From an optimization exercise on the open Yosys and OpenROAD flow, aimed at a short achievable clock period and few clock cycles; shortcuts taken in it are not production practice. Only simulation tests tie the RTL to the original design; equivalence was not proved. The series may have gaps, and a smaller design here may also do less where the tests do not look. Power figures rest on the tool's default switching activity, not on a simulated workload.

==> design/flow/design.v <==
module rvcore_verilog(
   input          clk,
   output [31:0] mem_addr,   
   output [31:0] mem_wdata,  
   output  [3:0] mem_wmask,  
   input  [31:0] mem_rdata,  
   output        mem_rstrb,  
   input         mem_rbusy,  
   input         mem_wbusy,  
   input         reset,       
    input               sobel_busy,
    output  reg         sobel_enable,
    output  reg [31:0]  sobel_in_addr, sobel_out_addr
);
   parameter RESET_ADDR       = 32'h00000000;
   parameter ADDR_WIDTH       = 24;
   wire [4:0] rdId = instr[11:7];
   (* onehot *)
   wire [7:0] funct3Is = 8'b00000001 << instr[14:12];
   wire [31:0] Uimm={    instr[31],   instr[30:12], {12{1'b0}}};
   wire [31:0] Iimm={{21{instr[31]}}, instr[30:20]};
   /*verilator lint_off UNUSED*/  
   wire [31:0] Simm={{21{instr[31]}}, instr[30:25],instr[11:7]};
   wire [31:0] Bimm={{20{instr[31]}}, instr[7],instr[30:25],instr[11:8],1'b0};
   wire [31:0] Jimm={{12{instr[31]}}, instr[19:12],instr[20],instr[30:21],1'b0};
   /*verilator lint_on UNUSED*/
   wire isLoad    =  (instr[6:2] == 5'b00000);  
   wire isALUimm  =  (instr[6:2] == 5'b00100);  
   wire isAUIPC   =  (instr[6:2] == 5'b00101);  
   wire isStore   =  (instr[6:2] == 5'b01000);  
   wire isALUreg  =  (instr[6:2] == 5'b01100);  
   wire isLUI     =  (instr[6:2] == 5'b01101);  
   wire isBranch  =  (instr[6:2] == 5'b11000);  
   wire isJALR    =  (instr[6:2] == 5'b11001);  
   wire isJAL     =  (instr[6:2] == 5'b11011);  
   wire isSYSTEM  =  (instr[6:2] == 5'b11100);  
   wire is_sobel   =  (instr[6:2] == 5'b00010);  
   wire isALU = isALUimm | isALUreg;
   reg [31:0] rs1;
   reg [31:0] rs2;
   reg [31:0] registerFile [31:1];  
   always @(posedge clk) begin
     if (writeBack)
       if (rdId != 0)
         registerFile[rdId] <= writeBackData;
   end
   wire [31:0] aluIn1 = rs1;
   wire [31:0] aluIn2 = isALUreg | isBranch ? rs2 : Iimm;
   wire aluWr;                
   wire [31:0] aluPlus = aluIn1 + aluIn2;
   wire [32:0] aluMinus = {1'b1, ~aluIn2} + {1'b0,aluIn1} + 33'b1;
   wire        LT  = (aluIn1[31] ^ aluIn2[31]) ? aluIn1[31] : aluMinus[32];
   wire        LTU = aluMinus[32];
   wire        EQ  = (aluMinus[31:0] == 0);
   wire [31:0] shifter_in = funct3Is[1] ?
     {aluIn1[ 0], aluIn1[ 1], aluIn1[ 2], aluIn1[ 3], aluIn1[ 4], aluIn1[ 5], 
      aluIn1[ 6], aluIn1[ 7], aluIn1[ 8], aluIn1[ 9], aluIn1[10], aluIn1[11], 
      aluIn1[12], aluIn1[13], aluIn1[14], aluIn1[15], aluIn1[16], aluIn1[17], 
      aluIn1[18], aluIn1[19], aluIn1[20], aluIn1[21], aluIn1[22], aluIn1[23],
      aluIn1[24], aluIn1[25], aluIn1[26], aluIn1[27], aluIn1[28], aluIn1[29], 
      aluIn1[30], aluIn1[31]} : aluIn1;
   /*verilator lint_off WIDTH*/
   wire [31:0] shifter = 
               $signed({instr[30] & aluIn1[31], shifter_in}) >>> aluIn2[4:0];
   /*verilator lint_on WIDTH*/
   wire [31:0] leftshift = {
     shifter[ 0], shifter[ 1], shifter[ 2], shifter[ 3], shifter[ 4], 
     shifter[ 5], shifter[ 6], shifter[ 7], shifter[ 8], shifter[ 9], 
     shifter[10], shifter[11], shifter[12], shifter[13], shifter[14], 
     shifter[15], shifter[16], shifter[17], shifter[18], shifter[19], 
     shifter[20], shifter[21], shifter[22], shifter[23], shifter[24], 
     shifter[25], shifter[26], shifter[27], shifter[28], shifter[29], 
     shifter[30], shifter[31]};
   wire funcM     = instr[25];
   wire isDivide  = isALUreg & funcM & instr[14];  
   wire aluBusy   = |quotient_msk;  
   wire isMULH   = funct3Is[1];
   wire isMULHSU = funct3Is[2];
   wire sign1 = aluIn1[31] &  isMULH;
   wire sign2 = aluIn2[31] & (isMULH | isMULHSU);
   wire signed [32:0] signed1 = {sign1, aluIn1};
   wire signed [32:0] signed2 = {sign2, aluIn2};
   wire signed [63:0] multiply = signed1 * signed2;
   wire [31:0] aluOut_base =
     (funct3Is[0]  ? instr[30] & instr[5] ? aluMinus[31:0] : aluPlus : 32'b0) |
     (funct3Is[1]  ? leftshift                                       : 32'b0) |
     (funct3Is[2]  ? {31'b0, LT}                                     : 32'b0) |
     (funct3Is[3]  ? {31'b0, LTU}                                    : 32'b0) |
     (funct3Is[4]  ? aluIn1 ^ aluIn2                                 : 32'b0) |
     (funct3Is[5]  ? shifter                                         : 32'b0) |
     (funct3Is[6]  ? aluIn1 | aluIn2                                 : 32'b0) |
     (funct3Is[7]  ? aluIn1 & aluIn2                                 : 32'b0) ;
   wire [31:0] aluOut_muldiv =
     (  funct3Is[0]   ?  multiply[31: 0] : 32'b0) |  
     ( |funct3Is[3:1] ?  multiply[63:32] : 32'b0) |  
     (  instr[14]     ?  div_sign ? -divResult : divResult : 32'b0) ; 
   wire [31:0] aluOut = isALUreg & funcM ? aluOut_muldiv : aluOut_base;
   reg [31:0] dividend;
   reg [62:0] divisor;
   reg [31:0] quotient;
   reg [31:0] quotient_msk;
   wire divstep_do = divisor <= {31'b0, dividend};
   wire [31:0] dividendN     = divstep_do ? dividend - divisor[31:0] : dividend;
   wire [31:0] quotientN     = divstep_do ? quotient | quotient_msk  : quotient;
   wire div_sign = ~instr[12] & (instr[13] ? aluIn1[31] : 
                    (aluIn1[31] != aluIn2[31]) & |aluIn2);
   always @(posedge clk) begin
      if (isDivide & aluWr) begin
	 dividend <=   ~instr[12] & aluIn1[31] ? -aluIn1 : aluIn1;
	 divisor  <= {(~instr[12] & aluIn2[31] ? -aluIn2 : aluIn2), 31'b0};
	 quotient <= 0;
	 quotient_msk <= 1 << 31;
      end else begin
	 dividend     <= dividendN;
	 divisor      <= divisor >> 1;
	 quotient     <= quotientN;
	 quotient_msk <= quotient_msk >> 1;
      end
   end
   reg  [31:0] divResult;
   always @(posedge clk) divResult <= instr[13] ? dividendN : quotientN;
    always @(posedge clk)begin
        sobel_enable <= 1'b0;
        if(reset & state[WAIT_ALU_OR_MEM_bit] & is_sobel & !aluBusy &
           !mem_rbusy & !mem_wbusy & !sobel_busy)begin
            sobel_enable <= 1'b1;
            sobel_in_addr <= rs1;
            sobel_out_addr <= rs2; 
        end
    end
   wire predicate =
        funct3Is[0] &  EQ  |  
        funct3Is[1] & !EQ  |  
        funct3Is[4] &  LT  |  
        funct3Is[5] & !LT  |  
        funct3Is[6] &  LTU |  
        funct3Is[7] & !LTU ;  
   reg  [ADDR_WIDTH-1:0] PC;  
   reg  [31:2] instr;         
   wire [ADDR_WIDTH-1:0] PCplus4 = PC + 4;
   wire [ADDR_WIDTH-1:0] PCplusImm = PC + ( instr[3] ? Jimm[ADDR_WIDTH-1:0] :
                                            instr[4] ? Uimm[ADDR_WIDTH-1:0] :
                                                       Bimm[ADDR_WIDTH-1:0] );
   wire [ADDR_WIDTH-1:0] loadstore_addr = rs1[ADDR_WIDTH-1:0] +
                   (instr[5] ? Simm[ADDR_WIDTH-1:0] : Iimm[ADDR_WIDTH-1:0]);
   /*verilator lint_off WIDTH*/
   assign mem_addr = state[WAIT_INSTR_bit] | state[FETCH_INSTR_bit] ?
                     PC : loadstore_addr;
   wire [31:0] writeBackData  =
      (isLUI               ? Uimm      : 32'b0) |   
      (isALU               ? aluOut    : 32'b0) |   
      (isAUIPC             ? PCplusImm : 32'b0) |   
      (isJALR   | isJAL    ? PCplus4   : 32'b0) |   
      (isLoad              ? LOAD_data : 32'b0) ;   
   /*verilator lint_on WIDTH*/
   wire mem_byteAccess     = instr[13:12] == 2'b00;  
   wire mem_halfwordAccess = instr[13:12] == 2'b01;  
   wire LOAD_sign =
        !instr[14] & (mem_byteAccess ? LOAD_byte[7] : LOAD_halfword[15]);
   wire [31:0] LOAD_data =
         mem_byteAccess ? {{24{LOAD_sign}},     LOAD_byte} :
     mem_halfwordAccess ? {{16{LOAD_sign}}, LOAD_halfword} :
                          mem_rdata ;
   wire [15:0] LOAD_halfword =
               loadstore_addr[1] ? mem_rdata[31:16] : mem_rdata[15:0];
   wire  [7:0] LOAD_byte =
               loadstore_addr[0] ? LOAD_halfword[15:8] : LOAD_halfword[7:0];
   assign mem_wdata[ 7: 0] = rs2[7:0];
   assign mem_wdata[15: 8] = loadstore_addr[0] ? rs2[7:0]  : rs2[15: 8];
   assign mem_wdata[23:16] = loadstore_addr[1] ? rs2[7:0]  : rs2[23:16];
   assign mem_wdata[31:24] = loadstore_addr[0] ? rs2[7:0]  :
                             loadstore_addr[1] ? rs2[15:8] : rs2[31:24];
   wire [3:0] STORE_wmask =
              mem_byteAccess      ?
                    (loadstore_addr[1] ?
                          (loadstore_addr[0] ? 4'b1000 : 4'b0100) :
                          (loadstore_addr[0] ? 4'b0010 : 4'b0001)
                    ) :
              mem_halfwordAccess ?
                    (loadstore_addr[1] ? 4'b1100 : 4'b0011) :
              4'b1111;
   localparam FETCH_INSTR_bit     = 0;
   localparam WAIT_INSTR_bit      = 1;
   localparam EXECUTE_bit         = 2;
   localparam WAIT_ALU_OR_MEM_bit = 3;
   localparam NB_STATES           = 4;
   localparam FETCH_INSTR     = 1 << FETCH_INSTR_bit;
   localparam WAIT_INSTR      = 1 << WAIT_INSTR_bit;
   localparam EXECUTE         = 1 << EXECUTE_bit;
   localparam WAIT_ALU_OR_MEM = 1 << WAIT_ALU_OR_MEM_bit;
   (* onehot *)
   reg [NB_STATES-1:0] state;
   wire writeBack = ~(isBranch | isStore ) &
                    (state[EXECUTE_bit] | state[WAIT_ALU_OR_MEM_bit]);
   assign mem_rstrb = state[EXECUTE_bit] & isLoad | state[FETCH_INSTR_bit];
   assign mem_wmask = {4{state[EXECUTE_bit] & isStore}} & STORE_wmask;
   assign aluWr = state[EXECUTE_bit] & isALU;
   wire jumpToPCplusImm = isJAL | (isBranch & predicate);
   wire needToWait = isLoad | isStore | isDivide | is_sobel;    
   wire [ADDR_WIDTH-1:0] PC_new = 
			 isJALR           ? {aluPlus[ADDR_WIDTH-1:1],1'b0} :
                         jumpToPCplusImm  ? PCplusImm :
                         PCplus4;
   always @(posedge clk) begin
      if(!reset) begin
         state      <= WAIT_ALU_OR_MEM;  
         PC         <= RESET_ADDR[ADDR_WIDTH-1:0];
         instr      <= 30'b0;  
      end else
      case(1'b1)
        state[WAIT_INSTR_bit]: begin
           if(!mem_rbusy) begin  
              rs1 <= mem_rdata[19:15] == 5'd0 ? 32'b0 :
                                                registerFile[mem_rdata[19:15]];
              rs2 <= mem_rdata[24:20] == 5'd0 ? 32'b0 :
                                                registerFile[mem_rdata[24:20]];
              instr <= mem_rdata[31:2];  
              state <= EXECUTE;          
           end
        end
        state[EXECUTE_bit]: begin
           PC <= PC_new;
           state <= needToWait ? WAIT_ALU_OR_MEM : FETCH_INSTR;
        end
        state[WAIT_ALU_OR_MEM_bit]: begin
           if(!aluBusy & !mem_rbusy & !mem_wbusy & !(is_sobel & sobel_busy))
             state <= FETCH_INSTR;  
        end
        default: begin  
          state <= WAIT_INSTR;
        end
      endcase
   end
endmodule
==> design/flow/run.sh <==
#!/bin/bash
# synth_recipe.tcl (not shown) runs the flow's synth.tcl, then flattens the netlist and writes it again
# the make line also repeats each setting of config.mk as NAME=value (left out here)
make -C /OpenROAD-flow-scripts/flow DESIGN_CONFIG=/design/flow/config.mk WORK_HOME=/design/flow/orfs CLKGATE_MAP_FILE= SYNTH_SCRIPT=/design/flow/synth_recipe.tcl finish
==> design/flow/config.mk <==
export PLATFORM = sky130hd
export DESIGN_NAME = rvcore_verilog
export DESIGN_NICKNAME = rvcore_verilog
export VERILOG_FILES = /design/flow/design.v
export SDC_FILE = /design/flow/constraint.sdc
export NUM_CORES = 4
export LEC_CHECK = 0
export CAP_MARGIN = 20
export CORE_MARGIN = 2
export CORE_UTILIZATION = 30
export SLEW_MARGIN = 20
==> design/flow/constraint.sdc <==
create_clock -name core_clock -period 15.0 [get_ports {clk}]
set_input_delay 3.0000 -clock core_clock [delete_from_list [all_inputs] [get_ports {clk}]]
set_output_delay 3.0000 -clock core_clock [all_outputs]
set_load 0.01 [all_outputs]
==> run_1/io_fan.png <==
(1 px per micron)
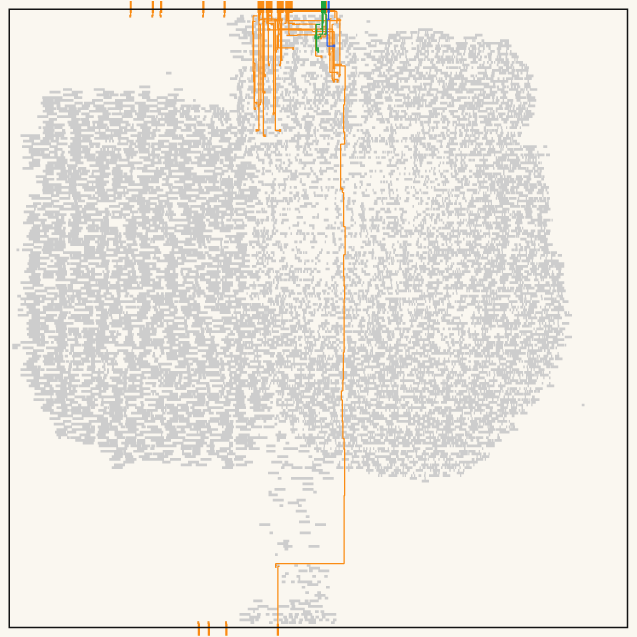
Key: `mem_addr` = orange [bits 32, direction output, edge 28 top, 4 bottom, end cells 32, buffers 24, wire 2830 microns]; `mem_rstrb` = blue [bits 1, direction output, edge top, end cells 1, buffers 1, wire 43.9 microns]; `mem_wmask` = green [bits 4, direction output, edge top, end cells 4, buffers 4, wire 147 microns]
Top-Level Pins: 171
Port Buffers: 162

==> run_1/clock_tree.png <==
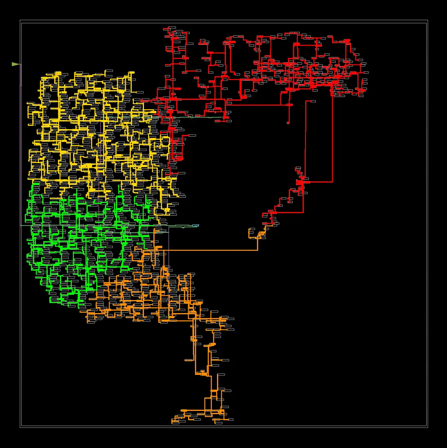
H-tree depth: 4
TritonCTS buffer count: 155
clock sinks: 1369
CTS root buf: clkbuf_16

==> run_1/congestion.png <==
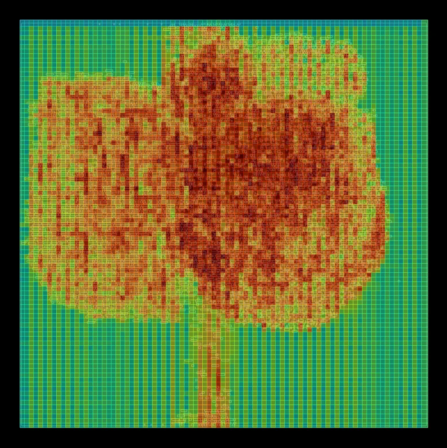
met2 usage: 37.4%
GRT Overall Usage: 23.9%
met1 Use GR: 28.7%
WL/cell: 30.1 microns

==> run_1/layer_met3.png <==
(1 px per micron)
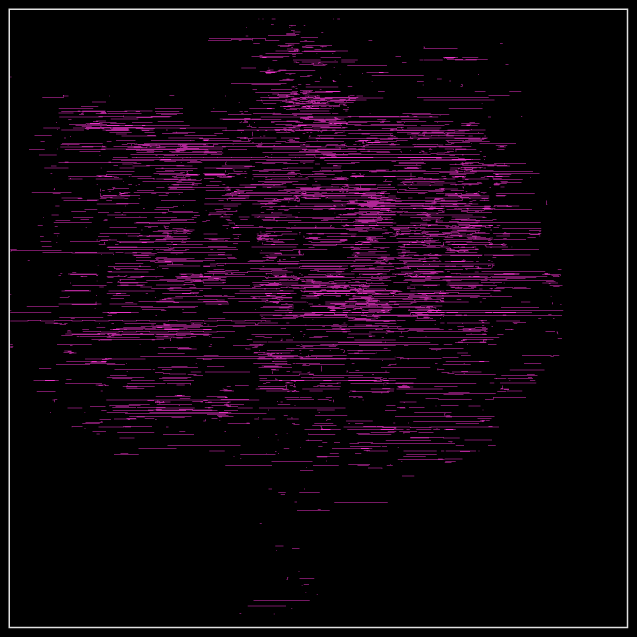
The layer carries 47.7 mm of wire. The wires run mostly horizontal. The longest straight run is 190 microns.
vias: 86482
Post-Route WL: 463000 microns
met3 Usage GRT: 5.73%

==> reports/metrics.csv, run 1 <==
stage,metric,value,unit
run_status,status,no timing/DRC/antenna violations,
power_and_ir_drop,Pleak,48.4,nW
setup_path,crit path from,instr[5]$_SDFFE_PN0P_,
final_layout,Regs by FF count,"registerFile x992, divisor x63",
clock_tree,CTS tree,built,
clock_tree,Post-CTS Resized,0,
timing,RSZ-0062 raised after global routing,false,
setup_path,RR Startpoint,instr[5]$_SDFFE_PN0P_,
synthesis,Synth Area in Simple Gates,9.86,%
flow_run,Max-Cap Viols,0,
final_layout,most flop-heavy register,registerFile,
timing,fin crit share,88.6,%
timing,Setup TNS,0,ps
synthesis,Mapped Area,113000,sq um
final_layout,nets@finish,11869,
placement,HPWL after detailed placement,331000,microns
setup_path,CP endpoint kind,flip-flop,
synthesis,Synth Flop Type,edfxtp_1,
floorplan,site row count,224,
placement,Placer Congestion,1.08,
timing,Max Freq,75.3,MHz
final_layout,Inverters,1343,
synthesis,largest family of logic cells by synthesized area,adder cells,
synthesis,post-synth top area cell,edfxtp_1,
synthesis,syn_area_per_cell,10.9,sq um
synthesis,yosys warns,1,
floorplan,Starting Density,30.2,%
synthesis,Synth top area share,29.9,%
final_layout,multi-input combinational area share,53.1,%
clock_tree,Post-CTS Repair Setup Buffers,0,
drt,Final ANT Viol Nets,0,
power_and_ir_drop,Psw,4.34,mW
final_layout,final instance area,126000,sq um
clock_tree,Clock Latency Late Sink,910,ps
power_and_ir_drop,sequential share of power,36.7,%
final_layout,sequential share of cell area,30.6,%
drt,drt pass-1 iters,6,
final_layout,biggest area consumer among cell classes,multi-input gates,
drt,Post-route DRC,0,
synthesis,most common cell in the netlist,inv_1,
setup_path,CP bufs+invs,9,
setup_path,R2R setup slack,1720,ps
floorplan,core area,373000,sq um
final_layout,fill cell count,37149,
grt,initial antenna violation count,44,
final_layout,synth-to-layout area growth,12.0,%
setup_path,kind of critical path,reg2reg,
synthesis,Synth area leaders,"edfxtp_1 30%, fa_1 20%, mux4_2 8.5%",
placement,DP Area,121000,sq um
timing,relative slew slack,11.9,%
final_layout,sequential standard cell area,38600,sq um
power_and_ir_drop,Switching Fraction,35.8,%
final_layout,post-route insts no fill,15408,
setup_path,Worst R2R Path Depth,36,
power_and_ir_drop,Pwr Total,12.1,mW
timing,Final Max Slew Viols,0,
grt,largest net degree at the start of global routing,92,
synthesis,adder-cell area share of the yosys netlist,24.8,%
hold_path,min-delay worst type,reg2reg,
floorplan,overall die height,617,microns
timing,clk_skew,132,ps
setup_path,"delay-heaviest family, CP",adder cells,
power_and_ir_drop,Pwr per Cell Area,96.0,nW/um^2
final_layout,clk_buf instances,188,
synthesis,compound-gate portion of the synthesized area,9.53,%
synthesis,sequential area share after synthesis,34.3,%
final_layout,"Core Util, Final",33.8,%
floorplan,die width,617,microns
final_layout,max FFs per register,992,
timing,actual slew at the worst max-slew pin,1320,ps
power_and_ir_drop,Int Pwr,7.77,mW
final_layout,clk tree area frac,3.96,%
setup_path,Crit path depth,36,
setup_path,data required time of the worst path,15460,ps
clock_tree,clk buf depth,4,
timing,Final Setup Violations,0,
synthesis,most frequent cells after synthesis,"1322 x inv_1, 1168 x nand2_1, 1130 x fa_1",
final_layout,Seq cells,1369,
power_and_ir_drop,combinational share of power,31.6,%
synthesis,mux share of post-synthesis cell area,12.4,%
synthesis,Yosys cell types,100,
setup_path,CP max stage delay,850,ps
setup_path,Crit-path slowest cell,o21ai_0,
drt,vias per cell,5.61,
setup_path,CP max FO,32,
synthesis,Post-synth EDFFs,1120,
setup_path,Reg-to-Reg End,registerFile[14][5]$_DFFE_PP_,
hold_path,worst hold path depth,2,
clock_tree,cts-stage hold buffer count,0,
synthesis,post-synthesis xor/xnor area fraction,2.31,%
grt,vias in the first global route,85163,
setup_path,worst endpoint data arrival time,13740,ps
power_and_ir_drop,clock power share,31.7,%
final_layout,# diodes,36,
setup_path,Critical Path Sink,registerFile[14][5]$_DFFE_PP_,
placement,cell total after placement,15093,
grt,first-pass GRT wire length,649000,microns
setup_path,critical path startpoint category,flip-flop,
clock_tree,clock-pin slew on the worst setup and hold paths,60,ps
final_layout,area of the multi-input gates,67000,sq um
floorplan,die area,380000,sq um
final_layout,layout cell share with drive strength beyond 1,12.5,%
synthesis,ys async rst share,0,%
final_layout,Non-clk bufs,490,
timing,"Min Clock Period, post-route",13280,ps
setup_path,CP most frequent cell,fa_1,
synthesis,Seq cells post-synth,1369,
final_layout,Final non-clock buffer share,3.28,%
timing,final hold violation count,0,
grt,GRT overflow,0,
synthesis,Cells after Synth,10302,
floorplan,Tap Count,4972,
drt,Iter 0 DRT Violations,10837,
power_and_ir_drop,peak supply drop,0.0932,mV
final_layout,multi-input combinational cell count,6923,
Testbench counts for the RTL of run 1, summed over its fixed seeds: cycles 245,154.
run 1: power by group through the flow:
| stage | Sequential [mW] | Clock, mW | Combinational [mW] |
|---|---|---|---|
| after CTS | 4.44 | 3.89 | 3.70 |
| final | 4.44 | 3.84 | 3.83 |
| after floorplan | 4.50 | 0 | 2.16 |
| after global placement | 4.52 | 0 | 3.67 |
| after detailed placement | 4.52 | 0 | 3.68 |
| after global routing | 4.44 | 4.03 | 4.05 |
run 1: layer usage:
metal / vias to the layer above / GRT usage, % / wire length (microns) / part of all wire (%)
met5: - / 0 / 152 / 0.033
met4: 24 / 17.7 / 41000 / 8.8
met3: 1425 / 5.73 / 47700 / 10
met2: 5306 / 37.4 / 208000 / 45
met1: 44198 / 28.7 / 167000 / 36
li1: 35529 / - / - / -
run 1: cell families (layout without fill, tap and decap cells):
| group | after synthesis | in the layout |
|---|---|---|
| simple gates | 2571 | 2571 |
| buf+inv | 2017 | 2108 |
| compound gates | 1647 | 1647 |
| fa+ha+maj | 1550 | 1550 |
| flops | 1369 | 1369 |
| mux | 850 | 850 |
| xor+xnor | 297 | 297 |
| other cells | 1 | 44 |
run 1: metrics by stage:
step | setup WS, ps | hold slack, ps
after global routing | 1450 | 448
after global placement | 2230 | 433
after floorplan | 3390 | 424
final | 1720 | 421
after CTS | 2030 | 445
after detailed placement | 2090 | 437
run 1: cells in the final DEF, fill, tap and decap left out, drive strengths merged, types with 55 or more instances in the layout:
master	instances
nor2b	56
buf	338
clkdlybuf4s50	152
nor2	776
clkbuf	188
nand2	1168
fa	1130
inv	1340
dfxtp	249
a21oi	466
a221oi	164
nand3	71
mux4	423
edfxtp	1120
xor2	88
ha	420
clkinv	69
and2	63
a31oi	55
mux2	156
a21o	90
o21ai	401
o221ai	75
mux2i	271
xnor2	209
nor3	144
run 1: how the worst min path moves through the flow:
stage                                  from                      end
floorplan            quotient[0]$_SDFF_PP0_   quotient[0]$_SDFF_PP0_
global placement    quotient[15]$_SDFF_PP0_  quotient[15]$_SDFF_PP0_
detailed placement      divisor[59]$_DFF_P_      divisor[58]$_DFF_P_
CTS                     divisor[59]$_DFF_P_      divisor[58]$_DFF_P_
global route            divisor[48]$_DFF_P_      divisor[47]$_DFF_P_
finish                  divisor[48]$_DFF_P_      divisor[47]$_DFF_P_
run 1: worst min-delay path, stage by stage (launching register included):
cell	delay (ps)
dfxtp_1	320
nand2_1	50
o21ai_0	70
## Run 2: files that changed since run 1, shown whole
==> design/flow/design.v <==
module rvcore_verilog(
   input          clk,
   output [31:0] mem_addr,   
   output [31:0] mem_wdata,  
   output  [3:0] mem_wmask,  
   input  [31:0] mem_rdata,  
   output        mem_rstrb,  
   input         mem_rbusy,  
   input         mem_wbusy,  
   input         reset,       
    input               sobel_busy,
    output  reg         sobel_enable,
    output  reg [31:0]  sobel_in_addr, sobel_out_addr
);
   parameter RESET_ADDR       = 32'h00000000;
   parameter ADDR_WIDTH       = 24;
   localparam AW = ADDR_WIDTH;
   wire run = ~mem_rbusy & ~mem_wbusy;
   reg [AW-1:0] fpc;       
   reg          d_valid;   
   reg [AW-1:0] d_pc;      
   reg          e_valid;
   reg  [4:0]   e_rd;
   reg          e_wbE;     
   reg          e_ld, e_st, e_br, e_jal, e_jalr, e_alu, e_md, e_div, e_sob;
   reg  [2:0]   e_f3;
   reg          e_i30, e_i5;
   reg  [31:0]  e_a, e_b;   
   reg  [AW-1:0] e_imm;     
   reg  [AW-1:0] e_tgt;     
   reg  [31:0]  e_fix;      
   reg          e_wt1, e_wt2;  
   reg          m_valid;    
   reg  [4:0]   m_rd;
   reg  [2:0]   m_f3;
   reg  [1:0]   m_lo;
   reg          sob_pend;   
   wire [31:0] resE;
   wire        weE;
   wire [31:0] ld_data;
   wire        weM = m_valid & run & (m_rd != 5'd0);
   wire [32*32-1:0] rfv;
   assign rfv[31:0] = 32'b0;
   genvar gi;
   generate
      for (gi = 1; gi < 32; gi = gi + 1) begin : RF
         reg [31:0] r;
         always @(posedge clk) begin
            if (weE && e_rd == gi)
              r <= resE;
            else if (weM && m_rd == gi)
              r <= ld_data;
         end
         assign rfv[gi*32 +: 32] = r;
      end
   endgenerate
   wire [31:0] di = mem_rdata;
   wire d_isLoad   = (di[6:2] == 5'b00000);
   wire d_isALUimm = (di[6:2] == 5'b00100);
   wire d_isAUIPC  = (di[6:2] == 5'b00101);
   wire d_isStore  = (di[6:2] == 5'b01000);
   wire d_isALUreg = (di[6:2] == 5'b01100);
   wire d_isLUI    = (di[6:2] == 5'b01101);
   wire d_isBranch = (di[6:2] == 5'b11000);
   wire d_isJALR   = (di[6:2] == 5'b11001);
   wire d_isJAL    = (di[6:2] == 5'b11011);
   wire d_isSob    = (di[6:2] == 5'b00010);
   wire [31:0] d_Uimm = {di[31], di[30:12], {12{1'b0}}};
   wire [31:0] d_Iimm = {{21{di[31]}}, di[30:20]};
   wire [31:0] d_Simm = {{21{di[31]}}, di[30:25], di[11:7]};
   wire [31:0] d_Bimm = {{20{di[31]}}, di[7], di[30:25], di[11:8], 1'b0};
   wire [31:0] d_Jimm = {{12{di[31]}}, di[19:12], di[20], di[30:21], 1'b0};
   wire [4:0] d_rs1 = di[19:15];
   wire [4:0] d_rs2 = di[24:20];
   wire [4:0] d_rd  = di[11:7];
   wire d_use1 = ~(d_isLUI | d_isAUIPC | d_isJAL);
   wire d_use2 = d_isALUreg | d_isBranch | d_isStore | d_isSob;
   wire [AW-1:0] d_PCplusImm = d_pc + ( di[3] ? d_Jimm[AW-1:0] :
                                        di[4] ? d_Uimm[AW-1:0] :
                                                d_Bimm[AW-1:0] );
   wire [AW-1:0] d_PCplus4 = d_pc + 4;
   wire [31:0] d_fix =
      (d_isLUI            ? d_Uimm             : 32'b0) |
      (d_isAUIPC          ? {{(32-AW){1'b0}}, d_PCplusImm} : 32'b0) |
      (d_isJAL | d_isJALR ? {{(32-AW){1'b0}}, d_PCplus4}   : 32'b0);
   wire e_done;
   wire e_fwd  = e_done & e_wbE & (e_rd != 5'd0);
   wire e_ldfw = e_valid & e_ld & (e_rd != 5'd0);
   wire m_fwd  = m_valid & (m_rd != 5'd0);
   wire [31:0] rf1 = rfv[d_rs1*32 +: 32];
   wire [31:0] rf2 = rfv[d_rs2*32 +: 32];
   wire [31:0] d_v1 = (e_fwd & e_rd == d_rs1) ? resE :
                      (m_fwd & m_rd == d_rs1) ? ld_data : rf1;
   wire [31:0] d_v2 = (e_fwd & e_rd == d_rs2) ? resE :
                      (m_fwd & m_rd == d_rs2) ? ld_data : rf2;
   wire d_w1 = d_use1 & e_ldfw & (e_rd == d_rs1);
   wire d_w2 = d_use2 & e_ldfw & (e_rd == d_rs2);
   wire [31:0] aluIn1 = e_a;
   wire [31:0] aluIn2 = e_b;
   wire [7:0]  funct3Is = 8'b00000001 << e_f3;
   wire [31:0] aluPlus = aluIn1 + aluIn2;
   wire [32:0] aluMinus = {1'b1, ~aluIn2} + {1'b0,aluIn1} + 33'b1;
   wire        LT  = (aluIn1[31] ^ aluIn2[31]) ? aluIn1[31] : aluMinus[32];
   wire        LTU = aluMinus[32];
   wire        EQ  = (aluIn1 == aluIn2);
   wire [31:0] shifter_in = funct3Is[1] ?
     {aluIn1[ 0], aluIn1[ 1], aluIn1[ 2], aluIn1[ 3], aluIn1[ 4], aluIn1[ 5],
      aluIn1[ 6], aluIn1[ 7], aluIn1[ 8], aluIn1[ 9], aluIn1[10], aluIn1[11],
      aluIn1[12], aluIn1[13], aluIn1[14], aluIn1[15], aluIn1[16], aluIn1[17],
      aluIn1[18], aluIn1[19], aluIn1[20], aluIn1[21], aluIn1[22], aluIn1[23],
      aluIn1[24], aluIn1[25], aluIn1[26], aluIn1[27], aluIn1[28], aluIn1[29],
      aluIn1[30], aluIn1[31]} : aluIn1;
   /*verilator lint_off WIDTH*/
   wire [31:0] shifter =
               $signed({e_i30 & aluIn1[31], shifter_in}) >>> aluIn2[4:0];
   /*verilator lint_on WIDTH*/
   wire [31:0] leftshift = {
     shifter[ 0], shifter[ 1], shifter[ 2], shifter[ 3], shifter[ 4],
     shifter[ 5], shifter[ 6], shifter[ 7], shifter[ 8], shifter[ 9],
     shifter[10], shifter[11], shifter[12], shifter[13], shifter[14],
     shifter[15], shifter[16], shifter[17], shifter[18], shifter[19],
     shifter[20], shifter[21], shifter[22], shifter[23], shifter[24],
     shifter[25], shifter[26], shifter[27], shifter[28], shifter[29],
     shifter[30], shifter[31]};
   wire [31:0] aluOut_base =
     (funct3Is[0]  ? e_i30 & e_i5 ? aluMinus[31:0] : aluPlus : 32'b0) |
     (funct3Is[1]  ? leftshift                               : 32'b0) |
     (funct3Is[2]  ? {31'b0, LT}                             : 32'b0) |
     (funct3Is[3]  ? {31'b0, LTU}                            : 32'b0) |
     (funct3Is[4]  ? aluIn1 ^ aluIn2                         : 32'b0) |
     (funct3Is[5]  ? shifter                                 : 32'b0) |
     (funct3Is[6]  ? aluIn1 | aluIn2                         : 32'b0) |
     (funct3Is[7]  ? aluIn1 & aluIn2                         : 32'b0) ;
   wire predicate =
        funct3Is[0] &  EQ  |  
        funct3Is[1] & !EQ  |  
        funct3Is[4] &  LT  |  
        funct3Is[5] & !LT  |  
        funct3Is[6] &  LTU |  
        funct3Is[7] & !LTU ;  
   wire isMULH   = funct3Is[1];
   wire isMULHSU = funct3Is[2];
   wire sign1 = aluIn1[31] &  isMULH;
   wire sign2 = aluIn2[31] & (isMULH | isMULHSU);
   wire signed [32:0] m_in1  = {sign1, aluIn1};
   wire signed [16:0] m_in2h = {sign2, aluIn2[31:16]};
   wire signed [16:0] m_in2l = {1'b0,  aluIn2[15:0]};
   reg  signed [49:0] p_lo, p_hi;
   reg                mul_ph;     
   always @(posedge clk) begin
      p_lo <= m_in1 * m_in2l;
      p_hi <= m_in1 * m_in2h;
   end
   wire [63:0] p_lo64 = {{14{p_lo[49]}}, p_lo};
   wire [63:0] p_hi64 = {p_hi[47:0], 16'b0};
   wire [63:0] multiply = p_lo64 + p_hi64;
   reg  [1:0]  div_st;    
   reg  [31:0] dv_r, dv_q, dv_d, dv_m;
   wire        dsigned = ~e_f3[0];
   wire [31:0] absN = (dsigned & aluIn1[31]) ? -aluIn1 : aluIn1;
   wire [31:0] absD = (dsigned & aluIn2[31]) ? -aluIn2 : aluIn2;
   wire        div_sign = ~e_f3[0] & (e_f3[1] ? aluIn1[31] :
                          (aluIn1[31] != aluIn2[31]) & |aluIn2);
   wire [31:0] nN0 = absN;
   wire        zN4 = nN0[31:16] == 0; wire [31:0] nN1 = zN4 ? {nN0[15:0],16'b0} : nN0;
   wire        zN3 = nN1[31:24] == 0; wire [31:0] nN2 = zN3 ? {nN1[23:0], 8'b0} : nN1;
   wire        zN2 = nN2[31:28] == 0; wire [31:0] nN3 = zN2 ? {nN2[27:0], 4'b0} : nN2;
   wire        zN1 = nN3[31:30] == 0; wire [31:0] nN4 = zN1 ? {nN3[29:0], 2'b0} : nN3;
   wire        zN0 = ~nN4[31];
   wire [4:0]  clzN = {zN4, zN3, zN2, zN1, zN0};
   wire [31:0] nD0 = absD;
   wire        zD4 = nD0[31:16] == 0; wire [31:0] nD1 = zD4 ? {nD0[15:0],16'b0} : nD0;
   wire        zD3 = nD1[31:24] == 0; wire [31:0] nD2 = zD3 ? {nD1[23:0], 8'b0} : nD1;
   wire        zD2 = nD2[31:28] == 0; wire [31:0] nD3 = zD2 ? {nD2[27:0], 4'b0} : nD2;
   wire        zD1 = nD3[31:30] == 0; wire [31:0] nD4 = zD1 ? {nD3[29:0], 2'b0} : nD3;
   wire        zD0 = ~nD4[31];
   wire [4:0]  clzD = {zD4, zD3, zD2, zD1, zD0};
   wire [4:0]  dshift = clzD - clzN;
   wire        d_zero = (aluIn2 == 32'b0);
   wire        n_lt_d = (absN < absD);
   wire        s1_go  = (dv_m != 0) & (dv_d <= dv_r);
   wire [31:0] s1_r   = s1_go ? dv_r - dv_d : dv_r;
   wire [31:0] s1_q   = s1_go ? dv_q | dv_m : dv_q;
   wire [31:0] s1_d   = dv_d >> 1;
   wire [31:0] s1_m   = dv_m >> 1;
   wire        s2_go  = (s1_m != 0) & (s1_d <= s1_r);
   wire [31:0] s2_r   = s2_go ? s1_r - s1_d : s1_r;
   wire [31:0] s2_q   = s2_go ? s1_q | s1_m : s1_q;
   wire [31:0] s2_d   = s1_d >> 1;
   wire [31:0] s2_m   = s1_m >> 1;
   wire [31:0] divRes  = e_f3[1] ? dv_r : dv_q;
   wire [31:0] divOut  = div_sign ? -divRes : divRes;
   wire [31:0] aluOut_muldiv =
     (  funct3Is[0]   ?  multiply[31: 0] : 32'b0) |  
     ( |funct3Is[3:1] ?  multiply[63:32] : 32'b0) |  
     (  e_f3[2]       ?  divOut          : 32'b0) ;  
   assign resE = e_alu ? (e_md ? aluOut_muldiv : aluOut_base) : e_fix;
   wire e_wait   = e_wt1 | e_wt2;
   wire st_block = e_st & (sob_pend | sobel_enable);
   wire e_busy   = e_div ? (div_st != 2'd2) :
                   e_md  ? ~mul_ph :
                   e_sob ? sob_pend :
                   st_block;
   assign e_done = e_valid & ~e_wait & ~e_busy;
   wire bus_data = e_valid & (e_ld | e_st) & ~e_wait & ~st_block;
   wire e_taken  = e_jal | e_jalr | (e_br & predicate);
   wire redirect = e_done & e_taken;
   wire e_accept = ~e_valid | e_done;
   assign weE = run & e_done & e_wbE & (e_rd != 5'd0);
   wire [AW-1:0] agu = e_a[AW-1:0] + e_imm;
   wire fetch_rq = ~bus_data & (~d_valid | e_accept);
   wire [AW-1:0] faddr = redirect ? (e_jalr ? {agu[AW-1:1], 1'b0} : e_tgt) : fpc;
   assign mem_addr  = {{(32-AW){1'b0}}, bus_data ? agu : faddr};
   assign mem_rstrb = run & (fetch_rq | (bus_data & e_ld));
   wire mem_byteAccess     = e_f3[1:0] == 2'b00;
   wire mem_halfwordAccess = e_f3[1:0] == 2'b01;
   assign mem_wdata[ 7: 0] = e_b[7:0];
   assign mem_wdata[15: 8] = agu[0] ? e_b[7:0]  : e_b[15: 8];
   assign mem_wdata[23:16] = agu[1] ? e_b[7:0]  : e_b[23:16];
   assign mem_wdata[31:24] = agu[0] ? e_b[7:0]  :
                             agu[1] ? e_b[15:8] : e_b[31:24];
   wire [3:0] STORE_wmask =
              mem_byteAccess      ?
                    (agu[1] ?
                          (agu[0] ? 4'b1000 : 4'b0100) :
                          (agu[0] ? 4'b0010 : 4'b0001)
                    ) :
              mem_halfwordAccess ?
                    (agu[1] ? 4'b1100 : 4'b0011) :
              4'b1111;
   assign mem_wmask = {4{run & bus_data & e_st}} & STORE_wmask;
   wire m_byte = m_f3[1:0] == 2'b00;
   wire m_half = m_f3[1:0] == 2'b01;
   wire [15:0] LOAD_halfword = m_lo[1] ? mem_rdata[31:16] : mem_rdata[15:0];
   wire  [7:0] LOAD_byte     = m_lo[0] ? LOAD_halfword[15:8] : LOAD_halfword[7:0];
   wire LOAD_sign = !m_f3[2] & (m_byte ? LOAD_byte[7] : LOAD_halfword[15]);
   assign ld_data = m_byte ? {{24{LOAD_sign}}, LOAD_byte} :
                    m_half ? {{16{LOAD_sign}}, LOAD_halfword} :
                             mem_rdata;
   wire fetch_fire = run & fetch_rq;
   wire d_go = run & d_valid & e_accept & ~redirect;
   always @(posedge clk) begin
      if (!reset) begin
         fpc     <= RESET_ADDR[AW-1:0];
         d_valid <= 1'b0;
         e_valid <= 1'b0;
         e_wt1   <= 1'b0;
         e_wt2   <= 1'b0;
         m_valid <= 1'b0;
         mul_ph  <= 1'b0;
         div_st  <= 2'd0;
      end else if (run) begin
         d_valid <= fetch_rq | (d_valid & ~e_accept);
         if (fetch_rq) begin
            d_pc <= faddr;
            fpc  <= faddr + 4;
         end
         m_valid <= bus_data & e_ld;
         if (bus_data) begin
            m_rd <= e_rd;
            m_f3 <= e_f3;
            m_lo <= agu[1:0];
         end
         mul_ph <= e_valid & e_md & ~e_div & ~e_wait & ~mul_ph;
         if (e_valid & e_div & ~e_wait) begin
            case (div_st)
              2'd0: begin
                 dv_r <= absN;
                 if (d_zero) begin
                    dv_q <= 32'hffffffff;
                    div_st <= 2'd2;
                 end else if (n_lt_d) begin
                    dv_q <= 32'b0;
                    div_st <= 2'd2;
                 end else begin
                    dv_q <= 32'b0;
                    dv_d <= absD << dshift;
                    dv_m <= 32'b1 << dshift;
                    div_st <= 2'd1;
                 end
              end
              2'd1: begin
                 dv_r <= s2_r;
                 dv_q <= s2_q;
                 dv_d <= s2_d;
                 dv_m <= s2_m;
                 if (s2_m == 0) div_st <= 2'd2;
              end
              default: div_st <= 2'd0;
            endcase
         end
         if (d_go) begin
            e_valid <= 1'b1;
            e_rd    <= d_rd;
            e_wbE   <= ~(d_isBranch | d_isStore | d_isLoad);
            e_ld    <= d_isLoad;
            e_st    <= d_isStore;
            e_br    <= d_isBranch;
            e_jal   <= d_isJAL;
            e_jalr  <= d_isJALR;
            e_alu   <= d_isALUimm | d_isALUreg;
            e_md    <= d_isALUreg & di[25];
            e_div   <= d_isALUreg & di[25] & di[14];
            e_sob   <= d_isSob;
            e_f3    <= di[14:12];
            e_i30   <= di[30];
            e_i5    <= di[5];
            e_a     <= d_v1;
            e_b     <= d_isALUimm ? d_Iimm : d_v2;
            e_imm   <= d_isStore ? d_Simm[AW-1:0] : d_Iimm[AW-1:0];
            e_tgt   <= d_PCplusImm;
            e_fix   <= d_fix;
            e_wt1   <= d_w1;
            e_wt2   <= d_w2 & ~d_isALUimm;
         end else begin
            if (e_done) e_valid <= 1'b0;
            if (e_valid & e_wt1 & m_valid) begin
               e_a   <= ld_data;
               e_wt1 <= 1'b0;
            end
            if (e_valid & e_wt2 & m_valid) begin
               e_b   <= ld_data;
               e_wt2 <= 1'b0;
            end
         end
      end
   end
   always @(posedge clk) begin
      sobel_enable <= 1'b0;
      if (!reset) begin
         sob_pend <= 1'b0;
      end else begin
         if (sob_pend & ~sobel_busy & ~sobel_enable) begin
            sobel_enable <= 1'b1;
            sob_pend     <= 1'b0;
         end
         if (run & e_valid & e_sob & ~e_wait & ~sob_pend) begin
            sob_pend       <= 1'b1;
            sobel_in_addr  <= e_a;
            sobel_out_addr <= e_b;
         end
      end
   end
endmodule
==> run_2/layer_met3.png <==
(1 px per micron)
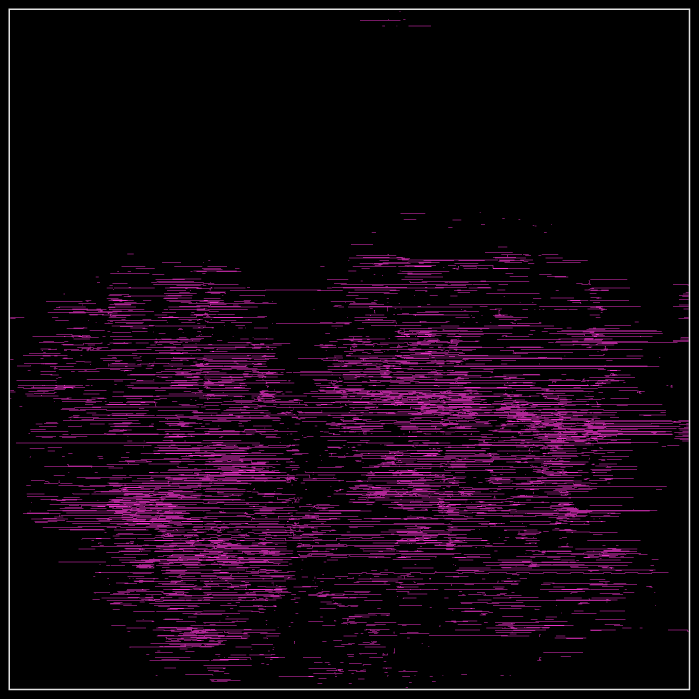
1584 nets have wire on it. The wires run mostly horizontal. The layer holds 13% of the routed length.
Post-Route WL: 579000 microns
met3 Usage GRT: 7.06%
vias: 113925

==> run 2 against run 1 <==
Against the previous run:
- die area up 21%
- cell count increased by 27%
- wire length grew 25%
- first-iteration DRC count up 51%
- area after synthesis increased by 21%
- clock-buffer cell count increased by 32
- sequential cell count grew 132
- largest cell class unchanged
==> reports/metrics.csv, run 2 <==
stage,metric,value,unit,change
synthesis,Cells after Synth,13838,,+34%
timing,final hold violation count,0,,unchanged
placement,HPWL after detailed placement,408000,microns,+23%
floorplan,site row count,247,,+10%
setup_path,CP endpoint kind,primary output,,
setup_path,worst endpoint data arrival time,8050,ps,-5690 ps
synthesis,Synth Area in Simple Gates,12.0,%,+2.2 points
synthesis,Mapped Area,137000,sq um,+21%
final_layout,Regs by FF count,"RF.r x992, p_lo x50, p_hi x48",,
clock_tree,CTS tree,built,,
drt,drt pass-1 iters,7,,+1
timing,clk_skew,117,ps,-14.5 ps
run_status,status,no timing/DRC/antenna violations,,
grt,GRT overflow,0,,unchanged
floorplan,core area,453000,sq um,+21%
grt,GRT Overall Usage,24.6,%,+0.64 points
setup_path,data required time of the worst path,12000,ps,-3460 ps
timing,fin crit share,73.7,%,-15 points
timing,Final Max Slew Viols,0,,unchanged
floorplan,die width,679,microns,+10%
synthesis,post-synthesis xor/xnor area fraction,2.61,%,+0.30 points
clock_tree,H-tree depth,4,,unchanged
timing,Setup WS post-layout,3950,ps,+2230 ps
final_layout,layout cell share with drive strength beyond 1,12.0,%,-0.50 points
placement,DP Area,146000,sq um,+20%
power_and_ir_drop,peak supply drop,0.150,mV,+60%
final_layout,final instance area,151000,sq um,+20%
synthesis,mux share of post-synthesis cell area,13.1,%,+0.68 points
synthesis,compound-gate portion of the synthesized area,13.5,%,+3.9 points
clock_tree,CTS root buf,clkbuf_16,,
synthesis,most common cell in the netlist,nand2_1,,
final_layout,"commonest non-fill, non-tap cell in the layout",nand2_1,,
clock_tree,cts-stage hold buffer count,0,,unchanged
synthesis,syn_area_per_cell,9.87,sq um,-9.7%
synthesis,sequential area share after synthesis,32.0,%,-2.3 points
power_and_ir_drop,Pwr Total,14.4,mW,+19%
clock_tree,Clock Latency Late Sink,940,ps,+30 ps
clock_tree,Post-CTS Resized,0,,unchanged
clock_tree,TritonCTS buffer count,176,,+14%
final_layout,nets@finish,15062,,+27%
hold_path,min-delay worst type,reg2reg,,
floorplan,Top-Level Pins,171,,unchanged
drt,Iter 0 DRT Violations,16387,,+51%
placement,cell total after placement,19261,,+28%
hold_path,worst min-delay path startpoint,fpc[23]$_SDFFE_PN0P_,,
grt,initial antenna violation count,42,,-4.5%
clock_tree,clock-pin slew on the worst setup and hold paths,70,ps,about the same
setup_path,kind of critical path,reg2out,,
synthesis,Synth top area share,30.1,%,+0.23 points
power_and_ir_drop,Pleak,58.0,nW,+20%
timing,Max Freq,90.5,MHz,+20%
grt,largest net degree at the start of global routing,78,,-15%
timing,RSZ-0062 raised after global routing,false,,
synthesis,post-synth top area cell,edfxtp_1,,
placement,DP Worst Slack,5160,ps,+3070 ps
drt,Post-route DRC,0,,unchanged
timing,actual slew at the worst max-slew pin,1350,ps,+32.8 ps
synthesis,Seq cells post-synth,1501,,+9.6%
synthesis,yosys warns,1,,unchanged
setup_path,critical path startpoint category,flip-flop,,
setup_path,CP max FO,44,,+38%
synthesis,Synth Flop Type,edfxtp_1,,
synthesis,ys async rst share,0,%,unchanged
final_layout,most flop-heavy register,RF.r,,
synthesis,Yosys cell types,108,,+8.0%
timing,"Min Clock Period, post-route",11050,ps,-2230 ps
placement,Port Buffers,162,,unchanged
drt,WL/cell,29.5,microns,-1.7%
synthesis,Post-synth EDFFs,1369,,+22%
placement,Placer Congestion,1.02,,-5.1%
floorplan,die area,461000,sq um,+21%
synthesis,most frequent cells after synthesis,"1658 x nand2_1, 1440 x nor2_1, 1369 x edfxtp_1",,
final_layout,post-route insts no fill,19590,,+27%
setup_path,crit path from,e_a[24]$_DFFE_PP_,,
timing,relative slew slack,9.72,%,-2.2 points
clock_tree,clock sinks,1501,,+9.6%
grt,first-pass GRT wire length,822000,microns,+27%
final_layout,max FFs per register,992,,unchanged
synthesis,Synth area leaders,"edfxtp_1 30%, fa_1 15%, mux4_2 10%",,
clock_tree,Post-CTS Repair Setup Buffers,0,,unchanged
timing,Setup TNS,0,ps,unchanged
grt,vias in the first global route,111215,,+31%
setup_path,RR Startpoint,e_a[9]$_DFFE_PP_,,
synthesis,adder-cell area share of the yosys netlist,19.9,%,-4.8 points
floorplan,Starting Density,30.1,%,-0.042 points
synthesis,largest family of logic cells by synthesized area,adder cells,,
floorplan,overall die height,679,microns,+10%
final_layout,"commonest cells after routing, fill and taps aside","1658 x nand2_1, 1406 x nor2_1, 1369 x edfxtp_1",,
timing,Final Setup Violations,0,,unchanged
final_layout,synth-to-layout area growth,10.8,%,
power_and_ir_drop,Pwr per Cell Area,95.3,nW/um^2,-0.73%
flow_run,Max-Cap Viols,0,,unchanged
drt,vias per cell,5.82,,+3.6%
drt,Final ANT Viol Nets,0,,unchanged
clock_tree,clk buf depth,4,,unchanged
Testbench counts for the RTL of run 2, summed over its fixed seeds: cycles 87,422.
==> run_2/flops_by_reg.png <==
(1 px per micron) Other sequential cells in the stronger gray, the rest of the logic in the fainter gray.
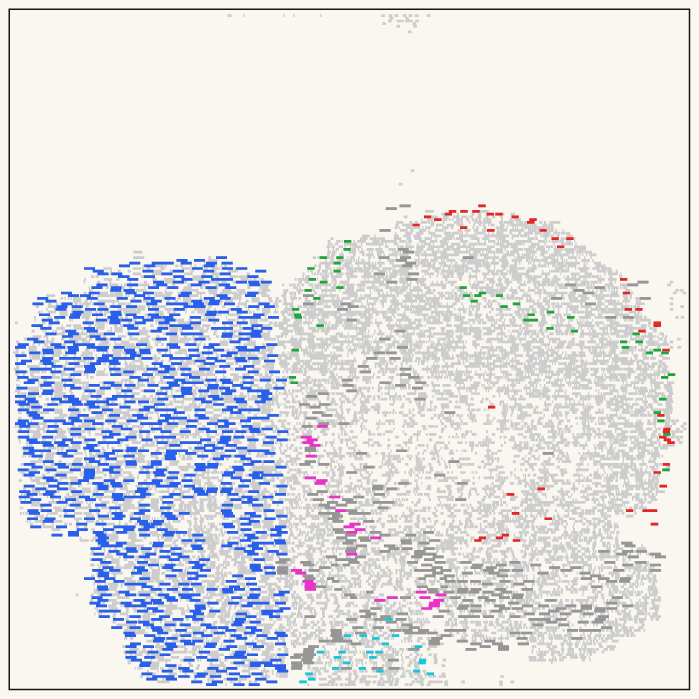
Key: `p_hi` = green [placed flops 48]; `p_lo` = red [placed flops 50]; `e_fix` = magenta [placed flops 32, where bottom center]; `RF.r` = blue [placed flops 992]; `fpc` = cyan [placed flops 24, where bottom center]
Seq power: 4.84 mW
Core Util, Final: 33.4%

run 2: cell count changes after synthesis, sizes merged, moves of 189 or more:
cell | before | now
nor2 | 776 | 1440
a21oi | 466 | 1013
clkbuf | 526 | 885
edfxtp | 1120 | 1369
o21ai | 401 | 987
mux4 | 423 | 612
nand2 | 1168 | 1659
run 2: area by class of cell:
| class | count | area, sq um |
|---|---|---|
| clock inverters | 91 | 891 |
| well taps | 5976 | 7480 |
| multi-input cells | 9916 | 84700 |
| diodes | 13 | 32.5 |
| fillers | 45619 | 302000 |
| inverters | 1306 | 4900 |
| repair buffers | 567 | 4910 |
| flip-flops and latches | 1501 | 43800 |
| clock buffers | 220 | 4720 |
run 2: path summary, 6_finish.rpt:
check,to,slack [ps],cells past startpoint
max,mem_addr[16],3950,14
min,fpc[23]$_SDFFE_PN0P_,480,2
max reg2reg,p_lo[46]$_DFF_P_,5760,27
min reg2reg,fpc[23]$_SDFFE_PN0P_,480,2
run 2: through the flow:
stage	util [%]	hold WS, ps
2_1_floorplan	-	419
3_3_place_gp	32.1	460
3_5_place_dp	32.1	462
4_1_cts	33.4	473
5_1_grt	33.4	492
6_report	33.4	477
run 2: logic make-up (layout without fill, tap and decap cells):
kind of cell | count (synthesis) | in the layout
AOI/OAI and AO/OA | 3048 | 3048
xor gates and xnor gates | 403 | 403
adders and majority gates | 1557 | 1557
buffers and inverters | 2428 | 2184
DFF | 1501 | 1501
muxes | 1008 | 1008
other | 1 | 21
and+or+nand+nor | 3892 | 3892
run 2: worst max-delay path, cell delays in order, from the launching register on:
cell and delay, ps:
edfxtp_1 320, buf_4 460, clkinv_1 1030, ha_1 810, or4_1 560, nor4_2 650
nand4_1 480, xnor2_1 270, a31oi_1 330, nand4_1 200, o21ai_4 260, buf_4 510
mux2i_1 520, o21ai_0 220, clkdlybuf4s50_1 550
run 2: report_power, final:
| part | internal [mW] | total [mW] | switching (mW) |
|---|---|---|---|
| registers | 4.71 | 4.84 | 0.134 |
| logic | 1.71 | 5.14 | 3.42 |
| clock network | 2.49 | 4.45 | 1.97 |
run 2: metal layers:
| layer | routed length (microns) | share of wire, % | track usage, % |
|---|---|---|---|
| met2 | 248000 | 43 | 36.9 |
| met1 | 212000 | 37 | 31.0 |
| met4 | 44500 | 7.7 | 15.4 |
| met3 | 73300 | 13 | 7.06 |
| met5 | 257 | 0.044 | 0 |
## Run 3: files that changed since run 2, shown whole
removed: design/flow/run.sh
==> design/flow/design.v <==
module rvcore_verilog(
   input          clk,
   output [31:0] mem_addr,   
   output [31:0] mem_wdata,  
   output  [3:0] mem_wmask,  
   input  [31:0] mem_rdata,  
   output        mem_rstrb,  
   input         mem_rbusy,  
   input         mem_wbusy,  
   input         reset,       
    input               sobel_busy,
    output  reg         sobel_enable,
    output  reg [31:0]  sobel_in_addr, sobel_out_addr
);
   parameter RESET_ADDR       = 32'h00000000;
   parameter ADDR_WIDTH       = 24;
   localparam AW = ADDR_WIDTH;
   wire run = ~mem_rbusy & ~mem_wbusy;
   reg [AW-1:0] fpc;       
   reg          f2_valid;  
   reg [AW-1:0] f2_pc;
   reg [AW-1:0] f2_pnext;
   reg          d_valid;   
   reg [AW-1:0] d_pc;      
   reg [AW-1:0] d_pnext;   
   reg  [31:0]  d_cdata;   
   reg          e_valid;
   reg  [4:0]   e_rd;
   reg          e_wbE;     
   reg          e_ld, e_st, e_br, e_jal, e_jalr, e_alu, e_md, e_div, e_sob;
   reg  [2:0]   e_f3;
   reg          e_i30, e_i5;
   reg  [31:0]  e_a, e_b;   
   reg  [31:0]  e_ca, e_cb;  
   reg [AW-1:0] e_ga;        
   reg          e_ag;        
   reg [AW-1:0] e_addr;      
   reg          e_aok;       
   reg  [31:0]  e_ma, e_mb;  
   reg          e_ms1, e_ms2;  
   reg          e_dsg;       
   reg  [AW-1:0] e_imm;     
   reg  [AW-1:0] e_tgt;     
   reg  [31:0]  e_fix;      
   reg          e_wt1, e_wt2;  
   reg          e_mul;
   reg          e_wdv, e_wd1, e_wd2;  
   reg [AW-1:0] e_pc, e_pc4, e_pc8, e_pnext, e_tgt4;
   reg          e_eqT, e_eqF;   
   reg          jr_mis;         
   reg [AW-1:0] jr_tgt, jr_tgt4;
   reg          m_valid;    
   reg          m_mul;
   reg  [4:0]   m_rd;
   reg  [2:0]   m_f3;
   reg  [1:0]   m_lo;
   reg          sob_pend;   
   wire [31:0] resE;
   wire        weE;
   wire [31:0] ld_data;
   wire [31:0] m_val;
   wire        weD;
   wire [31:0] divOut;
   wire        weM = m_valid & (m_rd != 5'd0);
   wire [32*32-1:0] rfv;
   assign rfv[31:0] = 32'b0;
   genvar gi;
   generate
      for (gi = 1; gi < 32; gi = gi + 1) begin : RF
         reg [31:0] r;
         always @(posedge clk) begin
            if (weE && e_rd == gi)
              r <= resE;
            else if (weM && m_rd == gi)
              r <= m_val;
            else if (weD && div_rd == gi)
              r <= divOut;
         end
         assign rfv[gi*32 +: 32] = r;
      end
   endgenerate
   wire [31:0] di = d_cdata;
   wire d_isLoad   = (di[6:2] == 5'b00000);
   wire d_isALUimm = (di[6:2] == 5'b00100);
   wire d_isAUIPC  = (di[6:2] == 5'b00101);
   wire d_isStore  = (di[6:2] == 5'b01000);
   wire d_isALUreg = (di[6:2] == 5'b01100);
   wire d_isLUI    = (di[6:2] == 5'b01101);
   wire d_isBranch = (di[6:2] == 5'b11000);
   wire d_isJALR   = (di[6:2] == 5'b11001);
   wire d_isJAL    = (di[6:2] == 5'b11011);
   wire d_isSob    = (di[6:2] == 5'b00010);
   wire [31:0] d_Uimm = {di[31], di[30:12], {12{1'b0}}};
   wire [31:0] d_Iimm = {{21{di[31]}}, di[30:20]};
   wire [31:0] d_Simm = {{21{di[31]}}, di[30:25], di[11:7]};
   wire [31:0] d_Bimm = {{20{di[31]}}, di[7], di[30:25], di[11:8], 1'b0};
   wire [31:0] d_Jimm = {{12{di[31]}}, di[19:12], di[20], di[30:21], 1'b0};
   wire [4:0] d_rs1 = di[19:15];
   wire [4:0] d_rs2 = di[24:20];
   wire [4:0] d_rd  = di[11:7];
   wire d_isMul    = d_isALUreg & di[25] & ~di[14];
   wire d_isDiv    = d_isALUreg & di[25] &  di[14];
   wire d_use1 = ~(d_isLUI | d_isAUIPC | d_isJAL);
   wire d_use2 = d_isALUreg | d_isBranch | d_isStore | d_isSob;
   wire [AW-1:0] d_PCplusImm, d_tgt4;
   wire          d_eqT;
   rv_dtgt u_dtgt(.pc(d_pc), .di(di), .pnext(d_pnext),
                  .tgt(d_PCplusImm), .tgt4(d_tgt4), .eq(d_eqT));
   wire [AW-1:0] d_PCplus4 = d_pc + 4;
   wire          d_eqF = (d_pnext == d_PCplus4);
   wire [31:0] d_fix =
      (d_isLUI            ? d_Uimm             : 32'b0) |
      (d_isAUIPC          ? {{(32-AW){1'b0}}, d_PCplusImm} : 32'b0) |
      (d_isJAL | d_isJALR ? {{(32-AW){1'b0}}, d_PCplus4}   : 32'b0);
   wire e_done;
   wire e_fwd  = e_done & e_wbE & (e_rd != 5'd0);
   wire ev;
   wire e_ldfw = ev & (e_ld | e_mul) & (e_rd != 5'd0);
   wire m_fwd  = m_valid & (m_rd != 5'd0);
   wire [31:0] rf1, rf2;
   rv_rfrd u_rf1(.v(rfv), .i(d_rs1), .o(rf1));
   rv_rfrd u_rf2(.v(rfv), .i(d_rs2), .o(rf2));
   wire [31:0] d_v1 = (e_fwd & e_rd == d_rs1) ? resE :
                      (m_fwd & m_rd == d_rs1) ? m_val :
                      (weD & div_rd == d_rs1) ? divOut : rf1;
   wire [31:0] d_v2 = (e_fwd & e_rd == d_rs2) ? resE :
                      (m_fwd & m_rd == d_rs2) ? m_val :
                      (weD & div_rd == d_rs2) ? divOut : rf2;
   wire       e_div_go = e_done & e_div;
   wire       div_hold = div_busy & ~div_fin;
   wire [4:0] hz_rd    = e_div_go ? e_rd : div_rd;
   wire       hz_on    = (e_div_go | div_hold) & (hz_rd != 5'd0);
   wire d_wd1 = hz_on & d_use1 & (d_rs1 == hz_rd);
   wire d_wd2 = hz_on & d_use2 & (d_rs2 == hz_rd);
   wire d_wdw = hz_on & ~(d_isBranch | d_isStore) & (d_rd == hz_rd);
   wire d_w1 = d_use1 & e_ldfw & (e_rd == d_rs1);
   wire [AW-1:0] d_addr;
   wire          d_efw1 = e_fwd & (e_rd == d_rs1);
   wire [AW-1:0] d_base = d_efw1 ? resE[AW-1:0] : rf1[AW-1:0];
   rv_add24 u_dagu(.a(d_base), .b(d_isStore ? d_Simm[AW-1:0] : d_Iimm[AW-1:0]),
                   .s(d_addr));
   wire d_byp1 = ~d_efw1 & ((m_fwd & m_rd == d_rs1) | (weD & div_rd == d_rs1)) |
                 d_w1 | d_wd1;
   wire d_w2 = d_use2 & e_ldfw & (e_rd == d_rs2);
   wire [31:0] aluIn1 = e_a;
   wire [31:0] aluIn2 = e_b;
   wire [7:0]  funct3Is = 8'b00000001 << e_f3;
   wire [31:0] aluOut_base;
   rv_alu u_alu(.a(aluIn1), .b(aluIn2), .f3(e_f3), .i30(e_i30), .i5(e_i5),
                .out(aluOut_base));
   wire predicate;
   rv_bcmp u_bcmp(.a(e_ca), .b(e_cb), .f3(e_f3), .taken(predicate));
   wire sign1 = e_ma[31] & e_ms1;
   wire sign2 = e_mb[31] & e_ms2;
   wire signed [32:0] m_in1 = {sign1, e_ma};
   wire signed  [8:0] m_b0  = {1'b0,  e_mb[ 7: 0]};
   wire signed  [8:0] m_b1  = {1'b0,  e_mb[15: 8]};
   wire signed  [8:0] m_b2  = {1'b0,  e_mb[23:16]};
   wire signed  [8:0] m_b3  = {sign2, e_mb[31:24]};
   wire [41:0] pp0_n, pp1_n, pp2_n, pp3_n;
   rv_mul33x9 u_pp0(.a(m_in1), .b(m_b0), .p(pp0_n));
   rv_mul33x9 u_pp1(.a(m_in1), .b(m_b1), .p(pp1_n));
   rv_mul33x9 u_pp2(.a(m_in1), .b(m_b2), .p(pp2_n));
   rv_mul33x9 u_pp3(.a(m_in1), .b(m_b3), .p(pp3_n));
   reg  [41:0] pp0, pp1, pp2, pp3;
   always @(posedge clk) begin
      if (run) begin
         pp0 <= pp0_n;
         pp1 <= pp1_n;
         pp2 <= pp2_n;
         pp3 <= pp3_n;
      end
   end
   wire [63:0] multiply;
   rv_msum u_msum(.p0(pp0), .p1(pp1), .p2(pp2), .p3(pp3), .s(multiply));
   reg         div_busy;  
   reg  [1:0]  div_st;    
   reg  [4:0]  div_rd;
   reg         div_rem, div_sgn;
   reg  [31:0] dv_r, dv_q, dv_d, dv_m;
   wire [31:0] absN = (e_dsg & aluIn1[31]) ? -aluIn1 : aluIn1;
   wire [31:0] absD = (e_dsg & aluIn2[31]) ? -aluIn2 : aluIn2;
   wire        div_sign = e_dsg & (e_f3[1] ? aluIn1[31] :
                          (aluIn1[31] != aluIn2[31]) & |aluIn2);
   wire [31:0] dsh_n, dmsk_n;
   wire        d_zero, n_lt_d;
   rv_dnorm u_dnorm(.n(dv_r), .d(dv_d), .dsh(dsh_n), .msk(dmsk_n),
                    .dzero(d_zero), .nltd(n_lt_d));
   wire [31:0] s1_r, s1_q, s1_d, s1_m, s2_r, s2_q, s2_d, s2_m;
   rv_dstep u_ds1(.r(dv_r), .q(dv_q), .d(dv_d), .m(dv_m),
                  .r2(s1_r), .q2(s1_q), .d2(s1_d), .m2(s1_m));
   rv_dstep u_ds2(.r(s1_r), .q(s1_q), .d(s1_d), .m(s1_m),
                  .r2(s2_r), .q2(s2_q), .d2(s2_d), .m2(s2_m));
   wire [31:0] divRes  = div_rem ? dv_r : dv_q;
   assign      divOut  = div_sgn ? -divRes : divRes;
   wire        div_fin = div_busy & div_st[1];
   assign      weD     = div_fin & (div_rd != 5'd0);
   wire [31:0] mulOut = (m_f3[1:0] == 2'b00) ? multiply[31:0] : multiply[63:32];
   assign resE = e_alu ? aluOut_base : e_fix;
   assign ev = e_valid & ~jr_mis;
   wire e_wait   = e_wt1 | e_wt2 | e_wdv;
   wire st_block = e_st & (sob_pend | sobel_enable);
   wire e_busy   = e_div ? (div_busy & ~div_fin) :
                   e_sob ? sob_pend :
                   st_block | ((e_ld | e_st) & ~e_aok);
   assign e_done = ev & ~e_wait & ~e_busy;
   wire bus_data = ev & (e_ld | e_st) & ~e_wait & ~st_block & e_aok;
   wire e_taken  = e_jal | (e_br & predicate);
   wire [AW-1:0] agu;
   rv_add24 u_agu(.a(e_ga), .b(e_imm), .s(agu));
   wire [AW-1:0] jalr_tgt = {agu[AW-1:1], 1'b0};
   wire e_bj   = e_br | e_jal;
   wire br_mis_n = e_done & e_bj & (e_taken ? ~e_eqT : ~e_eqF);
   wire jr_mis_n = br_mis_n | e_done & (e_jalr ? (e_pnext != jalr_tgt) : ~e_bj & ~e_eqF);
   wire redir = jr_mis;
   wire [AW-1:0] redir_tgt  = jr_tgt;
   wire [AW-1:0] redir_tgt4 = jr_tgt4;
   wire [AW-1:0] bt_new = e_jalr ? jalr_tgt : e_tgt;
   wire e_accept = ~ev | e_done;
   assign weE = e_done & e_wbE & (e_rd != 5'd0);
   wire [63:0]      ic_v;
   wire [64*16-1:0] ic_tagv;
   wire [64*32-1:0] ic_dv;
   wire [15:0]      bt_v;
   wire [16*18-1:0] bt_tagv;
   wire [16*AW-1:0] bt_tgtv;
   reg           ic_hit_q, bt_hit_q;
   reg  [31:0]   ic_data_q;
   wire          ic_jal_q = (ic_data_q[6:2] == 5'b11011);
   wire          ic_pt_q  = ic_jal_q | ((ic_data_q[6:2] == 5'b11000) & ic_data_q[31]);
   wire [AW-1:0] ic_imm_q = ic_jal_q ?
                  {{(AW-20){ic_data_q[31]}}, ic_data_q[19:12], ic_data_q[20], ic_data_q[30:21], 1'b0} :
                  {{(AW-12){ic_data_q[31]}}, ic_data_q[7], ic_data_q[30:25], ic_data_q[11:8], 1'b0};
   wire [AW-1:0] ic_tgt_q = fpc + ic_imm_q;
   reg  [AW-1:0] bt_tgt_q;
   wire d_free = ~d_valid | e_accept;
   wire fq     = ~f2_valid | d_free;
   wire          r_hitT;
   wire [31:0]   r_dataT;
   rv_iclk2 u_rJ(.a(jr_tgt), .v(ic_v), .tagv(ic_tagv), .dv(ic_dv), .hit(r_hitT), .data(r_dataT));
   wire          redir_hit  = r_hitT;
   wire [31:0]   redir_data = r_dataT;
   wire hit_go    = d_free & (redir ? redir_hit : (~f2_valid & ic_hit_q));
   wire bus_fetch = fq & ~bus_data & ~hit_go;
   wire fetch_go  = hit_go | bus_fetch;
   wire f2_del    = f2_valid & d_free & ~redir;
   wire [AW-1:0] faddr = redir ? redir_tgt : fpc;
   wire [AW-1:0] pnext = redir ? redir_tgt4 : bt_hit_q ? bt_tgt_q :
                         (ic_hit_q & ic_pt_q) ? ic_tgt_q : fpc + 4;
   wire [AW-1:0] pnext_a = bt_hit_q ? bt_tgt_q : (ic_hit_q & ic_pt_q) ? ic_tgt_q : fpc + 4;
   wire          fgo_a   = (d_free & ~f2_valid & ic_hit_q) | (fq & ~bus_data);
   wire [AW-1:0] fpc_c1  = jr_mis ? jr_tgt4 : fgo_a ? pnext_a : fpc;
   wire          ic_hit_1, bt_hit_1;
   wire [31:0]   ic_data_1;
   wire [AW-1:0] bt_tgt_1;
   rv_iclk2 u_iclk1(.a(fpc_c1), .v(ic_v), .tagv(ic_tagv), .dv(ic_dv),
                    .hit(ic_hit_1), .data(ic_data_1));
   rv_btlk u_btlk1(.a(fpc_c1), .v(bt_v), .tagv(bt_tagv), .tgtv(bt_tgtv),
                   .hit(bt_hit_1), .tgt(bt_tgt_1));
   reg  [AW-1:0] pf_addr;   
   reg           pf_pend;   
   reg  [AW-1:0] pf_fa;     
   reg           pf_ok_q;   
   wire [AW-1:0] pf_diff = pf_addr - fpc;
   wire pf_sel  = d_free & ~f2_valid & ic_hit_q & pf_ok_q;
   wire pf_fire = run & ~bus_data & ~redir & pf_sel;
   wire [AW-1:0] alt_addr = pf_sel ? pf_addr : fpc;
   wire [AW-1:0] pf_addr_n = (~bus_data & ~redir & pf_sel) ? pf_addr + 4 :
                             pf_diff[AW-1] ? fpc : pf_addr;
   wire [AW-1:0] pf_addr_r = pf_diff[AW-1] ? fpc : pf_addr;
   wire [AW-1:0] pf_addr_a = (~bus_data & pf_sel) ? pf_addr + 4 : pf_addr_r;
   wire [AW-1:0] pf_diff_1 = (jr_mis ? pf_addr_r : pf_addr_a) - fpc_c1;
   always @(posedge clk) begin
      if (!reset) begin
         ic_hit_q <= 1'b0;
         bt_hit_q <= 1'b0;
         pf_ok_q  <= 1'b1;
      end else begin
         ic_hit_q <= run & ic_hit_1;
         bt_hit_q <= run & bt_hit_1;
         pf_ok_q  <= run & (pf_diff_1 < 24'd192);
      end
      ic_data_q <= ic_data_1;
      bt_tgt_q  <= bt_tgt_1;
   end
   assign mem_addr  = {{(32-AW){1'b0}}, bus_data ? e_addr : jr_mis ? jr_tgt : alt_addr};
   wire   rq_r      = bus_data ? e_ld : fq;
   assign mem_rstrb = (rq_r & ~mem_rbusy) & ~mem_wbusy;
   wire mem_byteAccess     = e_f3[1:0] == 2'b00;
   wire mem_halfwordAccess = e_f3[1:0] == 2'b01;
   assign mem_wdata[ 7: 0] = e_b[7:0];
   assign mem_wdata[15: 8] = e_addr[0] ? e_b[7:0]  : e_b[15: 8];
   assign mem_wdata[23:16] = e_addr[1] ? e_b[7:0]  : e_b[23:16];
   assign mem_wdata[31:24] = e_addr[0] ? e_b[7:0]  :
                             e_addr[1] ? e_b[15:8] : e_b[31:24];
   wire [3:0] STORE_wmask =
              mem_byteAccess      ?
                    (e_addr[1] ?
                          (e_addr[0] ? 4'b1000 : 4'b0100) :
                          (e_addr[0] ? 4'b0010 : 4'b0001)
                    ) :
              mem_halfwordAccess ?
                    (e_addr[1] ? 4'b1100 : 4'b0011) :
              4'b1111;
   assign mem_wmask = ({4{bus_data & e_st}} & STORE_wmask & {4{~mem_rbusy}}) & {4{~mem_wbusy}};
   wire m_byte = m_f3[1:0] == 2'b00;
   wire m_half = m_f3[1:0] == 2'b01;
   wire [15:0] LOAD_halfword = m_lo[1] ? mem_rdata[31:16] : mem_rdata[15:0];
   wire  [7:0] LOAD_byte     = m_lo[0] ? LOAD_halfword[15:8] : LOAD_halfword[7:0];
   wire LOAD_sign = !m_f3[2] & (m_byte ? LOAD_byte[7] : LOAD_halfword[15]);
   assign ld_data = m_byte ? {{24{LOAD_sign}}, LOAD_byte} :
                    m_half ? {{16{LOAD_sign}}, LOAD_halfword} :
                             mem_rdata;
   assign m_val = m_mul ? mulOut : ld_data;
   reg           ic_fill, ic_inv;
   reg  [AW-1:0] ic_fa, ic_ia;
   reg  [31:0]   ic_fd;
   always @(posedge clk) begin
      if (!reset) begin
         ic_fill <= 1'b0;
         ic_inv  <= 1'b0;
      end else begin
         ic_fill <= run & (f2_valid | pf_pend);
         ic_inv  <= run & bus_data & e_st;
      end
      ic_fa <= pf_pend ? pf_fa : f2_pc;
      ic_fd <= mem_rdata;
      ic_ia <= e_addr;
   end
   wire          ic_same = (ic_ia[AW-1:2] == ic_fa[AW-1:2]);
   genvar ci;
   generate
      for (ci = 0; ci < 64; ci = ci + 1) begin : IC
         reg        v;
         reg [15:0] tag;
         reg [31:0] data;
         always @(posedge clk) begin
            if (!reset)
              v <= 1'b0;
            else if (ic_fill && ic_fa[7:2] == ci)
              v <= ~(ic_inv & ic_same);
            else if (ic_inv && ic_ia[7:2] == ci && tag == ic_ia[AW-1:8])
              v <= 1'b0;
            if (ic_fill && ic_fa[7:2] == ci) begin
               tag  <= ic_fa[AW-1:8];
               data <= ic_fd;
            end
         end
         assign ic_v[ci] = v;
         assign ic_tagv[ci*16 +: 16] = tag;
         assign ic_dv[ci*32 +: 32] = data;
      end
   endgenerate
   wire bt_wr  = e_done & (e_taken | e_jalr);
   wire bt_inv = br_mis_n & ~e_taken;
   genvar bi;
   generate
      for (bi = 0; bi < 16; bi = bi + 1) begin : BT
         reg          v;
         reg [17:0]   tag;
         reg [AW-1:0] tgt;
         always @(posedge clk) begin
            if (!reset)
              v <= 1'b0;
            else if (bt_wr && e_pc[5:2] == bi)
              v <= 1'b1;
            else if (bt_inv && e_pc[5:2] == bi)
              v <= 1'b0;
            if (bt_wr && e_pc[5:2] == bi) begin
               tag <= e_pc[AW-1:6];
               tgt <= bt_new;
            end
         end
         assign bt_v[bi] = v;
         assign bt_tagv[bi*18 +: 18] = tag;
         assign bt_tgtv[bi*AW +: AW] = tgt;
      end
   endgenerate
   wire d_go = run & d_valid & e_accept & ~redir;
   always @(posedge clk) begin
      if (!reset) begin
         fpc     <= RESET_ADDR[AW-1:0];
         f2_valid <= 1'b0;
         d_valid <= 1'b0;
         pf_pend <= 1'b0;
         pf_addr <= RESET_ADDR[AW-1:0];
         e_valid <= 1'b0;
         e_wt1   <= 1'b0;
         e_wt2   <= 1'b0;
         m_valid <= 1'b0;
         div_busy <= 1'b0;
         e_wdv   <= 1'b0;
         jr_mis  <= 1'b0;
      end else if (run) begin
         jr_mis  <= jr_mis_n;
         jr_tgt  <= e_jalr ? jalr_tgt : e_taken ? e_tgt : e_pc4;
         jr_tgt4 <= e_jalr ? jalr_tgt + 4 : e_taken ? e_tgt4 : e_pc8;
         pf_pend <= pf_fire;
         pf_fa   <= pf_addr;
         pf_addr <= pf_addr_n;
         if (fetch_go)
            fpc <= pnext;
         f2_valid <= bus_fetch | (f2_valid & ~f2_del & ~redir);
         if (bus_fetch) begin
            f2_pc    <= faddr;
            f2_pnext <= pnext;
         end
         d_valid <= hit_go | f2_del | (d_valid & ~e_accept & ~redir);
         if (f2_del) begin
            d_pc    <= f2_pc;
            d_pnext <= f2_pnext;
            d_cdata <= mem_rdata;
         end else if (hit_go) begin
            d_pc    <= faddr;
            d_pnext <= pnext;
            d_cdata <= redir ? redir_data : ic_data_q;
         end
         m_valid <= (bus_data & e_ld) | (e_done & e_mul);
         m_mul   <= e_mul;
         if (bus_data | e_mul) begin
            m_rd <= e_rd;
            m_f3 <= e_f3;
            m_lo <= e_addr[1:0];
         end
         if (e_div_go) begin
            div_busy <= 1'b1;
            div_rd   <= e_rd;
            div_rem  <= e_f3[1];
            div_sgn  <= div_sign;
            dv_r     <= absN;
            dv_d     <= absD;
            div_st   <= 2'd0;
         end else if (div_busy) begin
            case (div_st)
              2'd0: begin
                 if (d_zero) begin
                    dv_q   <= 32'hffffffff;
                    div_st <= 2'd2;
                 end else if (n_lt_d) begin
                    dv_q   <= 32'b0;
                    div_st <= 2'd2;
                 end else begin
                    dv_q   <= 32'b0;
                    dv_d   <= dsh_n;
                    dv_m   <= dmsk_n;
                    div_st <= 2'd1;
                 end
              end
              2'd1: begin
                 dv_r <= s2_r;
                 dv_q <= s2_q;
                 dv_d <= s2_d;
                 dv_m <= s2_m;
                 if (s2_m == 0) div_st <= 2'd2;
              end
              default: div_busy <= 1'b0;
            endcase
         end
         if (d_go) begin
            e_valid <= 1'b1;
            e_rd    <= d_rd;
            e_wbE   <= ~(d_isBranch | d_isStore | d_isLoad | d_isMul | d_isDiv);
            e_mul   <= d_isMul;
            e_pc    <= d_pc;
            e_pc4   <= d_PCplus4;
            e_pc8   <= d_pc + 8;
            e_pnext <= d_pnext;
            e_tgt4  <= d_tgt4;
            e_eqT   <= d_eqT;
            e_eqF   <= d_eqF;
            e_ld    <= d_isLoad;
            e_st    <= d_isStore;
            e_br    <= d_isBranch;
            e_jal   <= d_isJAL;
            e_jalr  <= d_isJALR;
            e_alu   <= d_isALUimm | d_isALUreg;
            e_md    <= d_isALUreg & di[25];
            e_div   <= d_isALUreg & di[25] & di[14];
            e_sob   <= d_isSob;
            e_f3    <= di[14:12];
            e_i30   <= di[30];
            e_i5    <= di[5];
            e_a     <= d_v1;
            e_b     <= d_isALUimm ? d_Iimm : d_v2;
            e_ag    <= d_isLoad | d_isStore | d_isJALR;
            e_addr  <= d_addr;
            e_aok   <= ~d_byp1;
            e_ms1   <= (di[14:12] == 3'd1);
            e_ms2   <= (di[14:12] == 3'd1) | (di[14:12] == 3'd2);
            e_dsg   <= ~di[12];
            if (d_isMul) begin
               e_ma <= d_v1;
               e_mb <= d_v2;
            end
            if (d_isBranch) begin
               e_ca <= d_v1;
               e_cb <= d_v2;
            end
            if (d_isLoad | d_isStore | d_isJALR)
               e_ga <= d_v1[AW-1:0];
            e_imm   <= d_isStore ? d_Simm[AW-1:0] : d_Iimm[AW-1:0];
            e_tgt   <= d_PCplusImm;
            e_fix   <= d_fix;
            e_wt1   <= d_w1;
            e_wt2   <= d_w2 & ~d_isALUimm;
            e_wdv   <= d_wd1 | d_wd2 | d_wdw;
            e_wd1   <= d_wd1;
            e_wd2   <= d_wd2;
         end else begin
            if (e_done | jr_mis) e_valid <= 1'b0;
            if (ev & (e_ld | e_st) & ~e_wait & ~e_aok) begin
               e_addr <= agu;
               e_aok  <= 1'b1;
            end
            if (e_valid & e_wt1 & m_valid) begin
               e_a   <= m_val;
               if (e_br) e_ca <= m_val;
               if (e_mul) e_ma <= m_val;
               if (e_ag) e_ga <= m_val[AW-1:0];
               e_wt1 <= 1'b0;
            end
            if (e_valid & e_wt2 & m_valid) begin
               e_b   <= m_val;
               if (e_br) e_cb <= m_val;
               if (e_mul) e_mb <= m_val;
               e_wt2 <= 1'b0;
            end
            if (e_valid & e_wdv & div_fin) begin
               if (e_wd1) e_a <= divOut;
               if (e_wd1 & e_br) e_ca <= divOut;
               if (e_wd1 & e_mul) e_ma <= divOut;
               if (e_wd1 & e_ag) e_ga <= divOut[AW-1:0];
               if (e_wd2) e_b <= divOut;
               if (e_wd2 & e_br) e_cb <= divOut;
               if (e_wd2 & e_mul) e_mb <= divOut;
               e_wdv <= 1'b0;
            end
         end
      end
   end
   always @(posedge clk) begin
      sobel_enable <= 1'b0;
      if (!reset) begin
         sob_pend <= 1'b0;
      end else begin
         if (sob_pend & ~sobel_busy & ~sobel_enable) begin
            sobel_enable <= 1'b1;
            sob_pend     <= 1'b0;
         end
         if (run & ev & e_sob & ~e_wait & ~sob_pend) begin
            sob_pend       <= 1'b1;
            sobel_in_addr  <= e_a;
            sobel_out_addr <= e_b;
         end
      end
   end
endmodule
module rv_rfrd(input [32*32-1:0] v, input [4:0] i, output [31:0] o);
   assign o = v[i*32 +: 32];
endmodule
module rv_dtgt(input [23:0] pc, input [31:0] di, input [23:0] pnext,
               output [23:0] tgt, output [23:0] tgt4, output eq);
   wire [31:0] Uimm = {di[31], di[30:12], {12{1'b0}}};
   wire [31:0] Bimm = {{20{di[31]}}, di[7], di[30:25], di[11:8], 1'b0};
   wire [31:0] Jimm = {{12{di[31]}}, di[19:12], di[20], di[30:21], 1'b0};
   wire [23:0] imm  = di[3] ? Jimm[23:0] : di[4] ? Uimm[23:0] : Bimm[23:0];
   assign tgt  = pc + imm;
   assign tgt4 = pc + imm + 24'd4;
   assign eq   = (pnext == tgt);
endmodule
module rv_add24(input [23:0] a, input [23:0] b, output [23:0] s);
   assign s = a + b;
endmodule
module rv_alu(input [31:0] a, input [31:0] b, input [2:0] f3, input i30,
              input i5, output [31:0] out);
   wire [7:0]  funct3Is = 8'b00000001 << f3;
   wire [31:0] aluPlus = a + b;
   wire [32:0] aluMinus = {1'b1, ~b} + {1'b0,a} + 33'b1;
   wire        LT  = (a[31] ^ b[31]) ? a[31] : aluMinus[32];
   wire        LTU = aluMinus[32];
   wire [31:0] shifter_in = funct3Is[1] ?
     {a[ 0], a[ 1], a[ 2], a[ 3], a[ 4], a[ 5], a[ 6], a[ 7],
      a[ 8], a[ 9], a[10], a[11], a[12], a[13], a[14], a[15],
      a[16], a[17], a[18], a[19], a[20], a[21], a[22], a[23],
      a[24], a[25], a[26], a[27], a[28], a[29], a[30], a[31]} : a;
   /*verilator lint_off WIDTH*/
   wire [31:0] shifter = $signed({i30 & a[31], shifter_in}) >>> b[4:0];
   /*verilator lint_on WIDTH*/
   wire [31:0] leftshift = {
     shifter[ 0], shifter[ 1], shifter[ 2], shifter[ 3], shifter[ 4],
     shifter[ 5], shifter[ 6], shifter[ 7], shifter[ 8], shifter[ 9],
     shifter[10], shifter[11], shifter[12], shifter[13], shifter[14],
     shifter[15], shifter[16], shifter[17], shifter[18], shifter[19],
     shifter[20], shifter[21], shifter[22], shifter[23], shifter[24],
     shifter[25], shifter[26], shifter[27], shifter[28], shifter[29],
     shifter[30], shifter[31]};
   assign out =
     (funct3Is[0]  ? i30 & i5 ? aluMinus[31:0] : aluPlus : 32'b0) |
     (funct3Is[1]  ? leftshift                           : 32'b0) |
     (funct3Is[2]  ? {31'b0, LT}                         : 32'b0) |
     (funct3Is[3]  ? {31'b0, LTU}                        : 32'b0) |
     (funct3Is[4]  ? a ^ b                               : 32'b0) |
     (funct3Is[5]  ? shifter                             : 32'b0) |
     (funct3Is[6]  ? a | b                               : 32'b0) |
     (funct3Is[7]  ? a & b                               : 32'b0) ;
endmodule
module rv_bcmp(input [31:0] a, input [31:0] b, input [2:0] f3,
               output taken);
   wire [32:0] d   = {1'b0, a} - {1'b0, b};
   wire        LTU = d[32];
   wire        LT  = (a[31] ^ b[31]) ? a[31] : LTU;
   wire        EQ  = (a == b);
   assign taken = (f3 == 3'd0) ?  EQ  :
                  (f3 == 3'd1) ? ~EQ  :
                  (f3 == 3'd4) ?  LT  :
                  (f3 == 3'd5) ? ~LT  :
                  (f3 == 3'd6) ?  LTU :
                  (f3 == 3'd7) ? ~LTU : 1'b0;
endmodule
module rv_mul33x9(input signed [32:0] a, input signed [8:0] b,
                  output signed [41:0] p);
   assign p = a * b;
endmodule
module rv_msum(input [41:0] p0, input [41:0] p1, input [41:0] p2,
               input [41:0] p3, output [63:0] s);
   wire [63:0] q0 = {{22{p0[41]}}, p0};
   wire [63:0] q1 = {{14{p1[41]}}, p1,  8'b0};
   wire [63:0] q2 = {{ 6{p2[41]}}, p2, 16'b0};
   wire [63:0] q3 = {p3[39:0], 24'b0};
   wire [63:0] cs1s = q0 ^ q1 ^ q2;
   wire [63:0] cs1c = {(q0[62:0] & q1[62:0]) | (q0[62:0] & q2[62:0]) |
                       (q1[62:0] & q2[62:0]), 1'b0};
   wire [63:0] cs2s = cs1s ^ cs1c ^ q3;
   wire [63:0] cs2c = {(cs1s[62:0] & cs1c[62:0]) | (cs1s[62:0] & q3[62:0]) |
                       (cs1c[62:0] & q3[62:0]), 1'b0};
   assign s = cs2s + cs2c;
endmodule
module rv_dnorm(input [31:0] n, input [31:0] d, output [31:0] dsh,
                output [31:0] msk, output dzero, output nltd);
   wire [31:0] nN0 = n;
   wire        zN4 = nN0[31:16] == 0; wire [31:0] nN1 = zN4 ? {nN0[15:0],16'b0} : nN0;
   wire        zN3 = nN1[31:24] == 0; wire [31:0] nN2 = zN3 ? {nN1[23:0], 8'b0} : nN1;
   wire        zN2 = nN2[31:28] == 0; wire [31:0] nN3 = zN2 ? {nN2[27:0], 4'b0} : nN2;
   wire        zN1 = nN3[31:30] == 0; wire [31:0] nN4 = zN1 ? {nN3[29:0], 2'b0} : nN3;
   wire        zN0 = ~nN4[31];
   wire [4:0]  clzN = {zN4, zN3, zN2, zN1, zN0};
   wire [31:0] nD0 = d;
   wire        zD4 = nD0[31:16] == 0; wire [31:0] nD1 = zD4 ? {nD0[15:0],16'b0} : nD0;
   wire        zD3 = nD1[31:24] == 0; wire [31:0] nD2 = zD3 ? {nD1[23:0], 8'b0} : nD1;
   wire        zD2 = nD2[31:28] == 0; wire [31:0] nD3 = zD2 ? {nD2[27:0], 4'b0} : nD2;
   wire        zD1 = nD3[31:30] == 0; wire [31:0] nD4 = zD1 ? {nD3[29:0], 2'b0} : nD3;
   wire        zD0 = ~nD4[31];
   wire [4:0]  clzD = {zD4, zD3, zD2, zD1, zD0};
   wire [4:0]  dshift = clzD - clzN;
   assign dsh   = d << dshift;
   assign msk   = 32'b1 << dshift;
   assign dzero = (d == 32'b0);
   assign nltd  = (n < d);
endmodule
module rv_dstep(input [31:0] r, input [31:0] q, input [31:0] d, input [31:0] m,
                output [31:0] r2, output [31:0] q2, output [31:0] d2,
                output [31:0] m2);
   wire [32:0] df = {1'b0, r} - {1'b0, d};
   wire        go = (m != 0) & ~df[32];
   assign r2 = go ? df[31:0] : r;
   assign q2 = go ? q | m : q;
   assign d2 = d >> 1;
   assign m2 = m >> 1;
endmodule
module rv_btlk(input [23:0] a, input [15:0] v, input [16*18-1:0] tagv,
               input [16*24-1:0] tgtv, output hit, output [23:0] tgt);
   wire [3:0] i = a[5:2];
   assign hit = v[i] & (tagv[i*18 +: 18] == a[23:6]);
   assign tgt = tgtv[i*24 +: 24];
endmodule
module rv_iclk2(input [23:0] a, input [63:0] v, input [64*16-1:0] tagv,
                input [64*32-1:0] dv, output hit, output [31:0] data);
   wire [5:0] i = a[7:2];
   assign hit  = v[i] & (tagv[i*16 +: 16] == a[23:8]);
   assign data = dv[i*32 +: 32];
endmodule
==> design/flow/flow/run.sh <==
#!/bin/bash
# Standard synthesis, then the standard layout with three changes in how it
# is made: repair_timing is asked for extra setup slack (flow/margin.txt), so
# that the layout is optimised well below the 15 ns clock period; the port
# buffers are buf_6 cells; and the ports of the busy-to-request paths are
# placed next to each other (flow/io.tcl). The layout steps use 8 threads.
set -uo pipefail
MARGIN=$(cat flow/margin.txt)
bash standard.sh synth > synth.log 2>&1 || exit 1
bash standard.sh SETUP_SLACK_MARGIN=$MARGIN NUM_CORES=8 \
  "BUFFER_PORTS_ARGS=-buffer_cell sky130_fd_sc_hd__buf_6" \
  PRE_IO_PLACEMENT_TCL=$(pwd)/flow/io.tcl finish > layout.log 2>&1 || exit 1
==> design/flow/flow/io.tcl <==
# Keep the ports of the paths from the memory's busy inputs to the request
# outputs next to each other, so that their gates sit close to the pins.
set_io_pin_constraint -group -order -pin_names {mem_rbusy mem_wbusy mem_rstrb mem_wmask[0] mem_wmask[1] mem_wmask[2] mem_wmask[3]}
==> design/flow/flow/margin.txt <==
8.5
==> design/flow/standard.sh <==
#!/bin/bash
# synth_recipe.tcl (not shown) runs the flow's synth.tcl, then flattens the netlist and writes it again
# the make line also repeats each setting of config.mk as NAME=value (left out here)
make -C /OpenROAD-flow-scripts/flow DESIGN_CONFIG=/design/flow/config.mk WORK_HOME=/design/flow/orfs CLKGATE_MAP_FILE= SYNTH_SCRIPT=/design/flow/synth_recipe.tcl "${@:-finish}"
==> design/flow/config.mk <==
export PLATFORM = sky130hd
export DESIGN_NAME = rvcore_verilog
export DESIGN_NICKNAME = rvcore_verilog
export VERILOG_FILES = /design/flow/design.v
export SDC_FILE = /design/flow/constraint.sdc
export NUM_CORES = 4
export LEC_CHECK = 0
export CAP_MARGIN = 20
export CORE_MARGIN = 2
export CORE_UTILIZATION = 30
export SLEW_MARGIN = 20
export SYNTH_HIERARCHICAL = 1
export TNS_END_PERCENT = 10
==> run_3/io_fan.png <==
(0.5 px per micron)
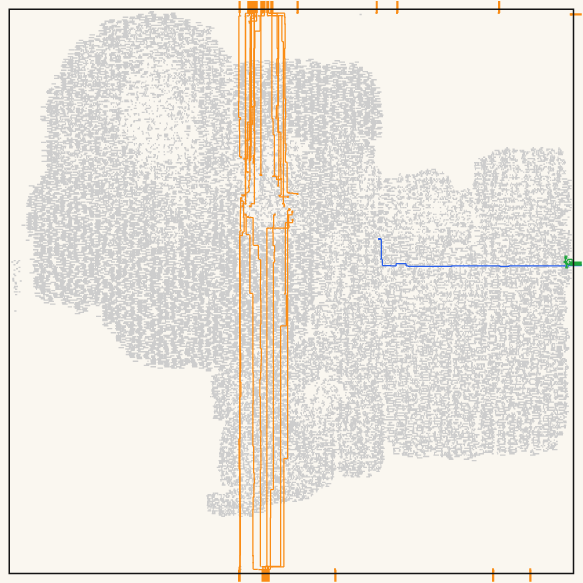
Key: `mem_addr` = orange [bits 32, direction output, edge 20 top, 11 bottom, 1 right, end cells 32, buffers 47, wire 12000 microns]; `mem_wmask` = green [bits 4, direction output, edge right, end cells 4, buffers 4, wire 91.6 microns]; `mem_rstrb` = blue [bits 1, direction output, edge right, end cells 1, buffers 2, wire 453 microns]

==> run 3 against run 2 <==
Against the previous run:
- critical path type is now in2out
- register-to-register slack improved by 2400 ps
- combinational power rose to 4.5 times the previous value
- critical path depth shrank 8
- clock skew rose by 18 ps
- critical endpoint is now mem_rstrb
- synthesized cell count rose by 130%
==> reports/metrics.csv, run 3 <==
stage,metric,value,unit,change
setup_path,critical path startpoint category,primary input,,
synthesis,Mapped Area,377000,sq um,+180%
grt,GRT overflow,0,,unchanged
floorplan,die area,1270000,sq um,+170%
drt,vias per cell,5.98,,+2.9%
clock_tree,CTS root buf,clkbuf_16,,
synthesis,syn_area_per_cell,11.9,sq um,+20%
floorplan,Top-Level Pins,171,,unchanged
power_and_ir_drop,Pleak,151,nW,+160%
placement,DP Area,399000,sq um,+170%
power_and_ir_drop,peak supply drop,0.662,mV,+340%
timing,clk_skew,136,ps,+18.1 ps
timing,Setup TNS,0,ps,unchanged
clock_tree,cts-stage hold buffer count,0,,unchanged
timing,fin crit share,47.8,%,-26 points
timing,worst hold margin,475,ps,-1.90 ps
grt,initial antenna violation count,154,,+270%
timing,Max Freq,139,MHz,+54%
grt,GRT Overall Usage,24.9,%,+0.36 points
final_layout,most flop-heavy register,IC.data,,
drt,drt pass-1 iters,7,,unchanged
grt,first-pass GRT wire length,2250000,microns,+170%
run_status,status,no timing/DRC/antenna violations,,
setup_path,CP cell instances,buf_6 -> or2_4 -> buf_12 -> a21oi_4 -> buf_12 -> buf_6,,
placement,Port Buffers,162,,unchanged
clock_tree,TritonCTS buffer count,660,,+280%
setup_path,kind of critical path,in2out,,
placement,HPWL after detailed placement,1090000,microns,+170%
drt,Final ANT Viol Nets,0,,unchanged
flow_run,Max-Cap Viols,0,,unchanged
grt,vias in the first global route,277187,,+150%
grt,largest net degree at the start of global routing,157,,+100%
drt,WL/cell,33.9,microns,+15%
timing,relative slew slack,4.60,%,-5.1 points
final_layout,layout cell share with drive strength beyond 1,16.9,%,+4.8 points
timing,Final Setup Violations,0,,unchanged
synthesis,Cells after Synth,31731,,+130%
final_layout,Regs by FF count,"IC.data x1920, IC.tag x1024, RF.r x992",,
drt,Post-route DRC,0,,unchanged
placement,Placer Congestion,1.04,,+1.7%
floorplan,core area,1260000,sq um,+180%
drt,Iter 0 DRT Violations,47823,,+190%
setup_path,CP max FO,3,,-93%
final_layout,final instance area,425000,sq um,+180%
final_layout,synth-to-layout area growth,12.6,%,
timing,RSZ-0062 raised after global routing,true,,
clock_tree,Clock Latency Late Sink,1150,ps,+210 ps
final_layout,max FFs per register,1920,,+94%
setup_path,data required time of the worst path,12000,ps,about the same
floorplan,die width,1130,microns,+66%
clock_tree,CTS tree,built,,
setup_path,Crit-path slowest cell,or2_4,,
setup_path,CP endpoint kind,primary output,,
clock_tree,H-tree depth,6,,+2
timing,actual slew at the worst max-slew pin,1420,ps,+61.9 ps
final_layout,"commonest non-fill, non-tap cell in the layout",edfxtp_1,,
floorplan,Starting Density,30.0,%,-0.11 points
clock_tree,clock-pin slew on the worst setup and hold paths,60,ps,about the same
setup_path,worst endpoint data arrival time,4170,ps,-3880 ps
timing,Final Max Slew Viols,0,,unchanged
hold_path,min-delay worst type,reg2reg,,
clock_tree,clk buf depth,5,,+1
timing,"Min Clock Period, post-route",7170,ps,-3880 ps
final_layout,nets@finish,33084,,+120%
floorplan,site row count,412,,+67%
power_and_ir_drop,Pwr per Cell Area,138,nW/um^2,+45%
final_layout,"commonest cells after routing, fill and taps aside","5633 x edfxtp_1, 4168 x nand2_1, 2740 x o21ai_0",,
timing,final hold violation count,0,,unchanged
setup_path,CP max stage delay,400,ps,-630 ps
clock_tree,clock sinks,5906,,+290%
synthesis,yosys warns,7,,+6
floorplan,overall die height,1130,microns,+66%
final_layout,fill cell count,122694,,+170%
Testbench counts for the RTL of run 3, summed over its fixed seeds: cycles 68,929.
==> run_3/layer_met3.png <==
(0.5 px per micron)
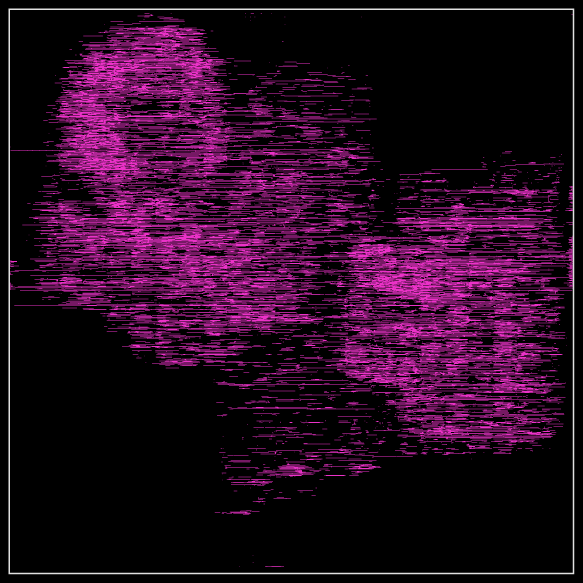
4308 nets have wire on it. The layer carries 242 mm of wire. The wires run mostly horizontal. The longest straight run is 420 microns. The layer holds 15% of the routed length.
vias: 290978
Post-Route WL: 1650000 microns
met3 Usage GRT: 9.57%

run 3: metrics by stage:
stage	cells	setup WS, ps	util (%)	total power, mW
6_report	48625	7830	33.8	58.5
3_3_place_gp	47155	5240	31.7	40.9
5_1_grt	48527	7840	33.8	60.2
2_1_floorplan	31819	7370	-	32.2
4_1_cts	48443	7880	33.7	57.6
3_5_place_dp	47162	5610	31.8	41.0
run 3: area by class of cell:
class | count | area, sq um | area share (%)
Timing Repair inverter | 13 | 106 | 0.0250
Multi-Input combinational cell | 22120 | 190000 | 44.8
Tap cell | 16767 | 21000 | 4.94
Antenna cell | 113 | 283 | 0.0666
Sequential cell | 5906 | 175000 | 41.1
Clock inverter | 342 | 3480 | 0.819
Inverter | 1204 | 4730 | 1.11
Timing Repair Buffer | 1314 | 12500 | 2.95
Clock buffer | 846 | 17800 | 4.18
run 3: metal layers:
layer / vias to the layer above / routed length [microns] / track usage [%]
met3: 4678 / 242000 / 9.57
met2: 22176 / 693000 / 36.4
li1: 116769 / - / -
met4: 66 / 116000 / 14.1
met5: - / 484 / 0
met1: 147289 / 596000 / 31.6
run 3: path summary, 6_finish.rpt:
kind	slack [ps]	end	start	cells past startpoint
setup / recovery	7830	mem_rstrb	mem_wbusy	6
hold / removal	470	d_pnext[23]$_DFFE_PP_	f2_pnext[23]$_DFFE_PP_	2
setup reg to reg	8170	e_b[26]$_DFFE_PP_	pp2[17]$_DFFE_PP_	22
hold reg to reg	470	d_pnext[23]$_DFFE_PP_	f2_pnext[23]$_DFFE_PP_	2
run 3: what timing repair did:
item	in CTS	in global routing
pin swaps	23	34
setup endpoints to repair	373	470
gates resized for setup	262	247
buffers inserted	56	54
gates cloned	37	7
run 3: where the power goes:
part	internal [mW]	total, mW	switching [mW]	leakage (nW)
combinational	6.92	23.1	16.1	87.6
sequential	18.5	18.9	0.362	53.1
clock	9.33	16.6	7.27	10.3
total	34.8	58.5	23.8	151
run 3: critical path, delay by kind of cell:
family	cells	cell delay [ps]
buffers and inverters	4	580
AND/OR/NAND/NOR	1	400
AO/OA/AOI/OAI	1	160

## static timing again, ports no longer ideal
The flow's constraints put no driver on any port. The routed layouts listed below were extracted and timed again, unchanged, in two steps. Step 1 (the two cells are an assumption about what drives the block):
set clk [get_ports {clk}]
set_driving_cell -lib_cell sky130_fd_sc_hd__clkbuf_16 $clk
set_driving_cell -lib_cell sky130_fd_sc_hd__buf_2 [delete_from_list [all_inputs] $clk]
Step 2 also shifts input and output timing later by t, the mid clock arrival at the registers, as if the neighbouring blocks saw the same clock. Three values: ideal ports, drivers, drivers and shift; two values: the first two.
run	t (ns)	setup WS [ns]	worst setup path after step 2	slew at the worst register clock pin (ns)	worst data-port slew with drivers (ns)
run 1	0.930	1.716 / 1.716 / 1.716	register to register	0.08 / 0.08	0.13
run 2	0.990	3.950 / 3.839 / 4.829	register to output	0.07 / 0.07	0.11
run 3	1.246	7.831 / 7.723 / 7.384	input to register	0.07 / 0.07	0.58
After both steps every run listed still meets setup and hold. For run 3, which loses most, drivers alone change the setup slack by -0.108 ns; drivers and shift together by -0.447 ns.
